Context: an optimization exercise on an open-source flow, tuned for small area. The choices shown serve that exercise and are no tape-out recipe.
In this exercise RTL edits were held to simulation tests only and were not proved equivalent to the original.
Not every run is shown, and edits may drop behaviour that the tests do not exercise.
Power figures rest on the tool's default switching activity, not on a simulated workload. The clock port is modelled as an ideal driver; clocking choices that lean on that would not hold on a real chip.

**Run 1: clock routing**

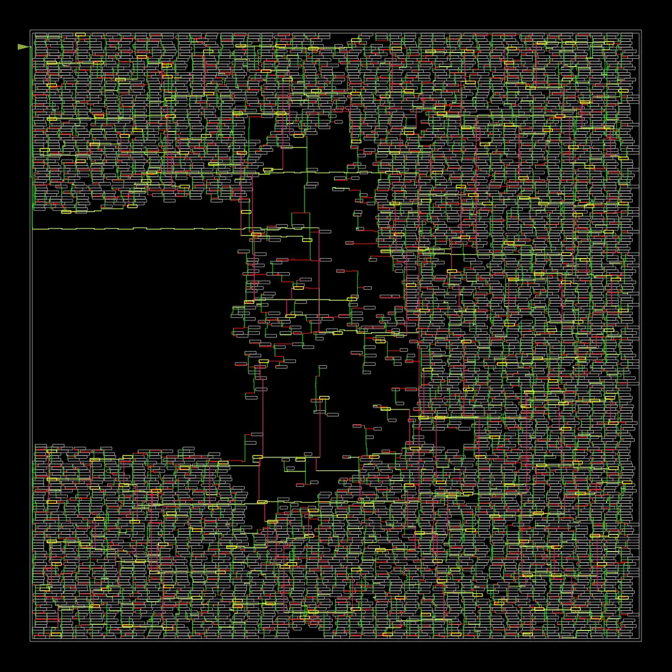
**Run 1: hierarchy map of the flops**

Other sequential cells in the stronger grey, the rest of the logic in the fainter grey.
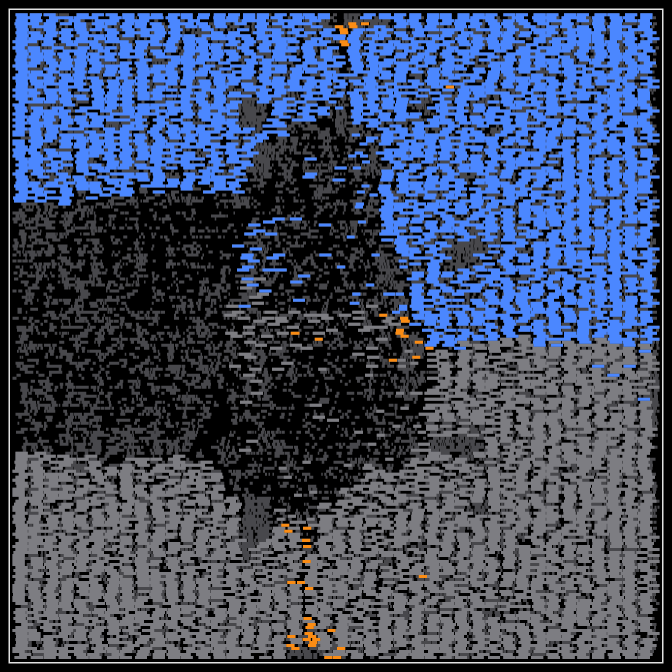
**Run 1: the metal 1 layer**

Supply wires on this layer in grey.
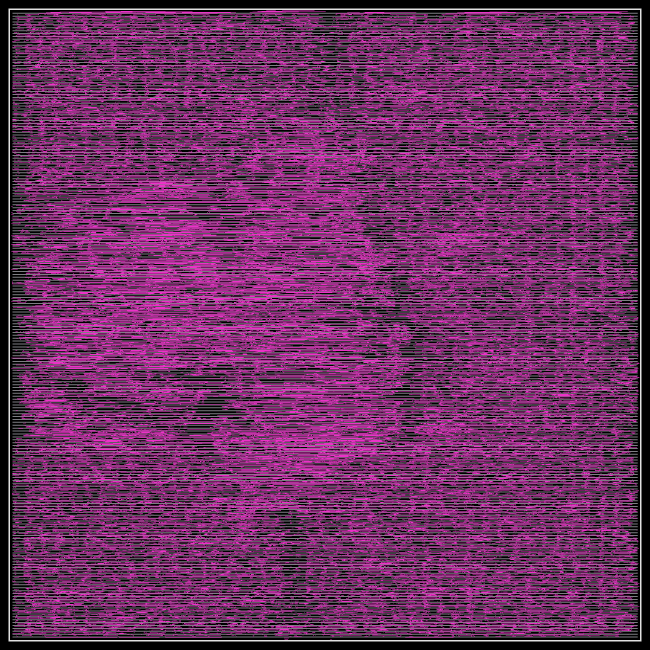
**Run 1: sequential cells grouped by signal name**

Other sequential cells in the stronger grey, the rest of the logic in the fainter grey.
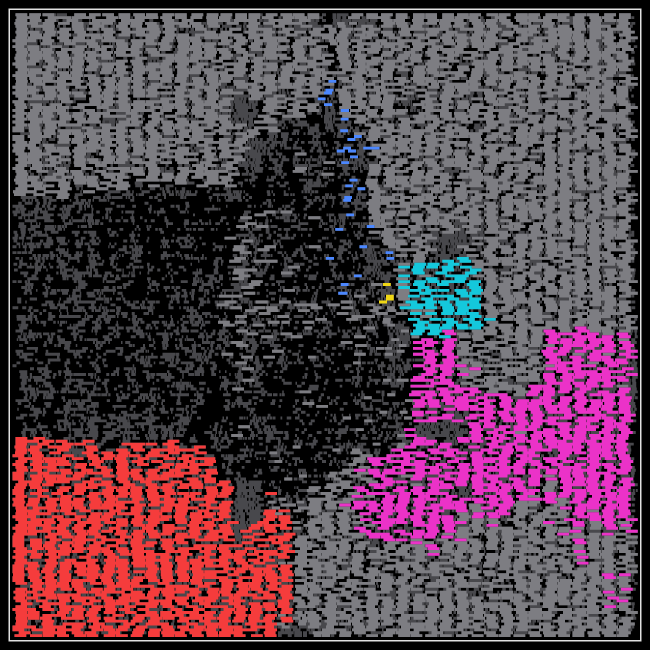
==> design/flow/design.v <==
module mul32(input [31:0] a, input [31:0] b, output [31:0] p);
  wire ng1 = b[1];
  wire on2 = b[0] ^ 1'b0;
  wire tw3 = (b[1] & ~b[0] & ~1'b0) | (~b[1] & b[0] & 1'b0);
  wire pp4 = ((on2 & a[0]) | (tw3 & 1'b0)) ^ ng1;
  wire pp5 = ((on2 & a[1]) | (tw3 & a[0])) ^ ng1;
  wire pp6 = ((on2 & a[2]) | (tw3 & a[1])) ^ ng1;
  wire pp7 = ((on2 & a[3]) | (tw3 & a[2])) ^ ng1;
  wire pp8 = ((on2 & a[4]) | (tw3 & a[3])) ^ ng1;
  wire pp9 = ((on2 & a[5]) | (tw3 & a[4])) ^ ng1;
  wire pp10 = ((on2 & a[6]) | (tw3 & a[5])) ^ ng1;
  wire pp11 = ((on2 & a[7]) | (tw3 & a[6])) ^ ng1;
  wire pp12 = ((on2 & a[8]) | (tw3 & a[7])) ^ ng1;
  wire pp13 = ((on2 & a[9]) | (tw3 & a[8])) ^ ng1;
  wire pp14 = ((on2 & a[10]) | (tw3 & a[9])) ^ ng1;
  wire pp15 = ((on2 & a[11]) | (tw3 & a[10])) ^ ng1;
  wire pp16 = ((on2 & a[12]) | (tw3 & a[11])) ^ ng1;
  wire pp17 = ((on2 & a[13]) | (tw3 & a[12])) ^ ng1;
  wire pp18 = ((on2 & a[14]) | (tw3 & a[13])) ^ ng1;
  wire pp19 = ((on2 & a[15]) | (tw3 & a[14])) ^ ng1;
  wire pp20 = ((on2 & a[16]) | (tw3 & a[15])) ^ ng1;
  wire pp21 = ((on2 & a[17]) | (tw3 & a[16])) ^ ng1;
  wire pp22 = ((on2 & a[18]) | (tw3 & a[17])) ^ ng1;
  wire pp23 = ((on2 & a[19]) | (tw3 & a[18])) ^ ng1;
  wire pp24 = ((on2 & a[20]) | (tw3 & a[19])) ^ ng1;
  wire pp25 = ((on2 & a[21]) | (tw3 & a[20])) ^ ng1;
  wire pp26 = ((on2 & a[22]) | (tw3 & a[21])) ^ ng1;
  wire pp27 = ((on2 & a[23]) | (tw3 & a[22])) ^ ng1;
  wire pp28 = ((on2 & a[24]) | (tw3 & a[23])) ^ ng1;
  wire pp29 = ((on2 & a[25]) | (tw3 & a[24])) ^ ng1;
  wire pp30 = ((on2 & a[26]) | (tw3 & a[25])) ^ ng1;
  wire pp31 = ((on2 & a[27]) | (tw3 & a[26])) ^ ng1;
  wire pp32 = ((on2 & a[28]) | (tw3 & a[27])) ^ ng1;
  wire pp33 = ((on2 & a[29]) | (tw3 & a[28])) ^ ng1;
  wire pp34 = ((on2 & a[30]) | (tw3 & a[29])) ^ ng1;
  wire pp35 = ((on2 & a[31]) | (tw3 & a[30])) ^ ng1;
  wire ng36 = b[3];
  wire on37 = b[2] ^ b[1];
  wire tw38 = (b[3] & ~b[2] & ~b[1]) | (~b[3] & b[2] & b[1]);
  wire pp39 = ((on37 & a[0]) | (tw38 & 1'b0)) ^ ng36;
  wire pp40 = ((on37 & a[1]) | (tw38 & a[0])) ^ ng36;
  wire pp41 = ((on37 & a[2]) | (tw38 & a[1])) ^ ng36;
  wire pp42 = ((on37 & a[3]) | (tw38 & a[2])) ^ ng36;
  wire pp43 = ((on37 & a[4]) | (tw38 & a[3])) ^ ng36;
  wire pp44 = ((on37 & a[5]) | (tw38 & a[4])) ^ ng36;
  wire pp45 = ((on37 & a[6]) | (tw38 & a[5])) ^ ng36;
  wire pp46 = ((on37 & a[7]) | (tw38 & a[6])) ^ ng36;
  wire pp47 = ((on37 & a[8]) | (tw38 & a[7])) ^ ng36;
  wire pp48 = ((on37 & a[9]) | (tw38 & a[8])) ^ ng36;
  wire pp49 = ((on37 & a[10]) | (tw38 & a[9])) ^ ng36;
  wire pp50 = ((on37 & a[11]) | (tw38 & a[10])) ^ ng36;
  wire pp51 = ((on37 & a[12]) | (tw38 & a[11])) ^ ng36;
  wire pp52 = ((on37 & a[13]) | (tw38 & a[12])) ^ ng36;
  wire pp53 = ((on37 & a[14]) | (tw38 & a[13])) ^ ng36;
  wire pp54 = ((on37 & a[15]) | (tw38 & a[14])) ^ ng36;
  wire pp55 = ((on37 & a[16]) | (tw38 & a[15])) ^ ng36;
  wire pp56 = ((on37 & a[17]) | (tw38 & a[16])) ^ ng36;
  wire pp57 = ((on37 & a[18]) | (tw38 & a[17])) ^ ng36;
  wire pp58 = ((on37 & a[19]) | (tw38 & a[18])) ^ ng36;
  wire pp59 = ((on37 & a[20]) | (tw38 & a[19])) ^ ng36;
  wire pp60 = ((on37 & a[21]) | (tw38 & a[20])) ^ ng36;
  wire pp61 = ((on37 & a[22]) | (tw38 & a[21])) ^ ng36;
  wire pp62 = ((on37 & a[23]) | (tw38 & a[22])) ^ ng36;
  wire pp63 = ((on37 & a[24]) | (tw38 & a[23])) ^ ng36;
  wire pp64 = ((on37 & a[25]) | (tw38 & a[24])) ^ ng36;
  wire pp65 = ((on37 & a[26]) | (tw38 & a[25])) ^ ng36;
  wire pp66 = ((on37 & a[27]) | (tw38 & a[26])) ^ ng36;
  wire pp67 = ((on37 & a[28]) | (tw38 & a[27])) ^ ng36;
  wire pp68 = ((on37 & a[29]) | (tw38 & a[28])) ^ ng36;
  wire ng69 = b[5];
  wire on70 = b[4] ^ b[3];
  wire tw71 = (b[5] & ~b[4] & ~b[3]) | (~b[5] & b[4] & b[3]);
  wire pp72 = ((on70 & a[0]) | (tw71 & 1'b0)) ^ ng69;
  wire pp73 = ((on70 & a[1]) | (tw71 & a[0])) ^ ng69;
  wire pp74 = ((on70 & a[2]) | (tw71 & a[1])) ^ ng69;
  wire pp75 = ((on70 & a[3]) | (tw71 & a[2])) ^ ng69;
  wire pp76 = ((on70 & a[4]) | (tw71 & a[3])) ^ ng69;
  wire pp77 = ((on70 & a[5]) | (tw71 & a[4])) ^ ng69;
  wire pp78 = ((on70 & a[6]) | (tw71 & a[5])) ^ ng69;
  wire pp79 = ((on70 & a[7]) | (tw71 & a[6])) ^ ng69;
  wire pp80 = ((on70 & a[8]) | (tw71 & a[7])) ^ ng69;
  wire pp81 = ((on70 & a[9]) | (tw71 & a[8])) ^ ng69;
  wire pp82 = ((on70 & a[10]) | (tw71 & a[9])) ^ ng69;
  wire pp83 = ((on70 & a[11]) | (tw71 & a[10])) ^ ng69;
  wire pp84 = ((on70 & a[12]) | (tw71 & a[11])) ^ ng69;
  wire pp85 = ((on70 & a[13]) | (tw71 & a[12])) ^ ng69;
  wire pp86 = ((on70 & a[14]) | (tw71 & a[13])) ^ ng69;
  wire pp87 = ((on70 & a[15]) | (tw71 & a[14])) ^ ng69;
  wire pp88 = ((on70 & a[16]) | (tw71 & a[15])) ^ ng69;
  wire pp89 = ((on70 & a[17]) | (tw71 & a[16])) ^ ng69;
  wire pp90 = ((on70 & a[18]) | (tw71 & a[17])) ^ ng69;
  wire pp91 = ((on70 & a[19]) | (tw71 & a[18])) ^ ng69;
  wire pp92 = ((on70 & a[20]) | (tw71 & a[19])) ^ ng69;
  wire pp93 = ((on70 & a[21]) | (tw71 & a[20])) ^ ng69;
  wire pp94 = ((on70 & a[22]) | (tw71 & a[21])) ^ ng69;
  wire pp95 = ((on70 & a[23]) | (tw71 & a[22])) ^ ng69;
  wire pp96 = ((on70 & a[24]) | (tw71 & a[23])) ^ ng69;
  wire pp97 = ((on70 & a[25]) | (tw71 & a[24])) ^ ng69;
  wire pp98 = ((on70 & a[26]) | (tw71 & a[25])) ^ ng69;
  wire pp99 = ((on70 & a[27]) | (tw71 & a[26])) ^ ng69;
  wire ng100 = b[7];
  wire on101 = b[6] ^ b[5];
  wire tw102 = (b[7] & ~b[6] & ~b[5]) | (~b[7] & b[6] & b[5]);
  wire pp103 = ((on101 & a[0]) | (tw102 & 1'b0)) ^ ng100;
  wire pp104 = ((on101 & a[1]) | (tw102 & a[0])) ^ ng100;
  wire pp105 = ((on101 & a[2]) | (tw102 & a[1])) ^ ng100;
  wire pp106 = ((on101 & a[3]) | (tw102 & a[2])) ^ ng100;
  wire pp107 = ((on101 & a[4]) | (tw102 & a[3])) ^ ng100;
  wire pp108 = ((on101 & a[5]) | (tw102 & a[4])) ^ ng100;
  wire pp109 = ((on101 & a[6]) | (tw102 & a[5])) ^ ng100;
  wire pp110 = ((on101 & a[7]) | (tw102 & a[6])) ^ ng100;
  wire pp111 = ((on101 & a[8]) | (tw102 & a[7])) ^ ng100;
  wire pp112 = ((on101 & a[9]) | (tw102 & a[8])) ^ ng100;
  wire pp113 = ((on101 & a[10]) | (tw102 & a[9])) ^ ng100;
  wire pp114 = ((on101 & a[11]) | (tw102 & a[10])) ^ ng100;
  wire pp115 = ((on101 & a[12]) | (tw102 & a[11])) ^ ng100;
  wire pp116 = ((on101 & a[13]) | (tw102 & a[12])) ^ ng100;
  wire pp117 = ((on101 & a[14]) | (tw102 & a[13])) ^ ng100;
  wire pp118 = ((on101 & a[15]) | (tw102 & a[14])) ^ ng100;
  wire pp119 = ((on101 & a[16]) | (tw102 & a[15])) ^ ng100;
  wire pp120 = ((on101 & a[17]) | (tw102 & a[16])) ^ ng100;
  wire pp121 = ((on101 & a[18]) | (tw102 & a[17])) ^ ng100;
  wire pp122 = ((on101 & a[19]) | (tw102 & a[18])) ^ ng100;
  wire pp123 = ((on101 & a[20]) | (tw102 & a[19])) ^ ng100;
  wire pp124 = ((on101 & a[21]) | (tw102 & a[20])) ^ ng100;
  wire pp125 = ((on101 & a[22]) | (tw102 & a[21])) ^ ng100;
  wire pp126 = ((on101 & a[23]) | (tw102 & a[22])) ^ ng100;
  wire pp127 = ((on101 & a[24]) | (tw102 & a[23])) ^ ng100;
  wire pp128 = ((on101 & a[25]) | (tw102 & a[24])) ^ ng100;
  wire ng129 = b[9];
  wire on130 = b[8] ^ b[7];
  wire tw131 = (b[9] & ~b[8] & ~b[7]) | (~b[9] & b[8] & b[7]);
  wire pp132 = ((on130 & a[0]) | (tw131 & 1'b0)) ^ ng129;
  wire pp133 = ((on130 & a[1]) | (tw131 & a[0])) ^ ng129;
  wire pp134 = ((on130 & a[2]) | (tw131 & a[1])) ^ ng129;
  wire pp135 = ((on130 & a[3]) | (tw131 & a[2])) ^ ng129;
  wire pp136 = ((on130 & a[4]) | (tw131 & a[3])) ^ ng129;
  wire pp137 = ((on130 & a[5]) | (tw131 & a[4])) ^ ng129;
  wire pp138 = ((on130 & a[6]) | (tw131 & a[5])) ^ ng129;
  wire pp139 = ((on130 & a[7]) | (tw131 & a[6])) ^ ng129;
  wire pp140 = ((on130 & a[8]) | (tw131 & a[7])) ^ ng129;
  wire pp141 = ((on130 & a[9]) | (tw131 & a[8])) ^ ng129;
  wire pp142 = ((on130 & a[10]) | (tw131 & a[9])) ^ ng129;
  wire pp143 = ((on130 & a[11]) | (tw131 & a[10])) ^ ng129;
  wire pp144 = ((on130 & a[12]) | (tw131 & a[11])) ^ ng129;
  wire pp145 = ((on130 & a[13]) | (tw131 & a[12])) ^ ng129;
  wire pp146 = ((on130 & a[14]) | (tw131 & a[13])) ^ ng129;
  wire pp147 = ((on130 & a[15]) | (tw131 & a[14])) ^ ng129;
  wire pp148 = ((on130 & a[16]) | (tw131 & a[15])) ^ ng129;
  wire pp149 = ((on130 & a[17]) | (tw131 & a[16])) ^ ng129;
  wire pp150 = ((on130 & a[18]) | (tw131 & a[17])) ^ ng129;
  wire pp151 = ((on130 & a[19]) | (tw131 & a[18])) ^ ng129;
  wire pp152 = ((on130 & a[20]) | (tw131 & a[19])) ^ ng129;
  wire pp153 = ((on130 & a[21]) | (tw131 & a[20])) ^ ng129;
  wire pp154 = ((on130 & a[22]) | (tw131 & a[21])) ^ ng129;
  wire pp155 = ((on130 & a[23]) | (tw131 & a[22])) ^ ng129;
  wire ng156 = b[11];
  wire on157 = b[10] ^ b[9];
  wire tw158 = (b[11] & ~b[10] & ~b[9]) | (~b[11] & b[10] & b[9]);
  wire pp159 = ((on157 & a[0]) | (tw158 & 1'b0)) ^ ng156;
  wire pp160 = ((on157 & a[1]) | (tw158 & a[0])) ^ ng156;
  wire pp161 = ((on157 & a[2]) | (tw158 & a[1])) ^ ng156;
  wire pp162 = ((on157 & a[3]) | (tw158 & a[2])) ^ ng156;
  wire pp163 = ((on157 & a[4]) | (tw158 & a[3])) ^ ng156;
  wire pp164 = ((on157 & a[5]) | (tw158 & a[4])) ^ ng156;
  wire pp165 = ((on157 & a[6]) | (tw158 & a[5])) ^ ng156;
  wire pp166 = ((on157 & a[7]) | (tw158 & a[6])) ^ ng156;
  wire pp167 = ((on157 & a[8]) | (tw158 & a[7])) ^ ng156;
  wire pp168 = ((on157 & a[9]) | (tw158 & a[8])) ^ ng156;
  wire pp169 = ((on157 & a[10]) | (tw158 & a[9])) ^ ng156;
  wire pp170 = ((on157 & a[11]) | (tw158 & a[10])) ^ ng156;
  wire pp171 = ((on157 & a[12]) | (tw158 & a[11])) ^ ng156;
  wire pp172 = ((on157 & a[13]) | (tw158 & a[12])) ^ ng156;
  wire pp173 = ((on157 & a[14]) | (tw158 & a[13])) ^ ng156;
  wire pp174 = ((on157 & a[15]) | (tw158 & a[14])) ^ ng156;
  wire pp175 = ((on157 & a[16]) | (tw158 & a[15])) ^ ng156;
  wire pp176 = ((on157 & a[17]) | (tw158 & a[16])) ^ ng156;
  wire pp177 = ((on157 & a[18]) | (tw158 & a[17])) ^ ng156;
  wire pp178 = ((on157 & a[19]) | (tw158 & a[18])) ^ ng156;
  wire pp179 = ((on157 & a[20]) | (tw158 & a[19])) ^ ng156;
  wire pp180 = ((on157 & a[21]) | (tw158 & a[20])) ^ ng156;
  wire ng181 = b[13];
  wire on182 = b[12] ^ b[11];
  wire tw183 = (b[13] & ~b[12] & ~b[11]) | (~b[13] & b[12] & b[11]);
  wire pp184 = ((on182 & a[0]) | (tw183 & 1'b0)) ^ ng181;
  wire pp185 = ((on182 & a[1]) | (tw183 & a[0])) ^ ng181;
  wire pp186 = ((on182 & a[2]) | (tw183 & a[1])) ^ ng181;
  wire pp187 = ((on182 & a[3]) | (tw183 & a[2])) ^ ng181;
  wire pp188 = ((on182 & a[4]) | (tw183 & a[3])) ^ ng181;
  wire pp189 = ((on182 & a[5]) | (tw183 & a[4])) ^ ng181;
  wire pp190 = ((on182 & a[6]) | (tw183 & a[5])) ^ ng181;
  wire pp191 = ((on182 & a[7]) | (tw183 & a[6])) ^ ng181;
  wire pp192 = ((on182 & a[8]) | (tw183 & a[7])) ^ ng181;
  wire pp193 = ((on182 & a[9]) | (tw183 & a[8])) ^ ng181;
  wire pp194 = ((on182 & a[10]) | (tw183 & a[9])) ^ ng181;
  wire pp195 = ((on182 & a[11]) | (tw183 & a[10])) ^ ng181;
  wire pp196 = ((on182 & a[12]) | (tw183 & a[11])) ^ ng181;
  wire pp197 = ((on182 & a[13]) | (tw183 & a[12])) ^ ng181;
  wire pp198 = ((on182 & a[14]) | (tw183 & a[13])) ^ ng181;
  wire pp199 = ((on182 & a[15]) | (tw183 & a[14])) ^ ng181;
  wire pp200 = ((on182 & a[16]) | (tw183 & a[15])) ^ ng181;
  wire pp201 = ((on182 & a[17]) | (tw183 & a[16])) ^ ng181;
  wire pp202 = ((on182 & a[18]) | (tw183 & a[17])) ^ ng181;
  wire pp203 = ((on182 & a[19]) | (tw183 & a[18])) ^ ng181;
  wire ng204 = b[15];
  wire on205 = b[14] ^ b[13];
  wire tw206 = (b[15] & ~b[14] & ~b[13]) | (~b[15] & b[14] & b[13]);
  wire pp207 = ((on205 & a[0]) | (tw206 & 1'b0)) ^ ng204;
  wire pp208 = ((on205 & a[1]) | (tw206 & a[0])) ^ ng204;
  wire pp209 = ((on205 & a[2]) | (tw206 & a[1])) ^ ng204;
  wire pp210 = ((on205 & a[3]) | (tw206 & a[2])) ^ ng204;
  wire pp211 = ((on205 & a[4]) | (tw206 & a[3])) ^ ng204;
  wire pp212 = ((on205 & a[5]) | (tw206 & a[4])) ^ ng204;
  wire pp213 = ((on205 & a[6]) | (tw206 & a[5])) ^ ng204;
  wire pp214 = ((on205 & a[7]) | (tw206 & a[6])) ^ ng204;
  wire pp215 = ((on205 & a[8]) | (tw206 & a[7])) ^ ng204;
  wire pp216 = ((on205 & a[9]) | (tw206 & a[8])) ^ ng204;
  wire pp217 = ((on205 & a[10]) | (tw206 & a[9])) ^ ng204;
  wire pp218 = ((on205 & a[11]) | (tw206 & a[10])) ^ ng204;
  wire pp219 = ((on205 & a[12]) | (tw206 & a[11])) ^ ng204;
  wire pp220 = ((on205 & a[13]) | (tw206 & a[12])) ^ ng204;
  wire pp221 = ((on205 & a[14]) | (tw206 & a[13])) ^ ng204;
  wire pp222 = ((on205 & a[15]) | (tw206 & a[14])) ^ ng204;
  wire pp223 = ((on205 & a[16]) | (tw206 & a[15])) ^ ng204;
  wire pp224 = ((on205 & a[17]) | (tw206 & a[16])) ^ ng204;
  wire ng225 = b[17];
  wire on226 = b[16] ^ b[15];
  wire tw227 = (b[17] & ~b[16] & ~b[15]) | (~b[17] & b[16] & b[15]);
  wire pp228 = ((on226 & a[0]) | (tw227 & 1'b0)) ^ ng225;
  wire pp229 = ((on226 & a[1]) | (tw227 & a[0])) ^ ng225;
  wire pp230 = ((on226 & a[2]) | (tw227 & a[1])) ^ ng225;
  wire pp231 = ((on226 & a[3]) | (tw227 & a[2])) ^ ng225;
  wire pp232 = ((on226 & a[4]) | (tw227 & a[3])) ^ ng225;
  wire pp233 = ((on226 & a[5]) | (tw227 & a[4])) ^ ng225;
  wire pp234 = ((on226 & a[6]) | (tw227 & a[5])) ^ ng225;
  wire pp235 = ((on226 & a[7]) | (tw227 & a[6])) ^ ng225;
  wire pp236 = ((on226 & a[8]) | (tw227 & a[7])) ^ ng225;
  wire pp237 = ((on226 & a[9]) | (tw227 & a[8])) ^ ng225;
  wire pp238 = ((on226 & a[10]) | (tw227 & a[9])) ^ ng225;
  wire pp239 = ((on226 & a[11]) | (tw227 & a[10])) ^ ng225;
  wire pp240 = ((on226 & a[12]) | (tw227 & a[11])) ^ ng225;
  wire pp241 = ((on226 & a[13]) | (tw227 & a[12])) ^ ng225;
  wire pp242 = ((on226 & a[14]) | (tw227 & a[13])) ^ ng225;
  wire pp243 = ((on226 & a[15]) | (tw227 & a[14])) ^ ng225;
  wire ng244 = b[19];
  wire on245 = b[18] ^ b[17];
  wire tw246 = (b[19] & ~b[18] & ~b[17]) | (~b[19] & b[18] & b[17]);
  wire pp247 = ((on245 & a[0]) | (tw246 & 1'b0)) ^ ng244;
  wire pp248 = ((on245 & a[1]) | (tw246 & a[0])) ^ ng244;
  wire pp249 = ((on245 & a[2]) | (tw246 & a[1])) ^ ng244;
  wire pp250 = ((on245 & a[3]) | (tw246 & a[2])) ^ ng244;
  wire pp251 = ((on245 & a[4]) | (tw246 & a[3])) ^ ng244;
  wire pp252 = ((on245 & a[5]) | (tw246 & a[4])) ^ ng244;
  wire pp253 = ((on245 & a[6]) | (tw246 & a[5])) ^ ng244;
  wire pp254 = ((on245 & a[7]) | (tw246 & a[6])) ^ ng244;
  wire pp255 = ((on245 & a[8]) | (tw246 & a[7])) ^ ng244;
  wire pp256 = ((on245 & a[9]) | (tw246 & a[8])) ^ ng244;
  wire pp257 = ((on245 & a[10]) | (tw246 & a[9])) ^ ng244;
  wire pp258 = ((on245 & a[11]) | (tw246 & a[10])) ^ ng244;
  wire pp259 = ((on245 & a[12]) | (tw246 & a[11])) ^ ng244;
  wire pp260 = ((on245 & a[13]) | (tw246 & a[12])) ^ ng244;
  wire ng261 = b[21];
  wire on262 = b[20] ^ b[19];
  wire tw263 = (b[21] & ~b[20] & ~b[19]) | (~b[21] & b[20] & b[19]);
  wire pp264 = ((on262 & a[0]) | (tw263 & 1'b0)) ^ ng261;
  wire pp265 = ((on262 & a[1]) | (tw263 & a[0])) ^ ng261;
  wire pp266 = ((on262 & a[2]) | (tw263 & a[1])) ^ ng261;
  wire pp267 = ((on262 & a[3]) | (tw263 & a[2])) ^ ng261;
  wire pp268 = ((on262 & a[4]) | (tw263 & a[3])) ^ ng261;
  wire pp269 = ((on262 & a[5]) | (tw263 & a[4])) ^ ng261;
  wire pp270 = ((on262 & a[6]) | (tw263 & a[5])) ^ ng261;
  wire pp271 = ((on262 & a[7]) | (tw263 & a[6])) ^ ng261;
  wire pp272 = ((on262 & a[8]) | (tw263 & a[7])) ^ ng261;
  wire pp273 = ((on262 & a[9]) | (tw263 & a[8])) ^ ng261;
  wire pp274 = ((on262 & a[10]) | (tw263 & a[9])) ^ ng261;
  wire pp275 = ((on262 & a[11]) | (tw263 & a[10])) ^ ng261;
  wire ng276 = b[23];
  wire on277 = b[22] ^ b[21];
  wire tw278 = (b[23] & ~b[22] & ~b[21]) | (~b[23] & b[22] & b[21]);
  wire pp279 = ((on277 & a[0]) | (tw278 & 1'b0)) ^ ng276;
  wire pp280 = ((on277 & a[1]) | (tw278 & a[0])) ^ ng276;
  wire pp281 = ((on277 & a[2]) | (tw278 & a[1])) ^ ng276;
  wire pp282 = ((on277 & a[3]) | (tw278 & a[2])) ^ ng276;
  wire pp283 = ((on277 & a[4]) | (tw278 & a[3])) ^ ng276;
  wire pp284 = ((on277 & a[5]) | (tw278 & a[4])) ^ ng276;
  wire pp285 = ((on277 & a[6]) | (tw278 & a[5])) ^ ng276;
  wire pp286 = ((on277 & a[7]) | (tw278 & a[6])) ^ ng276;
  wire pp287 = ((on277 & a[8]) | (tw278 & a[7])) ^ ng276;
  wire pp288 = ((on277 & a[9]) | (tw278 & a[8])) ^ ng276;
  wire ng289 = b[25];
  wire on290 = b[24] ^ b[23];
  wire tw291 = (b[25] & ~b[24] & ~b[23]) | (~b[25] & b[24] & b[23]);
  wire pp292 = ((on290 & a[0]) | (tw291 & 1'b0)) ^ ng289;
  wire pp293 = ((on290 & a[1]) | (tw291 & a[0])) ^ ng289;
  wire pp294 = ((on290 & a[2]) | (tw291 & a[1])) ^ ng289;
  wire pp295 = ((on290 & a[3]) | (tw291 & a[2])) ^ ng289;
  wire pp296 = ((on290 & a[4]) | (tw291 & a[3])) ^ ng289;
  wire pp297 = ((on290 & a[5]) | (tw291 & a[4])) ^ ng289;
  wire pp298 = ((on290 & a[6]) | (tw291 & a[5])) ^ ng289;
  wire pp299 = ((on290 & a[7]) | (tw291 & a[6])) ^ ng289;
  wire ng300 = b[27];
  wire on301 = b[26] ^ b[25];
  wire tw302 = (b[27] & ~b[26] & ~b[25]) | (~b[27] & b[26] & b[25]);
  wire pp303 = ((on301 & a[0]) | (tw302 & 1'b0)) ^ ng300;
  wire pp304 = ((on301 & a[1]) | (tw302 & a[0])) ^ ng300;
  wire pp305 = ((on301 & a[2]) | (tw302 & a[1])) ^ ng300;
  wire pp306 = ((on301 & a[3]) | (tw302 & a[2])) ^ ng300;
  wire pp307 = ((on301 & a[4]) | (tw302 & a[3])) ^ ng300;
  wire pp308 = ((on301 & a[5]) | (tw302 & a[4])) ^ ng300;
  wire ng309 = b[29];
  wire on310 = b[28] ^ b[27];
  wire tw311 = (b[29] & ~b[28] & ~b[27]) | (~b[29] & b[28] & b[27]);
  wire pp312 = ((on310 & a[0]) | (tw311 & 1'b0)) ^ ng309;
  wire pp313 = ((on310 & a[1]) | (tw311 & a[0])) ^ ng309;
  wire pp314 = ((on310 & a[2]) | (tw311 & a[1])) ^ ng309;
  wire pp315 = ((on310 & a[3]) | (tw311 & a[2])) ^ ng309;
  wire ng316 = b[31];
  wire on317 = b[30] ^ b[29];
  wire tw318 = (b[31] & ~b[30] & ~b[29]) | (~b[31] & b[30] & b[29]);
  wire pp319 = ((on317 & a[0]) | (tw318 & 1'b0)) ^ ng316;
  wire pp320 = ((on317 & a[1]) | (tw318 & a[0])) ^ ng316;
  wire s321 = pp28 ^ pp61;
  wire c322 = pp28 & pp61;
  wire s323 = pp29 ^ pp62;
  wire c324 = pp29 & pp62;
  wire s325 = pp30 ^ pp63 ^ pp94;
  wire c326 = (pp30 & pp63) | (pp30 & pp94) | (pp63 & pp94);
  wire s327 = pp123 ^ pp150;
  wire c328 = pp123 & pp150;
  wire s329 = pp31 ^ pp64 ^ pp95;
  wire c330 = (pp31 & pp64) | (pp31 & pp95) | (pp64 & pp95);
  wire s331 = pp124 ^ pp151;
  wire c332 = pp124 & pp151;
  wire s333 = pp32 ^ pp65 ^ pp96;
  wire c334 = (pp32 & pp65) | (pp32 & pp96) | (pp65 & pp96);
  wire s335 = pp125 ^ pp152 ^ pp177;
  wire c336 = (pp125 & pp152) | (pp125 & pp177) | (pp152 & pp177);
  wire s337 = pp200 ^ pp221;
  wire c338 = pp200 & pp221;
  wire s339 = pp33 ^ pp66 ^ pp97;
  wire c340 = (pp33 & pp66) | (pp33 & pp97) | (pp66 & pp97);
  wire s341 = pp126 ^ pp153 ^ pp178;
  wire c342 = (pp126 & pp153) | (pp126 & pp178) | (pp153 & pp178);
  wire s343 = pp201 ^ pp222;
  wire c344 = pp201 & pp222;
  wire s345 = pp34 ^ pp67 ^ pp98;
  wire c346 = (pp34 & pp67) | (pp34 & pp98) | (pp67 & pp98);
  wire s347 = pp127 ^ pp154 ^ pp179;
  wire c348 = (pp127 & pp154) | (pp127 & pp179) | (pp154 & pp179);
  wire s349 = pp202 ^ pp223 ^ pp242;
  wire c350 = (pp202 & pp223) | (pp202 & pp242) | (pp223 & pp242);
  wire s351 = pp259 ^ pp274;
  wire c352 = pp259 & pp274;
  wire s353 = pp35 ^ pp68 ^ pp99;
  wire c354 = (pp35 & pp68) | (pp35 & pp99) | (pp68 & pp99);
  wire s355 = pp128 ^ pp155 ^ pp180;
  wire c356 = (pp128 & pp155) | (pp128 & pp180) | (pp155 & pp180);
  wire s357 = pp203 ^ pp224 ^ pp243;
  wire c358 = (pp203 & pp224) | (pp203 & pp243) | (pp224 & pp243);
  wire s359 = pp260 ^ pp275;
  wire c360 = pp260 & pp275;
  wire s361 = pp20 ^ pp53;
  wire c362 = pp20 & pp53;
  wire s363 = pp21 ^ pp54;
  wire c364 = pp21 & pp54;
  wire s365 = pp22 ^ pp55 ^ pp86;
  wire c366 = (pp22 & pp55) | (pp22 & pp86) | (pp55 & pp86);
  wire s367 = pp115 ^ pp142;
  wire c368 = pp115 & pp142;
  wire s369 = pp23 ^ pp56 ^ pp87;
  wire c370 = (pp23 & pp56) | (pp23 & pp87) | (pp56 & pp87);
  wire s371 = pp116 ^ pp143;
  wire c372 = pp116 & pp143;
  wire s373 = pp24 ^ pp57 ^ pp88;
  wire c374 = (pp24 & pp57) | (pp24 & pp88) | (pp57 & pp88);
  wire s375 = pp117 ^ pp144 ^ pp169;
  wire c376 = (pp117 & pp144) | (pp117 & pp169) | (pp144 & pp169);
  wire s377 = pp192 ^ pp213;
  wire c378 = pp192 & pp213;
  wire s379 = pp25 ^ pp58 ^ pp89;
  wire c380 = (pp25 & pp58) | (pp25 & pp89) | (pp58 & pp89);
  wire s381 = pp118 ^ pp145 ^ pp170;
  wire c382 = (pp118 & pp145) | (pp118 & pp170) | (pp145 & pp170);
  wire s383 = pp193 ^ pp214;
  wire c384 = pp193 & pp214;
  wire s385 = pp26 ^ pp59 ^ pp90;
  wire c386 = (pp26 & pp59) | (pp26 & pp90) | (pp59 & pp90);
  wire s387 = pp119 ^ pp146 ^ pp171;
  wire c388 = (pp119 & pp146) | (pp119 & pp171) | (pp146 & pp171);
  wire s389 = pp194 ^ pp215 ^ pp234;
  wire c390 = (pp194 & pp215) | (pp194 & pp234) | (pp215 & pp234);
  wire s391 = pp251 ^ pp266;
  wire c392 = pp251 & pp266;
  wire s393 = pp27 ^ pp60 ^ pp91;
  wire c394 = (pp27 & pp60) | (pp27 & pp91) | (pp60 & pp91);
  wire s395 = pp120 ^ pp147 ^ pp172;
  wire c396 = (pp120 & pp147) | (pp120 & pp172) | (pp147 & pp172);
  wire s397 = pp195 ^ pp216 ^ pp235;
  wire c398 = (pp195 & pp216) | (pp195 & pp235) | (pp216 & pp235);
  wire s399 = pp252 ^ pp267;
  wire c400 = pp252 & pp267;
  wire s401 = pp92 ^ pp121 ^ pp148;
  wire c402 = (pp92 & pp121) | (pp92 & pp148) | (pp121 & pp148);
  wire s403 = pp173 ^ pp196 ^ pp217;
  wire c404 = (pp173 & pp196) | (pp173 & pp217) | (pp196 & pp217);
  wire s405 = pp236 ^ pp253 ^ pp268;
  wire c406 = (pp236 & pp253) | (pp236 & pp268) | (pp253 & pp268);
  wire s407 = pp281 ^ pp292 ^ ng289;
  wire c408 = (pp281 & pp292) | (pp281 & ng289) | (pp292 & ng289);
  wire s409 = pp93 ^ pp122 ^ pp149;
  wire c410 = (pp93 & pp122) | (pp93 & pp149) | (pp122 & pp149);
  wire s411 = pp174 ^ pp197 ^ pp218;
  wire c412 = (pp174 & pp197) | (pp174 & pp218) | (pp197 & pp218);
  wire s413 = pp237 ^ pp254 ^ pp269;
  wire c414 = (pp237 & pp254) | (pp237 & pp269) | (pp254 & pp269);
  wire s415 = pp282 ^ pp293 ^ s323;
  wire c416 = (pp282 & pp293) | (pp282 & s323) | (pp293 & s323);
  wire s417 = pp175 ^ pp198 ^ pp219;
  wire c418 = (pp175 & pp198) | (pp175 & pp219) | (pp198 & pp219);
  wire s419 = pp238 ^ pp255 ^ pp270;
  wire c420 = (pp238 & pp255) | (pp238 & pp270) | (pp255 & pp270);
  wire s421 = pp283 ^ pp294 ^ pp303;
  wire c422 = (pp283 & pp294) | (pp283 & pp303) | (pp294 & pp303);
  wire s423 = ng300 ^ s325 ^ s327;
  wire c424 = (ng300 & s325) | (ng300 & s327) | (s325 & s327);
  wire s425 = pp176 ^ pp199 ^ pp220;
  wire c426 = (pp176 & pp199) | (pp176 & pp220) | (pp199 & pp220);
  wire s427 = pp239 ^ pp256 ^ pp271;
  wire c428 = (pp239 & pp256) | (pp239 & pp271) | (pp256 & pp271);
  wire s429 = pp284 ^ pp295 ^ pp304;
  wire c430 = (pp284 & pp295) | (pp284 & pp304) | (pp295 & pp304);
  wire s431 = s329 ^ s331 ^ c326;
  wire c432 = (s329 & s331) | (s329 & c326) | (s331 & c326);
  wire s433 = pp240 ^ pp257 ^ pp272;
  wire c434 = (pp240 & pp257) | (pp240 & pp272) | (pp257 & pp272);
  wire s435 = pp285 ^ pp296 ^ pp305;
  wire c436 = (pp285 & pp296) | (pp285 & pp305) | (pp296 & pp305);
  wire s437 = pp312 ^ ng309 ^ s333;
  wire c438 = (pp312 & ng309) | (pp312 & s333) | (ng309 & s333);
  wire s439 = s335 ^ s337 ^ c330;
  wire c440 = (s335 & s337) | (s335 & c330) | (s337 & c330);
  wire s441 = pp241 ^ pp258 ^ pp273;
  wire c442 = (pp241 & pp258) | (pp241 & pp273) | (pp258 & pp273);
  wire s443 = pp286 ^ pp297 ^ pp306;
  wire c444 = (pp286 & pp297) | (pp286 & pp306) | (pp297 & pp306);
  wire s445 = pp313 ^ s339 ^ s341;
  wire c446 = (pp313 & s339) | (pp313 & s341) | (s339 & s341);
  wire s447 = s343 ^ c334 ^ c336;
  wire c448 = (s343 & c334) | (s343 & c336) | (c334 & c336);
  wire s449 = pp287 ^ pp298 ^ pp307;
  wire c450 = (pp287 & pp298) | (pp287 & pp307) | (pp298 & pp307);
  wire s451 = pp314 ^ pp319 ^ ng316;
  wire c452 = (pp314 & pp319) | (pp314 & ng316) | (pp319 & ng316);
  wire s453 = s345 ^ s347 ^ s349;
  wire c454 = (s345 & s347) | (s345 & s349) | (s347 & s349);
  wire s455 = s351 ^ c340 ^ c342;
  wire c456 = (s351 & c340) | (s351 & c342) | (c340 & c342);
  wire s457 = pp288 ^ pp299 ^ pp308;
  wire c458 = (pp288 & pp299) | (pp288 & pp308) | (pp299 & pp308);
  wire s459 = pp315 ^ pp320 ^ s353;
  wire c460 = (pp315 & pp320) | (pp315 & s353) | (pp320 & s353);
  wire s461 = s355 ^ s357 ^ s359;
  wire c462 = (s355 & s357) | (s355 & s359) | (s357 & s359);
  wire s463 = c346 ^ c348 ^ c350;
  wire c464 = (c346 & c348) | (c346 & c350) | (c348 & c350);
  wire s465 = pp14 ^ pp47;
  wire c466 = pp14 & pp47;
  wire s467 = pp15 ^ pp48;
  wire c468 = pp15 & pp48;
  wire s469 = pp16 ^ pp49 ^ pp80;
  wire c470 = (pp16 & pp49) | (pp16 & pp80) | (pp49 & pp80);
  wire s471 = pp109 ^ pp136;
  wire c472 = pp109 & pp136;
  wire s473 = pp17 ^ pp50 ^ pp81;
  wire c474 = (pp17 & pp50) | (pp17 & pp81) | (pp50 & pp81);
  wire s475 = pp110 ^ pp137;
  wire c476 = pp110 & pp137;
  wire s477 = pp18 ^ pp51 ^ pp82;
  wire c478 = (pp18 & pp51) | (pp18 & pp82) | (pp51 & pp82);
  wire s479 = pp111 ^ pp138 ^ pp163;
  wire c480 = (pp111 & pp138) | (pp111 & pp163) | (pp138 & pp163);
  wire s481 = pp186 ^ pp207;
  wire c482 = pp186 & pp207;
  wire s483 = pp19 ^ pp52 ^ pp83;
  wire c484 = (pp19 & pp52) | (pp19 & pp83) | (pp52 & pp83);
  wire s485 = pp112 ^ pp139 ^ pp164;
  wire c486 = (pp112 & pp139) | (pp112 & pp164) | (pp139 & pp164);
  wire s487 = pp187 ^ pp208;
  wire c488 = pp187 & pp208;
  wire s489 = pp84 ^ pp113 ^ pp140;
  wire c490 = (pp84 & pp113) | (pp84 & pp140) | (pp113 & pp140);
  wire s491 = pp165 ^ pp188 ^ pp209;
  wire c492 = (pp165 & pp188) | (pp165 & pp209) | (pp188 & pp209);
  wire s493 = pp228 ^ ng225 ^ s361;
  wire c494 = (pp228 & ng225) | (pp228 & s361) | (ng225 & s361);
  wire s495 = pp85 ^ pp114 ^ pp141;
  wire c496 = (pp85 & pp114) | (pp85 & pp141) | (pp114 & pp141);
  wire s497 = pp166 ^ pp189 ^ pp210;
  wire c498 = (pp166 & pp189) | (pp166 & pp210) | (pp189 & pp210);
  wire s499 = pp229 ^ s363 ^ c362;
  wire c500 = (pp229 & s363) | (pp229 & c362) | (s363 & c362);
  wire s501 = pp167 ^ pp190 ^ pp211;
  wire c502 = (pp167 & pp190) | (pp167 & pp211) | (pp190 & pp211);
  wire s503 = pp230 ^ pp247 ^ ng244;
  wire c504 = (pp230 & pp247) | (pp230 & ng244) | (pp247 & ng244);
  wire s505 = s365 ^ s367 ^ c364;
  wire c506 = (s365 & s367) | (s365 & c364) | (s367 & c364);
  wire s507 = pp168 ^ pp191 ^ pp212;
  wire c508 = (pp168 & pp191) | (pp168 & pp212) | (pp191 & pp212);
  wire s509 = pp231 ^ pp248 ^ s369;
  wire c510 = (pp231 & pp248) | (pp231 & s369) | (pp248 & s369);
  wire s511 = s371 ^ c366 ^ c368;
  wire c512 = (s371 & c366) | (s371 & c368) | (c366 & c368);
  wire s513 = pp232 ^ pp249 ^ pp264;
  wire c514 = (pp232 & pp249) | (pp232 & pp264) | (pp249 & pp264);
  wire s515 = ng261 ^ s373 ^ s375;
  wire c516 = (ng261 & s373) | (ng261 & s375) | (s373 & s375);
  wire s517 = s377 ^ c370 ^ c372;
  wire c518 = (s377 & c370) | (s377 & c372) | (c370 & c372);
  wire s519 = pp233 ^ pp250 ^ pp265;
  wire c520 = (pp233 & pp250) | (pp233 & pp265) | (pp250 & pp265);
  wire s521 = s379 ^ s381 ^ s383;
  wire c522 = (s379 & s381) | (s379 & s383) | (s381 & s383);
  wire s523 = c374 ^ c376 ^ c378;
  wire c524 = (c374 & c376) | (c374 & c378) | (c376 & c378);
  wire s525 = pp279 ^ ng276 ^ s385;
  wire c526 = (pp279 & ng276) | (pp279 & s385) | (ng276 & s385);
  wire s527 = s387 ^ s389 ^ s391;
  wire c528 = (s387 & s389) | (s387 & s391) | (s389 & s391);
  wire s529 = c380 ^ c382 ^ c384;
  wire c530 = (c380 & c382) | (c380 & c384) | (c382 & c384);
  wire s531 = pp280 ^ s393 ^ s395;
  wire c532 = (pp280 & s393) | (pp280 & s395) | (s393 & s395);
  wire s533 = s397 ^ s399 ^ c386;
  wire c534 = (s397 & s399) | (s397 & c386) | (s399 & c386);
  wire s535 = c388 ^ c390 ^ c392;
  wire c536 = (c388 & c390) | (c388 & c392) | (c390 & c392);
  wire s537 = s321 ^ s401 ^ s403;
  wire c538 = (s321 & s401) | (s321 & s403) | (s401 & s403);
  wire s539 = s405 ^ s407 ^ c394;
  wire c540 = (s405 & s407) | (s405 & c394) | (s407 & c394);
  wire s541 = c396 ^ c398 ^ c400;
  wire c542 = (c396 & c398) | (c396 & c400) | (c398 & c400);
  wire s543 = c322 ^ s409 ^ s411;
  wire c544 = (c322 & s409) | (c322 & s411) | (s409 & s411);
  wire s545 = s413 ^ s415 ^ c402;
  wire c546 = (s413 & s415) | (s413 & c402) | (s415 & c402);
  wire s547 = c404 ^ c406 ^ c408;
  wire c548 = (c404 & c406) | (c404 & c408) | (c406 & c408);
  wire s549 = c324 ^ s417 ^ s419;
  wire c550 = (c324 & s417) | (c324 & s419) | (s417 & s419);
  wire s551 = s421 ^ s423 ^ c410;
  wire c552 = (s421 & s423) | (s421 & c410) | (s423 & c410);
  wire s553 = c412 ^ c414 ^ c416;
  wire c554 = (c412 & c414) | (c412 & c416) | (c414 & c416);
  wire s555 = c328 ^ s425 ^ s427;
  wire c556 = (c328 & s425) | (c328 & s427) | (s425 & s427);
  wire s557 = s429 ^ s431 ^ c418;
  wire c558 = (s429 & s431) | (s429 & c418) | (s431 & c418);
  wire s559 = c420 ^ c422 ^ c424;
  wire c560 = (c420 & c422) | (c420 & c424) | (c422 & c424);
  wire s561 = c332 ^ s433 ^ s435;
  wire c562 = (c332 & s433) | (c332 & s435) | (s433 & s435);
  wire s563 = s437 ^ s439 ^ c426;
  wire c564 = (s437 & s439) | (s437 & c426) | (s439 & c426);
  wire s565 = c428 ^ c430 ^ c432;
  wire c566 = (c428 & c430) | (c428 & c432) | (c430 & c432);
  wire s567 = c338 ^ s441 ^ s443;
  wire c568 = (c338 & s441) | (c338 & s443) | (s441 & s443);
  wire s569 = s445 ^ s447 ^ c434;
  wire c570 = (s445 & s447) | (s445 & c434) | (s447 & c434);
  wire s571 = c436 ^ c438 ^ c440;
  wire c572 = (c436 & c438) | (c436 & c440) | (c438 & c440);
  wire s573 = c344 ^ s449 ^ s451;
  wire c574 = (c344 & s449) | (c344 & s451) | (s449 & s451);
  wire s575 = s453 ^ s455 ^ c442;
  wire c576 = (s453 & s455) | (s453 & c442) | (s455 & c442);
  wire s577 = c444 ^ c446 ^ c448;
  wire c578 = (c444 & c446) | (c444 & c448) | (c446 & c448);
  wire s579 = c352 ^ s457 ^ s459;
  wire c580 = (c352 & s457) | (c352 & s459) | (s457 & s459);
  wire s581 = s461 ^ s463 ^ c450;
  wire c582 = (s461 & s463) | (s461 & c450) | (s463 & c450);
  wire s583 = c452 ^ c454 ^ c456;
  wire c584 = (c452 & c454) | (c452 & c456) | (c454 & c456);
  wire s585 = pp10 ^ pp43;
  wire c586 = pp10 & pp43;
  wire s587 = pp11 ^ pp44;
  wire c588 = pp11 & pp44;
  wire s589 = pp12 ^ pp45 ^ pp76;
  wire c590 = (pp12 & pp45) | (pp12 & pp76) | (pp45 & pp76);
  wire s591 = pp105 ^ pp132;
  wire c592 = pp105 & pp132;
  wire s593 = pp13 ^ pp46 ^ pp77;
  wire c594 = (pp13 & pp46) | (pp13 & pp77) | (pp46 & pp77);
  wire s595 = pp106 ^ pp133;
  wire c596 = pp106 & pp133;
  wire s597 = pp78 ^ pp107 ^ pp134;
  wire c598 = (pp78 & pp107) | (pp78 & pp134) | (pp107 & pp134);
  wire s599 = pp159 ^ ng156 ^ s465;
  wire c600 = (pp159 & ng156) | (pp159 & s465) | (ng156 & s465);
  wire s601 = pp79 ^ pp108 ^ pp135;
  wire c602 = (pp79 & pp108) | (pp79 & pp135) | (pp108 & pp135);
  wire s603 = pp160 ^ s467 ^ c466;
  wire c604 = (pp160 & s467) | (pp160 & c466) | (s467 & c466);
  wire s605 = pp161 ^ pp184 ^ ng181;
  wire c606 = (pp161 & pp184) | (pp161 & ng181) | (pp184 & ng181);
  wire s607 = s469 ^ s471 ^ c468;
  wire c608 = (s469 & s471) | (s469 & c468) | (s471 & c468);
  wire s609 = pp162 ^ pp185 ^ s473;
  wire c610 = (pp162 & pp185) | (pp162 & s473) | (pp185 & s473);
  wire s611 = s475 ^ c470 ^ c472;
  wire c612 = (s475 & c470) | (s475 & c472) | (c470 & c472);
  wire s613 = ng204 ^ s477 ^ s479;
  wire c614 = (ng204 & s477) | (ng204 & s479) | (s477 & s479);
  wire s615 = s481 ^ c474 ^ c476;
  wire c616 = (s481 & c474) | (s481 & c476) | (c474 & c476);
  wire s617 = s483 ^ s485 ^ s487;
  wire c618 = (s483 & s485) | (s483 & s487) | (s485 & s487);
  wire s619 = c478 ^ c480 ^ c482;
  wire c620 = (c478 & c480) | (c478 & c482) | (c480 & c482);
  wire s621 = s489 ^ s491 ^ s493;
  wire c622 = (s489 & s491) | (s489 & s493) | (s491 & s493);
  wire s623 = c484 ^ c486 ^ c488;
  wire c624 = (c484 & c486) | (c484 & c488) | (c486 & c488);
  wire s625 = s495 ^ s497 ^ s499;
  wire c626 = (s495 & s497) | (s495 & s499) | (s497 & s499);
  wire s627 = c490 ^ c492 ^ c494;
  wire c628 = (c490 & c492) | (c490 & c494) | (c492 & c494);
  wire s629 = s501 ^ s503 ^ s505;
  wire c630 = (s501 & s503) | (s501 & s505) | (s503 & s505);
  wire s631 = c496 ^ c498 ^ c500;
  wire c632 = (c496 & c498) | (c496 & c500) | (c498 & c500);
  wire s633 = s507 ^ s509 ^ s511;
  wire c634 = (s507 & s509) | (s507 & s511) | (s509 & s511);
  wire s635 = c502 ^ c504 ^ c506;
  wire c636 = (c502 & c504) | (c502 & c506) | (c504 & c506);
  wire s637 = s513 ^ s515 ^ s517;
  wire c638 = (s513 & s515) | (s513 & s517) | (s515 & s517);
  wire s639 = c508 ^ c510 ^ c512;
  wire c640 = (c508 & c510) | (c508 & c512) | (c510 & c512);
  wire s641 = s519 ^ s521 ^ s523;
  wire c642 = (s519 & s521) | (s519 & s523) | (s521 & s523);
  wire s643 = c514 ^ c516 ^ c518;
  wire c644 = (c514 & c516) | (c514 & c518) | (c516 & c518);
  wire s645 = s525 ^ s527 ^ s529;
  wire c646 = (s525 & s527) | (s525 & s529) | (s527 & s529);
  wire s647 = c520 ^ c522 ^ c524;
  wire c648 = (c520 & c522) | (c520 & c524) | (c522 & c524);
  wire s649 = s531 ^ s533 ^ s535;
  wire c650 = (s531 & s533) | (s531 & s535) | (s533 & s535);
  wire s651 = c526 ^ c528 ^ c530;
  wire c652 = (c526 & c528) | (c526 & c530) | (c528 & c530);
  wire s653 = s537 ^ s539 ^ s541;
  wire c654 = (s537 & s539) | (s537 & s541) | (s539 & s541);
  wire s655 = c532 ^ c534 ^ c536;
  wire c656 = (c532 & c534) | (c532 & c536) | (c534 & c536);
  wire s657 = s543 ^ s545 ^ s547;
  wire c658 = (s543 & s545) | (s543 & s547) | (s545 & s547);
  wire s659 = c538 ^ c540 ^ c542;
  wire c660 = (c538 & c540) | (c538 & c542) | (c540 & c542);
  wire s661 = s549 ^ s551 ^ s553;
  wire c662 = (s549 & s551) | (s549 & s553) | (s551 & s553);
  wire s663 = c544 ^ c546 ^ c548;
  wire c664 = (c544 & c546) | (c544 & c548) | (c546 & c548);
  wire s665 = s555 ^ s557 ^ s559;
  wire c666 = (s555 & s557) | (s555 & s559) | (s557 & s559);
  wire s667 = c550 ^ c552 ^ c554;
  wire c668 = (c550 & c552) | (c550 & c554) | (c552 & c554);
  wire s669 = s561 ^ s563 ^ s565;
  wire c670 = (s561 & s563) | (s561 & s565) | (s563 & s565);
  wire s671 = c556 ^ c558 ^ c560;
  wire c672 = (c556 & c558) | (c556 & c560) | (c558 & c560);
  wire s673 = s567 ^ s569 ^ s571;
  wire c674 = (s567 & s569) | (s567 & s571) | (s569 & s571);
  wire s675 = c562 ^ c564 ^ c566;
  wire c676 = (c562 & c564) | (c562 & c566) | (c564 & c566);
  wire s677 = s573 ^ s575 ^ s577;
  wire c678 = (s573 & s575) | (s573 & s577) | (s575 & s577);
  wire s679 = c568 ^ c570 ^ c572;
  wire c680 = (c568 & c570) | (c568 & c572) | (c570 & c572);
  wire s681 = s579 ^ s581 ^ s583;
  wire c682 = (s579 & s581) | (s579 & s583) | (s581 & s583);
  wire s683 = c574 ^ c576 ^ c578;
  wire c684 = (c574 & c576) | (c574 & c578) | (c576 & c578);
  wire s685 = pp8 ^ pp41;
  wire c686 = pp8 & pp41;
  wire s687 = pp9 ^ pp42;
  wire c688 = pp9 & pp42;
  wire s689 = pp74 ^ pp103 ^ ng100;
  wire c690 = (pp74 & pp103) | (pp74 & ng100) | (pp103 & ng100);
  wire s691 = pp75 ^ pp104 ^ s587;
  wire c692 = (pp75 & pp104) | (pp75 & s587) | (pp104 & s587);
  wire s693 = ng129 ^ s589 ^ s591;
  wire c694 = (ng129 & s589) | (ng129 & s591) | (s589 & s591);
  wire s695 = s593 ^ s595 ^ c590;
  wire c696 = (s593 & s595) | (s593 & c590) | (s595 & c590);
  wire s697 = s597 ^ s599 ^ c594;
  wire c698 = (s597 & s599) | (s597 & c594) | (s599 & c594);
  wire s699 = s601 ^ s603 ^ c598;
  wire c700 = (s601 & s603) | (s601 & c598) | (s603 & c598);
  wire s701 = s605 ^ s607 ^ c602;
  wire c702 = (s605 & s607) | (s605 & c602) | (s607 & c602);
  wire s703 = s609 ^ s611 ^ c606;
  wire c704 = (s609 & s611) | (s609 & c606) | (s611 & c606);
  wire s705 = s613 ^ s615 ^ c610;
  wire c706 = (s613 & s615) | (s613 & c610) | (s615 & c610);
  wire s707 = s617 ^ s619 ^ c614;
  wire c708 = (s617 & s619) | (s617 & c614) | (s619 & c614);
  wire s709 = s621 ^ s623 ^ c618;
  wire c710 = (s621 & s623) | (s621 & c618) | (s623 & c618);
  wire s711 = s625 ^ s627 ^ c622;
  wire c712 = (s625 & s627) | (s625 & c622) | (s627 & c622);
  wire s713 = s629 ^ s631 ^ c626;
  wire c714 = (s629 & s631) | (s629 & c626) | (s631 & c626);
  wire s715 = s633 ^ s635 ^ c630;
  wire c716 = (s633 & s635) | (s633 & c630) | (s635 & c630);
  wire s717 = s637 ^ s639 ^ c634;
  wire c718 = (s637 & s639) | (s637 & c634) | (s639 & c634);
  wire s719 = s641 ^ s643 ^ c638;
  wire c720 = (s641 & s643) | (s641 & c638) | (s643 & c638);
  wire s721 = s645 ^ s647 ^ c642;
  wire c722 = (s645 & s647) | (s645 & c642) | (s647 & c642);
  wire s723 = s649 ^ s651 ^ c646;
  wire c724 = (s649 & s651) | (s649 & c646) | (s651 & c646);
  wire s725 = s653 ^ s655 ^ c650;
  wire c726 = (s653 & s655) | (s653 & c650) | (s655 & c650);
  wire s727 = s657 ^ s659 ^ c654;
  wire c728 = (s657 & s659) | (s657 & c654) | (s659 & c654);
  wire s729 = s661 ^ s663 ^ c658;
  wire c730 = (s661 & s663) | (s661 & c658) | (s663 & c658);
  wire s731 = s665 ^ s667 ^ c662;
  wire c732 = (s665 & s667) | (s665 & c662) | (s667 & c662);
  wire s733 = s669 ^ s671 ^ c666;
  wire c734 = (s669 & s671) | (s669 & c666) | (s671 & c666);
  wire s735 = s673 ^ s675 ^ c670;
  wire c736 = (s673 & s675) | (s673 & c670) | (s675 & c670);
  wire s737 = s677 ^ s679 ^ c674;
  wire c738 = (s677 & s679) | (s677 & c674) | (s679 & c674);
  wire s739 = s681 ^ s683 ^ c678;
  wire c740 = (s681 & s683) | (s681 & c678) | (s683 & c678);
  wire s741 = pp6 ^ pp39;
  wire c742 = pp6 & pp39;
  wire s743 = pp7 ^ pp40;
  wire c744 = pp7 & pp40;
  wire s745 = pp72 ^ ng69 ^ s685;
  wire c746 = (pp72 & ng69) | (pp72 & s685) | (ng69 & s685);
  wire s747 = pp73 ^ s687 ^ c686;
  wire c748 = (pp73 & s687) | (pp73 & c686) | (s687 & c686);
  wire s749 = s585 ^ s689 ^ c688;
  wire c750 = (s585 & s689) | (s585 & c688) | (s689 & c688);
  wire s751 = c586 ^ s691 ^ c690;
  wire c752 = (c586 & s691) | (c586 & c690) | (s691 & c690);
  wire s753 = c588 ^ s693 ^ c692;
  wire c754 = (c588 & s693) | (c588 & c692) | (s693 & c692);
  wire s755 = c592 ^ s695 ^ c694;
  wire c756 = (c592 & s695) | (c592 & c694) | (s695 & c694);
  wire s757 = c596 ^ s697 ^ c696;
  wire c758 = (c596 & s697) | (c596 & c696) | (s697 & c696);
  wire s759 = c600 ^ s699 ^ c698;
  wire c760 = (c600 & s699) | (c600 & c698) | (s699 & c698);
  wire s761 = c604 ^ s701 ^ c700;
  wire c762 = (c604 & s701) | (c604 & c700) | (s701 & c700);
  wire s763 = c608 ^ s703 ^ c702;
  wire c764 = (c608 & s703) | (c608 & c702) | (s703 & c702);
  wire s765 = c612 ^ s705 ^ c704;
  wire c766 = (c612 & s705) | (c612 & c704) | (s705 & c704);
  wire s767 = c616 ^ s707 ^ c706;
  wire c768 = (c616 & s707) | (c616 & c706) | (s707 & c706);
  wire s769 = c620 ^ s709 ^ c708;
  wire c770 = (c620 & s709) | (c620 & c708) | (s709 & c708);
  wire s771 = c624 ^ s711 ^ c710;
  wire c772 = (c624 & s711) | (c624 & c710) | (s711 & c710);
  wire s773 = c628 ^ s713 ^ c712;
  wire c774 = (c628 & s713) | (c628 & c712) | (s713 & c712);
  wire s775 = c632 ^ s715 ^ c714;
  wire c776 = (c632 & s715) | (c632 & c714) | (s715 & c714);
  wire s777 = c636 ^ s717 ^ c716;
  wire c778 = (c636 & s717) | (c636 & c716) | (s717 & c716);
  wire s779 = c640 ^ s719 ^ c718;
  wire c780 = (c640 & s719) | (c640 & c718) | (s719 & c718);
  wire s781 = c644 ^ s721 ^ c720;
  wire c782 = (c644 & s721) | (c644 & c720) | (s721 & c720);
  wire s783 = c648 ^ s723 ^ c722;
  wire c784 = (c648 & s723) | (c648 & c722) | (s723 & c722);
  wire s785 = c652 ^ s725 ^ c724;
  wire c786 = (c652 & s725) | (c652 & c724) | (s725 & c724);
  wire s787 = c656 ^ s727 ^ c726;
  wire c788 = (c656 & s727) | (c656 & c726) | (s727 & c726);
  wire s789 = c660 ^ s729 ^ c728;
  wire c790 = (c660 & s729) | (c660 & c728) | (s729 & c728);
  wire s791 = c664 ^ s731 ^ c730;
  wire c792 = (c664 & s731) | (c664 & c730) | (s731 & c730);
  wire s793 = c668 ^ s733 ^ c732;
  wire c794 = (c668 & s733) | (c668 & c732) | (s733 & c732);
  wire s795 = c672 ^ s735 ^ c734;
  wire c796 = (c672 & s735) | (c672 & c734) | (s735 & c734);
  wire s797 = c676 ^ s737 ^ c736;
  wire c798 = (c676 & s737) | (c676 & c736) | (s737 & c736);
  wire s799 = c680 ^ s739 ^ c738;
  wire c800 = (c680 & s739) | (c680 & c738) | (s739 & c738);
  wire [31:0] r0 = {s799,s797,s795,s793,s791,s789,s787,s785,s783,s781,s779,s777,s775,s773,s771,s769,s767,s765,s763,s761,s759,s757,s755,s753,s751,s749,s747,s745,s743,ng36,pp5,pp4};
  wire [31:0] r1 = {c798,c796,c794,c792,c790,c788,c786,c784,c782,c780,c778,c776,c774,c772,c770,c768,c766,c764,c762,c760,c758,c756,c754,c752,c750,c748,c746,c744,c742,s741,1'b0,ng1};
  assign p = r0 + r1;
endmodule
module rf1
    #(parameter [31:0] X5 = 32'd0)
    (
    input clk,
    input res,
    input we,
    input [4:0] wa,
    input [31:0] wd,
    input [4:0] ra,
    output [31:0] rq
);
    wire [31:0] wdz = wd & {32{~res}};
    wire [31:0] wd5 = (wd & {32{~res}}) | (X5 & {32{res}});
    wire [32*32-1:0] all;
    assign all[31:0] = 32'd0;
    genvar g;
    generate
        for (g = 1; g < 32; g = g + 1) begin : R
            reg [31:0] r;
            always @(posedge clk)
                if (res | (we & (wa == g)))
                    r <= (g == 5) ? wd5 : wdz;
            assign all[32*g +: 32] = r;
        end
    endgenerate
    reg [31:0] q;
    integer i;
    always @* begin
        q = 32'd0;
        for (i = 1; i < 32; i = i + 1)
            q = q | (all[32*i +: 32] & {32{ra == i}});
    end
    assign rq = q;
endmodule
module core
    #(parameter [31:0] CORE_ID = 32'd0)
    (
    input clk,
    input res,
    input iwr,                
    input [27:0] iwcode,      
    input igc,                
    input ivl,                
    output ireq,              
    input dgc,                
    input [31:0] data_read,   
    output dreq,
    output dst,               
    output [31:0] dadr,
    output x_c,               
    output x_d,               
    output [31:0] x_b,        
    output [4:0] x_ctl,       
    input [31:0] xres,
    output [31:0] pc_o,
    output [31:0] rs1_o,
    output [31:0] h2_o
);
    localparam [3:0] R0 = 4'd0, RL = 4'd1, RM = 4'd2, IF = 4'd3, PR = 4'd4,
                     WRW = 4'd5, WJI = 4'd6, WDR = 4'd7, WDW = 4'd8;
    reg [3:0] st;
    reg [31:0] pc;
    reg [31:0] h2;
    wire ready = (st == R0) || (st == RL) || (st == RM);
    wire inpr = (st == PR);
    wire [27:0] code;
    wire hit;
    icache_store cs(.clk(clk), .res(res), .pcw(pc[31:2]), .we(iwr), .wcode(iwcode),
                    .code(code), .hit(hit));
    wire hit_eff = hit & ~ivl;
    assign ireq = (st == RL) & ~hit_eff;
    wire [2:0] cls = code[27:25];
    wire [24:0] p = code[24:0];
    wire cLUI = (cls == 3'd0);
    wire cAUIPC = (cls == 3'd1);
    wire cJAL = (cls == 3'd2);
    wire cOPI = (cls == 3'd3);
    wire cBR = (cls == 3'd4);
    wire cOP = (cls == 3'd5);
    wire cMISC = (cls == 3'd6);
    wire [2:0] f3 = p[7:5];
    wire cLD = cMISC & (f3 == 3'd0);
    wire cST = cMISC & (f3 == 3'd1);
    wire cJALR = cMISC & (f3 == 3'd2);
    wire cSYS = cMISC & (f3 == 3'd3);
    wire [1:0] f7c = p[19:18];
    wire [4:0] rd = p[4:0];
    wire [4:0] rs1 = p[12:8];
    wire [4:0] rs2 = p[17:13];
    wire [31:0] immI = {{20{p[24]}}, p[24:13]};
    wire [31:0] immS = {{20{p[24]}}, p[24:18], p[4:0]};
    wire [31:0] immB = {{19{p[24]}}, p[24], p[0], p[23:18], p[4:1], 1'b0};
    wire [31:0] immU = {p[24:5], 12'b0};
    wire [31:0] immJ = {{11{p[24]}}, p[24], p[12:5], p[13], p[23:14], 1'b0};
    wire rf_we;
    wire [31:0] rf_wd;
    wire [31:0] rq;
    rf1 #(.X5(CORE_ID)) rf(.clk(clk), .res(res), .we(rf_we), .wa(rd), .wd(rf_wd),
                           .ra(ready ? rs2 : rs1), .rq(rq));
    always @(posedge clk)
        if (ready) h2 <= rq;
    wire brc = cBR & ~inpr;
    wire [31:0] opa = (cAUIPC | cJAL | (cBR & inpr)) ? pc : rq;
    wire [31:0] imm = cAUIPC ? immU : cJAL ? immJ : cST ? immS : cBR ? immB : immI;
    wire [31:0] opb = (cOP | brc) ? h2 : imm;
    wire slt_op = (f3 == 3'd2) | (f3 == 3'd3);
    wire sub = brc | ((cOP | cOPI) & slt_op) | (cOP & (f7c == 2'd1) & (f3 == 3'd0));
    wire [32:0] sum33 = {1'b0, opa} + {1'b0, sub ? ~opb : opb} + {32'd0, sub};
    wire [31:0] sum = sum33[31:0];
    wire ltu = ~sum33[32];
    wire lt = (opa[31] ^ opb[31]) ? opa[31] : ltu;
    wire eq = (sum == 32'd0);
    wire xneed = (cOP | cOPI) & ~slt_op & ((f3 != 3'd0) | (cOP & (f7c == 2'd2)));
    assign x_c = (st == IF) & xneed;
    assign x_d = inpr & xneed;
    assign x_b = opb;
    assign x_ctl = {cOP & (|opb[31:5]), cOP ? (f7c == 2'd1) : p[23], f3};
    reg [31:0] alu;
    always @* begin
        case (f3)
            3'd0: alu = (cOP & (f7c == 2'd2)) ? xres : sum;
            3'd2: alu = {31'd0, lt};
            3'd3: alu = {31'd0, ltu};
            default: alu = xres;
        endcase
    end
    wire op_zero = cOP & ((f7c == 2'd3) | ((f7c == 2'd2) & (f3 != 3'd0)) |
                          ((f7c == 2'd1) & (f3 != 3'd0) & (f3 != 3'd5)));
    wire [30:0] incc;
    wire [29:0] inc;
    assign incc[0] = 1'b1;
    genvar gi;
    generate
        for (gi = 0; gi < 30; gi = gi + 1) begin : INC
            assign inc[gi] = pc[gi + 2] ^ incc[gi];
            assign incc[gi + 1] = pc[gi + 2] & incc[gi];
        end
    endgenerate
    wire [31:0] pc4 = {inc, pc[1:0]};
    wire [31:0] res_v = cLUI ? immU :
                        cAUIPC ? sum :
                        (cJAL | cJALR) ? pc4 :
                        op_zero ? 32'd0 : alu;
    assign rf_we = inpr & ((cLUI | cAUIPC | cJAL | cOPI | cOP | cJALR) | (cLD & dgc));
    assign rf_wd = cLD ? data_read : res_v;
    reg taken;
    always @* begin
        case (f3)
            3'd0: taken = eq;
            3'd1: taken = ~eq;
            3'd4: taken = lt;
            3'd5: taken = ~lt;
            3'd6: taken = ltu;
            3'd7: taken = ~ltu;
            default: taken = 1'b0;
        endcase
    end
    reg tk;
    always @(posedge clk)
        if (st == IF) tk <= taken;
    always @(posedge clk) begin
        if (res)
            pc <= 32'h1A00_0000;
        else if (inpr) begin
            if (cJAL | cJALR) pc <= sum;
            else if (cBR) pc <= tk ? sum : pc4;
            else if (cSYS) pc <= 32'd0;
        end else if (st == WRW || st == WDW)
            pc <= pc4;
    end
    always @(posedge clk) begin
        if (res)
            st <= R0;
        else case (st)
            R0: st <= RL;
            RL: st <= hit_eff ? IF : (igc ? RM : RL);
            RM: st <= RL;
            IF: st <= PR;
            PR: begin
                if (cLUI | cAUIPC | cOPI | cOP) st <= WRW;
                else if (cJAL | cJALR) st <= WJI;
                else if (cLD) st <= dgc ? WDR : PR;
                else if (cST) st <= dgc ? WDW : PR;
                else st <= R0;
            end
            WDR: st <= WRW;
            default: st <= R0;
        endcase
    end
    assign dreq = inpr & (cLD | cST);
    assign dst = cST;
    assign dadr = sum;
    assign pc_o = pc;
    assign rs1_o = rq;
    assign h2_o = h2;
endmodule
module icache_store(
    input clk,
    input res,
    input [29:0] pcw,         
    input we,
    input [27:0] wcode,
    output [27:0] code,
    output hit
);
    wire [4:0] idx = pcw[4:0];
    wire [2:0] wcls = wcode[27:25] | {3{res}};
    reg [2:0]  cls  [0:31];
    reg [24:0] pay  [0:31];
    reg [24:0] tags [0:31];
    genvar g;
    generate
        for (g = 0; g < 32; g = g + 1) begin : L
            always @(posedge clk)
                if (res | (we & (idx == g)))
                    cls[g] <= wcls;
            always @(posedge clk)
                if (we & (idx == g)) begin
                    pay[g] <= wcode[24:0];
                    tags[g] <= pcw[29:5];
                end
        end
    endgenerate
    assign code = {cls[idx], pay[idx]};
    assign hit = (cls[idx] != 3'b111) && (tags[idx] == pcw[29:5]);
endmodule
module arb(
    input clk,
    input res,
    input ireq1,
    input ireq2,
    input dreq1,
    input dreq2,
    input dst1,
    input dst2,
    input [31:0] dadr1,
    input [31:0] dadr2,
    input [31:0] pc1,
    input [31:0] pc2,
    input [31:0] h2_1,
    input [31:0] h2_2,
    input instr_gnt,
    input instr_r_valid,
    input data_gnt,
    input data_r_valid,
    output iwr1,
    output iwr2,
    output reg igc1,
    output reg igc2,
    output reg ivl1,
    output reg ivl2,
    output reg dgc1,
    output reg dgc2,
    output instr_req,
    output [31:0] instr_adr,
    output data_req,
    output reg data_write_enable,
    output reg [31:0] data_adr,
    output [31:0] data_write
);
    localparam [2:0] C1_IREQ = 3'd0, C1_IFILL = 3'd1, C2_IREQ = 3'd2, C2_IFILL = 3'd3,
                     C1_DREQ = 3'd4, C1_DWR = 3'd5, C2_DREQ = 3'd6, C2_DWR = 3'd7;
    reg [2:0] st;
    reg tick;
    reg f1, f2, w1, w2;
    wire busy = instr_r_valid | data_r_valid;
    always @(posedge clk) begin
        if (res) begin
            st <= C1_IREQ;
            tick <= 1'b0;
        end else begin
            tick <= 1'b0;
            case (st)
                C1_IREQ, C2_IREQ, C1_DREQ, C2_DREQ: begin
                    if (busy) ;
                    else if (tick) st <= st + 3'd2;
                    else if ((st == C1_IREQ) ? ireq1 : (st == C2_IREQ) ? ireq2 :
                             (st == C1_DREQ) ? dreq1 : dreq2)
                        st <= st + 3'd1;
                    else tick <= 1'b1;
                end
                C1_IFILL, C2_IFILL:
                    if (instr_r_valid) st <= st + 3'd1;
                default:
                    if (data_r_valid) st <= st + 3'd1;
            endcase
        end
    end
    always @(posedge clk) begin
        if (res) begin
            f1 <= 1'b0; f2 <= 1'b0; w1 <= 1'b0; w2 <= 1'b0;
            igc1 <= 1'b0; igc2 <= 1'b0; ivl1 <= 1'b0; ivl2 <= 1'b0;
            dgc1 <= 1'b0; dgc2 <= 1'b0;
            data_write_enable <= 1'b0;
            data_adr <= 32'd0;
        end else begin
            f1 <= (st == C1_IFILL);
            f2 <= (st == C2_IFILL);
            w1 <= (st == C1_DWR);
            w2 <= (st == C2_DWR);
            igc1 <= (st == C1_IFILL) & instr_gnt;
            igc2 <= (st == C2_IFILL) & instr_gnt;
            ivl1 <= iwr1;
            ivl2 <= iwr2;
            dgc1 <= (st == C1_DWR) & data_gnt;
            dgc2 <= (st == C2_DWR) & data_gnt;
            data_write_enable <= ((st == C1_DWR) & dst1) | ((st == C2_DWR) & dst2);
            data_adr <= (st == C1_DWR) ? dadr1 : (st == C2_DWR) ? dadr2 : 32'd0;
        end
    end
    assign iwr1 = (st == C1_IFILL) & instr_r_valid;
    assign iwr2 = (st == C2_IFILL) & instr_r_valid;
    assign instr_req = f1 | f2;
    assign instr_adr = f1 ? pc1 : f2 ? pc2 : 32'd0;
    assign data_req = w1 | w2;
    assign data_write = w1 ? h2_1 : w2 ? h2_2 : 32'd0;
endmodule
`timescale 1ns / 1ps
module dual_core(
    input clk,
    input res,
    output instr_req,
    output [31 : 0] instr_adr,
    input instr_gnt,
    input instr_r_valid,
    input [31 : 0] instr_read,
    output data_req,
    output data_write_enable,
    output [31 : 0] data_adr,
    output [31 : 0] data_write,
    input data_gnt,
    input data_r_valid,
    input [31 : 0] data_read
);
    reg [27:0] wcode;
    always @* begin
        wcode = {3'd6, instr_read[31:7]};
        case (instr_read[6:0])
            7'h37: wcode[27:25] = 3'd0;
            7'h17: wcode[27:25] = 3'd1;
            7'h6f: wcode[27:25] = 3'd2;
            7'h13: wcode[27:25] = 3'd3;
            7'h63: wcode[27:25] = 3'd4;
            7'h33: begin
                wcode[27:25] = 3'd5;
                wcode[19:18] = (instr_read[31:25] == 7'b0000000) ? 2'd0 :
                               (instr_read[31:25] == 7'b0100000) ? 2'd1 :
                               (instr_read[31:25] == 7'b0000001) ? 2'd2 : 2'd3;
            end
            7'h03: wcode[7:5] = 3'd0;
            7'h23: wcode[7:5] = 3'd1;
            7'h67: wcode[7:5] = 3'd2;
            7'h73: wcode[7:5] = 3'd3;
            default: wcode[7:5] = 3'd4;
        endcase
    end
    wire iwr1, iwr2, igc1, igc2, ivl1, ivl2, dgc1, dgc2;
    wire ireq1, ireq2, dreq1, dreq2, dst1, dst2;
    wire [31:0] dadr1, dadr2, pc1, pc2, rs1_1, rs1_2, h2_1, h2_2;
    wire xc1, xd1, xc2, xd2;
    wire [31:0] xb1, xb2;
    wire [4:0] xctl1, xctl2;
    wire [31:0] xres1, xres2;
    core #(.CORE_ID(32'd0)) c1(
        .clk(clk), .res(res),
        .iwr(iwr1), .iwcode(wcode), .igc(igc1), .ivl(ivl1), .ireq(ireq1),
        .dgc(dgc1), .data_read(data_read), .dreq(dreq1), .dst(dst1), .dadr(dadr1),
        .x_c(xc1), .x_d(xd1), .x_b(xb1), .x_ctl(xctl1), .xres(xres1),
        .pc_o(pc1), .rs1_o(rs1_1), .h2_o(h2_1));
    core #(.CORE_ID(32'd1)) c2(
        .clk(clk), .res(res),
        .iwr(iwr2), .iwcode(wcode), .igc(igc2), .ivl(ivl2), .ireq(ireq2),
        .dgc(dgc2), .data_read(data_read), .dreq(dreq2), .dst(dst2), .dadr(dadr2),
        .x_c(xc2), .x_d(xd2), .x_b(xb2), .x_ctl(xctl2), .xres(xres2),
        .pc_o(pc2), .rs1_o(rs1_2), .h2_o(h2_2));
    reg [31:0] xreg;
    reg xst1, xst2;
    wire nd1 = xd1 & ~xst1;
    wire nd2 = xd2 & ~xst2;
    wire s1 = nd1 | (~nd2 & xc1);
    wire [31:0] xa = s1 ? rs1_1 : rs1_2;
    wire [31:0] xb = s1 ? xb1 : xb2;
    wire [4:0] xctl = s1 ? xctl1 : xctl2;
    wire [2:0] f3 = xctl[2:0];
    wire [31:0] prod;
    mul32 mul(.a(xa), .b(xb), .p(prod));
    wire left = (f3 == 3'd1);
    wire fill = ~left & xctl[3] & xa[31];
    reg [31:0] shin, shout;
    integer k;
    always @* begin
        for (k = 0; k < 32; k = k + 1)
            shin[k] = left ? xa[31 - k] : xa[k];
    end
    wire [63:0] shx = {{32{fill}}, shin} >> xb[4:0];
    wire [31:0] shr = xctl[4] ? {32{fill}} : shx[31:0];
    always @* begin
        for (k = 0; k < 32; k = k + 1)
            shout[k] = left ? shr[31 - k] : shr[k];
    end
    reg [31:0] xout;
    always @* begin
        case (f3)
            3'd1, 3'd5: xout = shout;
            3'd4: xout = xa ^ xb;
            3'd6: xout = xa | xb;
            3'd7: xout = xa & xb;
            default: xout = prod;
        endcase
    end
    wire pre = ~nd1 & ~nd2 & (xc1 | xc2);
    always @(posedge clk) begin
        if (res) begin
            xst1 <= 1'b0;
            xst2 <= 1'b0;
        end else begin
            xst1 <= pre & xc1;
            xst2 <= pre & ~xc1;
        end
    end
    always @(posedge clk)
        if (pre) xreg <= xout;
    assign xres1 = xst1 ? xreg : xout;
    assign xres2 = xst2 ? xreg : xout;
    arb arbiter(
        .clk(clk), .res(res),
        .ireq1(ireq1), .ireq2(ireq2), .dreq1(dreq1), .dreq2(dreq2),
        .dst1(dst1), .dst2(dst2), .dadr1(dadr1), .dadr2(dadr2),
        .pc1(pc1), .pc2(pc2), .h2_1(h2_1), .h2_2(h2_2),
        .instr_gnt(instr_gnt), .instr_r_valid(instr_r_valid),
        .data_gnt(data_gnt), .data_r_valid(data_r_valid),
        .iwr1(iwr1), .iwr2(iwr2), .igc1(igc1), .igc2(igc2), .ivl1(ivl1), .ivl2(ivl2),
        .dgc1(dgc1), .dgc2(dgc2),
        .instr_req(instr_req), .instr_adr(instr_adr), .data_req(data_req),
        .data_write_enable(data_write_enable), .data_adr(data_adr), .data_write(data_write));
endmodule
==> design/flow/flow/run.sh <==
#!/bin/bash
# Layout flow: the standard flow (standard.sh) for every step, with two
# changes: ABC maps the logic for area rather than for speed (the clock is
# slow), and clock tree synthesis uses larger sink clusters and no dummy
# loads. Every tool's output goes to the ORFS logs under orfs/logs and to
# standard_flow.log here.
set -euo pipefail
W=$PWD

cat > "$W/abc_area_map.script" <<'EOF'
&get -n
&st
&dc2
&dch -f
&nf -R 1000 -p
&put
topo
stime -c
EOF

# The standard flow's synthesis script, with every abc call using the script above
{
  sed -n 1p synth_recipe.tcl
  echo "proc abc {args} { set i [lsearch -exact \$args -script]; if {\$i >= 0} { lset args [expr {\$i + 1}] $W/abc_area_map.script }; yosys abc {*}\$args }"
  sed -n '2,$p' synth_recipe.tcl
} > "$W/synth_area.tcl"

export CTS_ARGS="-sink_clustering_enable -repair_clock_nets -dont_use_dummy_load -sink_clustering_size 30 -sink_clustering_max_diameter 100"

bash standard.sh SYNTH_SCRIPT="$W/synth_area.tcl" finish > "$W/standard_flow.log" 2>&1
==> design/flow/standard.sh <==
#!/bin/bash
# synth_recipe.tcl (not shown) runs the flow's synth.tcl, then flattens the netlist and writes it again
# the make line also repeats each setting of config.mk as NAME=value (left out here)
make -C /OpenROAD-flow-scripts/flow DESIGN_CONFIG=/design/flow/config.mk WORK_HOME=/design/flow/orfs CLKGATE_MAP_FILE= SYNTH_SCRIPT=/design/flow/synth_recipe.tcl "${@:-finish}"
==> design/flow/config.mk <==
export PLATFORM = sky130hd
export DESIGN_NAME = dual_core
export DESIGN_NICKNAME = dual_core
export VERILOG_FILES = /design/flow/design.v
export SDC_FILE = /design/flow/constraint.sdc
export NUM_CORES = 4
export LEC_CHECK = 0
export CAP_MARGIN = 20
export CORE_MARGIN = 2
export CORE_UTILIZATION = 65
export PLACE_DENSITY = 0.72
export SLEW_MARGIN = 20
==> design/flow/constraint.sdc <==
create_clock -name core_clock -period 20.0 [get_ports {clk}]
set_input_delay 4.0000 -clock core_clock [delete_from_list [all_inputs] [get_ports {clk}]]
set_output_delay 4.0000 -clock core_clock [all_outputs]
set_load 0.01 [all_outputs]
==> results by group, run 1 <==
Outcome
  – Outcome: finished clean

Timing
  – Max-slew violations: 0
  – Worst slew pin tran: 1290 ps
  – RSZ-0062 raised after global routing: false
  – Final setup viols: 0
  – Setup TNS: 0 ps
  – Tmin final: 18570 ps
  – FMAX: 0.0539 GHz
  – Final count of hold timing violations: 0
  – Rel. slew slack: 13.3%
  – Fin crit share: between 90 and 100%

Critical path
  – Reg-to-reg startpoint: c2.pc[4]$_SDFFE_PP0P_
  – WP data arrival: 19220 ps
  – CP max-delay cell: a211oi_4
  – Crit. End Element: flop
  – CP Launch Type: flop
  – Kind of critical path: reg2reg
  – Critical Path Max Stage Delay: approximately 970 ps
  – Top cell by count, worst path: nor2_1
  – Worst Reg2Reg Path Length in Cells: 56
  – R2R setup slack: roughly 1400 ps
  – Critical Path RT: 20650 ps
  – Critical path peak fanout: 31
  – FF-to-FF End: c1.rf.R[27].r[28]$_DFFE_PP_

Logic synthesis
  – Most numerous cell in the Yosys netlist: edfxtp_1
  – Post-synth top area share: 73.5%
  – Largest area contributor in the netlist: edfxtp_1
  – Syn Nets: 14.2k
  – Register area share after synthesis: 74.6%
  – Async set-reset flop share out of synthesis: 0%
  – Avg Inst Size Synth: 16.4 um2
  – Post-synth top cells: 5474 x edfxtp_1, 948 x a22oi_1, 826 x a222oi_1
  – #FFs+latches synth: 5595
  – YS warnings: 10
  – EDFF count, synth: 5474
  – Largest cells by area after synthesis: edfxtp_1 74%, a222oi_1 3.7%, a22oi_1 3.2%, fa_1 1.7%, xnor2_1 1.5%
  – Main flop type after synthesis: edfxtp_1
  – Synth cell types: 64
  – Area of the mapped netlist: 224000 um2
  – Post-synthesis instance total: approximately 14k

Worst hold path
  – Hold depth: 2
  – Worst min-delay path startpoint: arbiter.dgc1$_SDFF_PP0_
  – Worst Hold Endpoint: c1.st[3]$_SDFF_PP0_
  – Hold WC Path Type: reg2reg

Clock tree
  – CTS H-tree depth: 4
  – Setup bufs post-CTS: 0
  – Clock Sinks: roughly 5.6k
  – Cts hold-fix bufs: 0
  – Post-CTS sizing: 0
  – Clock latency (worst-skew pair): 1120 ps
  – CTS tree: yes
  – Clock slew at reported path FFs: 110 ps
  – Root Buffer: clkbuf_16
  – Clock Tree Buf Depth: 4

Power
  – Maximum vdd drop: 0.536 mV
  – Lkg Pwr: 0.0778 uW
  – PD cells: approximately 140 nW/um2

Global route
  – GRT Util Overall: 51.6%
  – Number of global-route vias before repair: roughly 150k
  – Antenna violations before repair: between 80 and 90
  – Gr ovfl total: 0
  – Largest net degree at the start of global routing: 75
  – First-pass GRT wire length: 1220000 um

Placement
  – Final GP Congestion: 1.05
  – Inst Count DP: 19.1k
  – Port bufs: about 170
  – DP HPWL: 547000 um

Detailed routing
  – Drt pass-1 iters: 15
  – Wire per inst: between 40 and 50 um
  – Initial DRC Count: around 40k
  – DRC: 0
  – Vias per std cell: around 8
  – Post-route ant nets: 0

Run
  – Max cap viols: 0

Floorplanning
  – Starting density of the core: 65.3%
  – Core Area: roughly 340000 um2
  – Die H: 591 um
  – Num rows: 215
  – Die Span X: 591 um
  – Number of I/O pins: about 170

Cells and area
  – Area grow syn2layout: 9.63%
  – Layout net count: 15.3k
  – Share of cells above drive strength 1: 9.58%
## Picture notes: 'clock routing'
clock buffer count: 218
Clk power: 5330 uW
CTS buffer count: 218
worst clock skew: 205 ps

## Picture notes: 'hierarchy map of the flops'
c1 -> blue  # placed flops 2757
arbiter -> orange  # placed flops 47, where a vertical strip down the middle
die area: 349000 um2
fin cells: 19.4k
Core Util, Final: 71.5%

## Picture notes: 'the metal 1 layer'
longest straight run = 176 um
share of all routed wire = 30%
drt total wl: 909000 um
via count: 159k
met1 GRT Util: 65.6%

## Picture notes: 'sequential cells grouped by signal name'
c2.cs.pay -> magenta  # placed flops 800
c1.cs.cls -> cyan  # placed flops 96
c1.pc -> blue  # placed flops 32, where top centre
c2.rf.R.r -> red  # placed flops 992, where lower left
c1.st -> yellow  # placed flops 4, where centre
not coloured = 3671

-- run 1: where the power goes --
part / switching [uW] / internal, uW / leakage [uW]
Clock: 3370 / 1960 / 0.00269
Combinational: 9110 / 3930 / 0.0222
Sequential: 500 / 15100 / 0.0528
Total: 13000 / 21000 / 0.0778
-- run 1: worst max path at each step --
stage | from | endpoint | depth (start not counted)
after floorplan | c1.pc[6]$_SDFFE_PP0P_ | c2.rf.R[10].r[30]$_DFFE_PP_ | 47
after global placement | c2.pc[4]$_SDFFE_PP0P_ | c2.rf.R[2].r[30]$_DFFE_PP_ | 53
after detailed placement | c2.pc[4]$_SDFFE_PP0P_ | c2.rf.R[2].r[30]$_DFFE_PP_ | 57
after CTS | c2.pc[4]$_SDFFE_PP0P_ | c2.rf.R[9].r[30]$_DFFE_PP_ | 57
after global routing | c2.pc[4]$_SDFFE_PP0P_ | c2.rf.R[21].r[30]$_DFFE_PP_ | 60
final | c2.pc[4]$_SDFFE_PP0P_ | c1.rf.R[27].r[28]$_DFFE_PP_ | 56
-- run 1: through the flow --
step / hold slack (ps) / power [uW] / instance area (um2) / worst slack (ps)
6_report: 479 / 34000 / 245000 / 1430
5_1_grt: 508 / 34700 / 245000 / 912
4_1_cts: 481 / 33100 / 245000 / 2400
3_5_place_dp: 470 / 28100 / 239000 / 2560
3_3_place_gp: 462 / 28100 / 239000 / 2450
2_1_floorplan: 443 / 22500 / 224000 / 550
-- run 1: layout by cell type, fill, tap and decap left out, drive strengths merged, types with 167 or more instances in the layout --
cell	instances
nand4	507
edfxtp	5474
nand3	184
a222oi	826
a22o	167
nand2	761
mux2i	182
o21ai	491
a22oi	948
nor2	624
a221oi	183
fa	188
buf	772
nor3	198
a21oi	475
xnor2	375
o22ai	285
clkinv	322
clkbuf	220
ha	254
-- run 1: critical path, delay by kind of cell (launching register included) --
family / cells / cell delay [ps]
flip-flops: 1 / 620
multiplexers: 1 / 490
AO/OA/AOI/OAI: 21 / 6650
adder cells (fa/ha/maj): 5 / 2140
buffers and inverters: 8 / 2360
AND/OR/NAND/NOR: 21 / 5800
-- run 1: registers in the layout (all words and copies together), names as in the netlist, 96 cells and up --
register    flops
c1.cs.tags    800
c2.cs.pay     800
c2.cs.cls      96
c2.cs.tags    800
c1.rf.R.r     992
c1.cs.cls      96
c2.rf.R.r     992
c1.cs.pay     800
-- run 1: logic make-up after synthesis --
group                      share of synthesized area, %
DFF                                                74.6
AOI/OAI and AO/OA                                  13.0
and+or+nand+nor                                    5.88
xor gates and xnor gates                           1.79
adders and majority gates                          3.10
buffers and inverters                             0.542
muxes                                              1.06
-- run 1: routing by layer --
metal	vias to the layer above	track usage [%]	routed length (um)
li1	59492	-	-
met1	76275	65.6	274000
met2	18976	72.8	378000
met3	4594	19.9	171000
met4	70	37.0	85800
met5	-	0	547
-- run 1: cell type report --
| cell class | count | area, um2 |
|---|---|---|
| antenna | 58 | 145 |
| clock buffer | 218 | 5460 |
| fill | 20669 | 97600 |
| inverter | 323 | 1210 |
| multi-input combinational | 7743 | 58100 |
| sequential | 5595 | 167000 |
| tap | 4557 | 5700 |
| timing repair buffer | 921 | 7690 |
==> inputs of run 2 (changes only) <==
--- a/design/flow/flow/run.sh
+++ b/design/flow/flow/run.sh
@@ -25,6 +25,8 @@
   sed -n '2,$p' synth_recipe.tcl
 } > "$W/synth_area.tcl"
 
-export CTS_ARGS="-sink_clustering_enable -repair_clock_nets -dont_use_dummy_load -sink_clustering_size 30 -sink_clustering_max_diameter 100"
+export CTS_ARGS="-sink_clustering_enable -repair_clock_nets -dont_use_dummy_load -sink_clustering_size 40 -sink_clustering_max_diameter 120"
+# port buffers: the smallest buffer
+export BUFFER_PORTS_ARGS="-buffer_cell sky130_fd_sc_hd__buf_1"
 
 bash standard.sh SYNTH_SCRIPT="$W/synth_area.tcl" finish > "$W/standard_flow.log" 2>&1
==> design/flow/config.mk (replaced) <==
export PLATFORM = sky130hd
export DESIGN_NAME = dual_core
export DESIGN_NICKNAME = dual_core
export VERILOG_FILES = /design/flow/design.v
export SDC_FILE = /design/flow/constraint.sdc
export NUM_CORES = 4
export LEC_CHECK = 0
export CAP_MARGIN = 10
export CORE_MARGIN = 2
export CORE_UTILIZATION = 75
export PLACE_DENSITY = 0.8
export SLEW_MARGIN = 10
==> run 2 against run 1 <==
- the flow now stops in global routing (5_1_grt)
- synthesized cell count did not move
- area after synthesis did not move
==> results by group, run 2 <==
Logic synthesis
  – Post-synth top cells: 5474 x edfxtp_1, 948 x a22oi_1, 826 x a222oi_1
  – Area of the mapped netlist: 224000 um2 (unchanged)
  – Synth cell types: 64 (unchanged)
  – Largest area contributor in the netlist: edfxtp_1
  – YS warnings: 10 (unchanged)
  – #FFs+latches synth: 5595 (unchanged)
  – Post-synth top area share: 73.5% (unchanged)
  – Main flop type after synthesis: edfxtp_1
  – Post-synthesis instance total: 13.7k (unchanged)
  – Async set-reset flop share out of synthesis: 0% (unchanged)
  – Largest cells by area after synthesis: edfxtp_1 74%, a222oi_1 3.7%, a22oi_1 3.2%, fa_1 1.7%, xnor2_1 1.5%
  – Avg Inst Size Synth: 16.4 um2 (unchanged)
  – EDFF count, synth: 5474 (unchanged)
  – Most numerous cell in the Yosys netlist: edfxtp_1
  – Syn Nets: 14.2k (unchanged)
  – Register area share after synthesis: 74.6% (unchanged)

Floorplanning
  – Num rows: 200 (-7.0%)
  – Number of I/O pins: 169 (unchanged)
  – Die Span X: 550 um (-6.9%)
  – Starting density of the core: 75.3% (+10 points)
  – Die H: 550 um (-6.9%)

Global route
  – Largest net degree at the start of global routing: 106
  – Antenna violations before repair: 185
  – Gr ovfl total: 117
  – GRT Util Overall: 81.9%

Clock tree
  – Post-CTS sizing: 0 (unchanged)
  – CTS buffer count: 170 (-22%)
  – Clock Tree Buf Depth: 4 (unchanged)
  – Root Buffer: clkbuf_16
  – Clock Sinks: 5595 (unchanged)
  – Cts hold-fix bufs: 0 (unchanged)
  – CTS H-tree depth: 4 (unchanged)
  – Setup bufs post-CTS: 0 (unchanged)

Placement
  – DP HPWL: 599000 um (+9.4%)
  – Port bufs: 168 (unchanged)
  – Placed cell area: 237000 um2 (-0.93%)
  – Final GP Congestion: 1.09 (+3.6%)

Outcome
  – Stopped at: global routing (5_1_grt)
  – Log Error: [ERROR GRT-0232] Routing congestion too high. Check the congestion heatmap in the GUI.
  – Outcome: stopped before the end

Timing
  – Worst-path end type: sequential cell input
  – Crit. endpoint post-GRT repair: c2.rf.R[17].r[28]$_DFFE_PP_/D
[run 2: cell counts after synthesis]
Identical to the previous run, type by type.
[run 2: how the worst min path moves through the flow]
stage | startpoint | endpoint | slack (ps) | cells past startpoint
after floorplan | arbiter.dgc2$_SDFF_PP0_ | c2.st[3]$_SDFF_PP0_ | 440 | 2
after detailed placement | c1.pc[22]$_SDFFE_PP0P_ | c1.pc[22]$_SDFFE_PP0P_ | 500 | 2
after CTS | c1.pc[22]$_SDFFE_PP0P_ | c1.pc[22]$_SDFFE_PP0P_ | 510 | 2
after global placement | c1.pc[22]$_SDFFE_PP0P_ | c1.pc[22]$_SDFFE_PP0P_ | 470 | 2
[run 2: cell families after synthesis]
| group | synth area share, % |
|---|---|
| flops | 74.6 |
| compound gates | 13.0 |
| simple gates | 5.88 |
| xor+xnor | 1.79 |
| fa+ha+maj | 3.10 |
| buf+inv | 0.542 |
| mux | 1.06 |
[run 2: power by group through the flow]
| stage | Clock (uW) | Sequential (uW) | Combinational, uW |
|---|---|---|---|
| CTS | 4770 | 15800 | 13000 |
| detailed placement | 0 | 16000 | 12700 |
| global placement | 0 | 15800 | 12300 |
| floorplan | 0 | 15700 | 6760 |
[run 2: routing by layer]
metal | overflow | global-route usage, %
met1 | 10 | 83.3
met3 | 18 | 73.5
met5 | 7 | 49.9
met4 | 51 | 76.9
met2 | 31 | 92.4
[run 2: per-stage QoR]
step | std cells | power, uW | setup slack, ps
2_1_floorplan | 13661 | 22500 | 550
3_3_place_gp | 18459 | 28100 | 2550
3_5_place_dp | 18459 | 28600 | 1440
4_1_cts | 18629 | 33600 | 881

static timing again, ports no longer ideal:
In the flow no input, the clock included, has a driving cell. The finished layout below was timed again as built, in two steps.
Step 1 assumes that a clkbuf_16 drives the clock port and a buf_2 every other input.
Step 2 also shifts input and output timing later by t, the mid clock arrival at the registers, as if the neighbouring blocks saw the same clock.
a / b / c = ideal ports / drivers / drivers and shift; a / b = the first two.
run: run 1
t, ns: 1.121
setup WS [ns]: 1.431 / 1.431 / 1.431
worst hold slack (ns): 0.479 / 0.479 / 0.479
slew at the worst register clock pin (ns): 0.12 / 0.12
After both steps run 1 still meets setup and hold. The setup slack of run 1 moves by 0.000 ns with the drivers and by 0.000 ns with both steps.
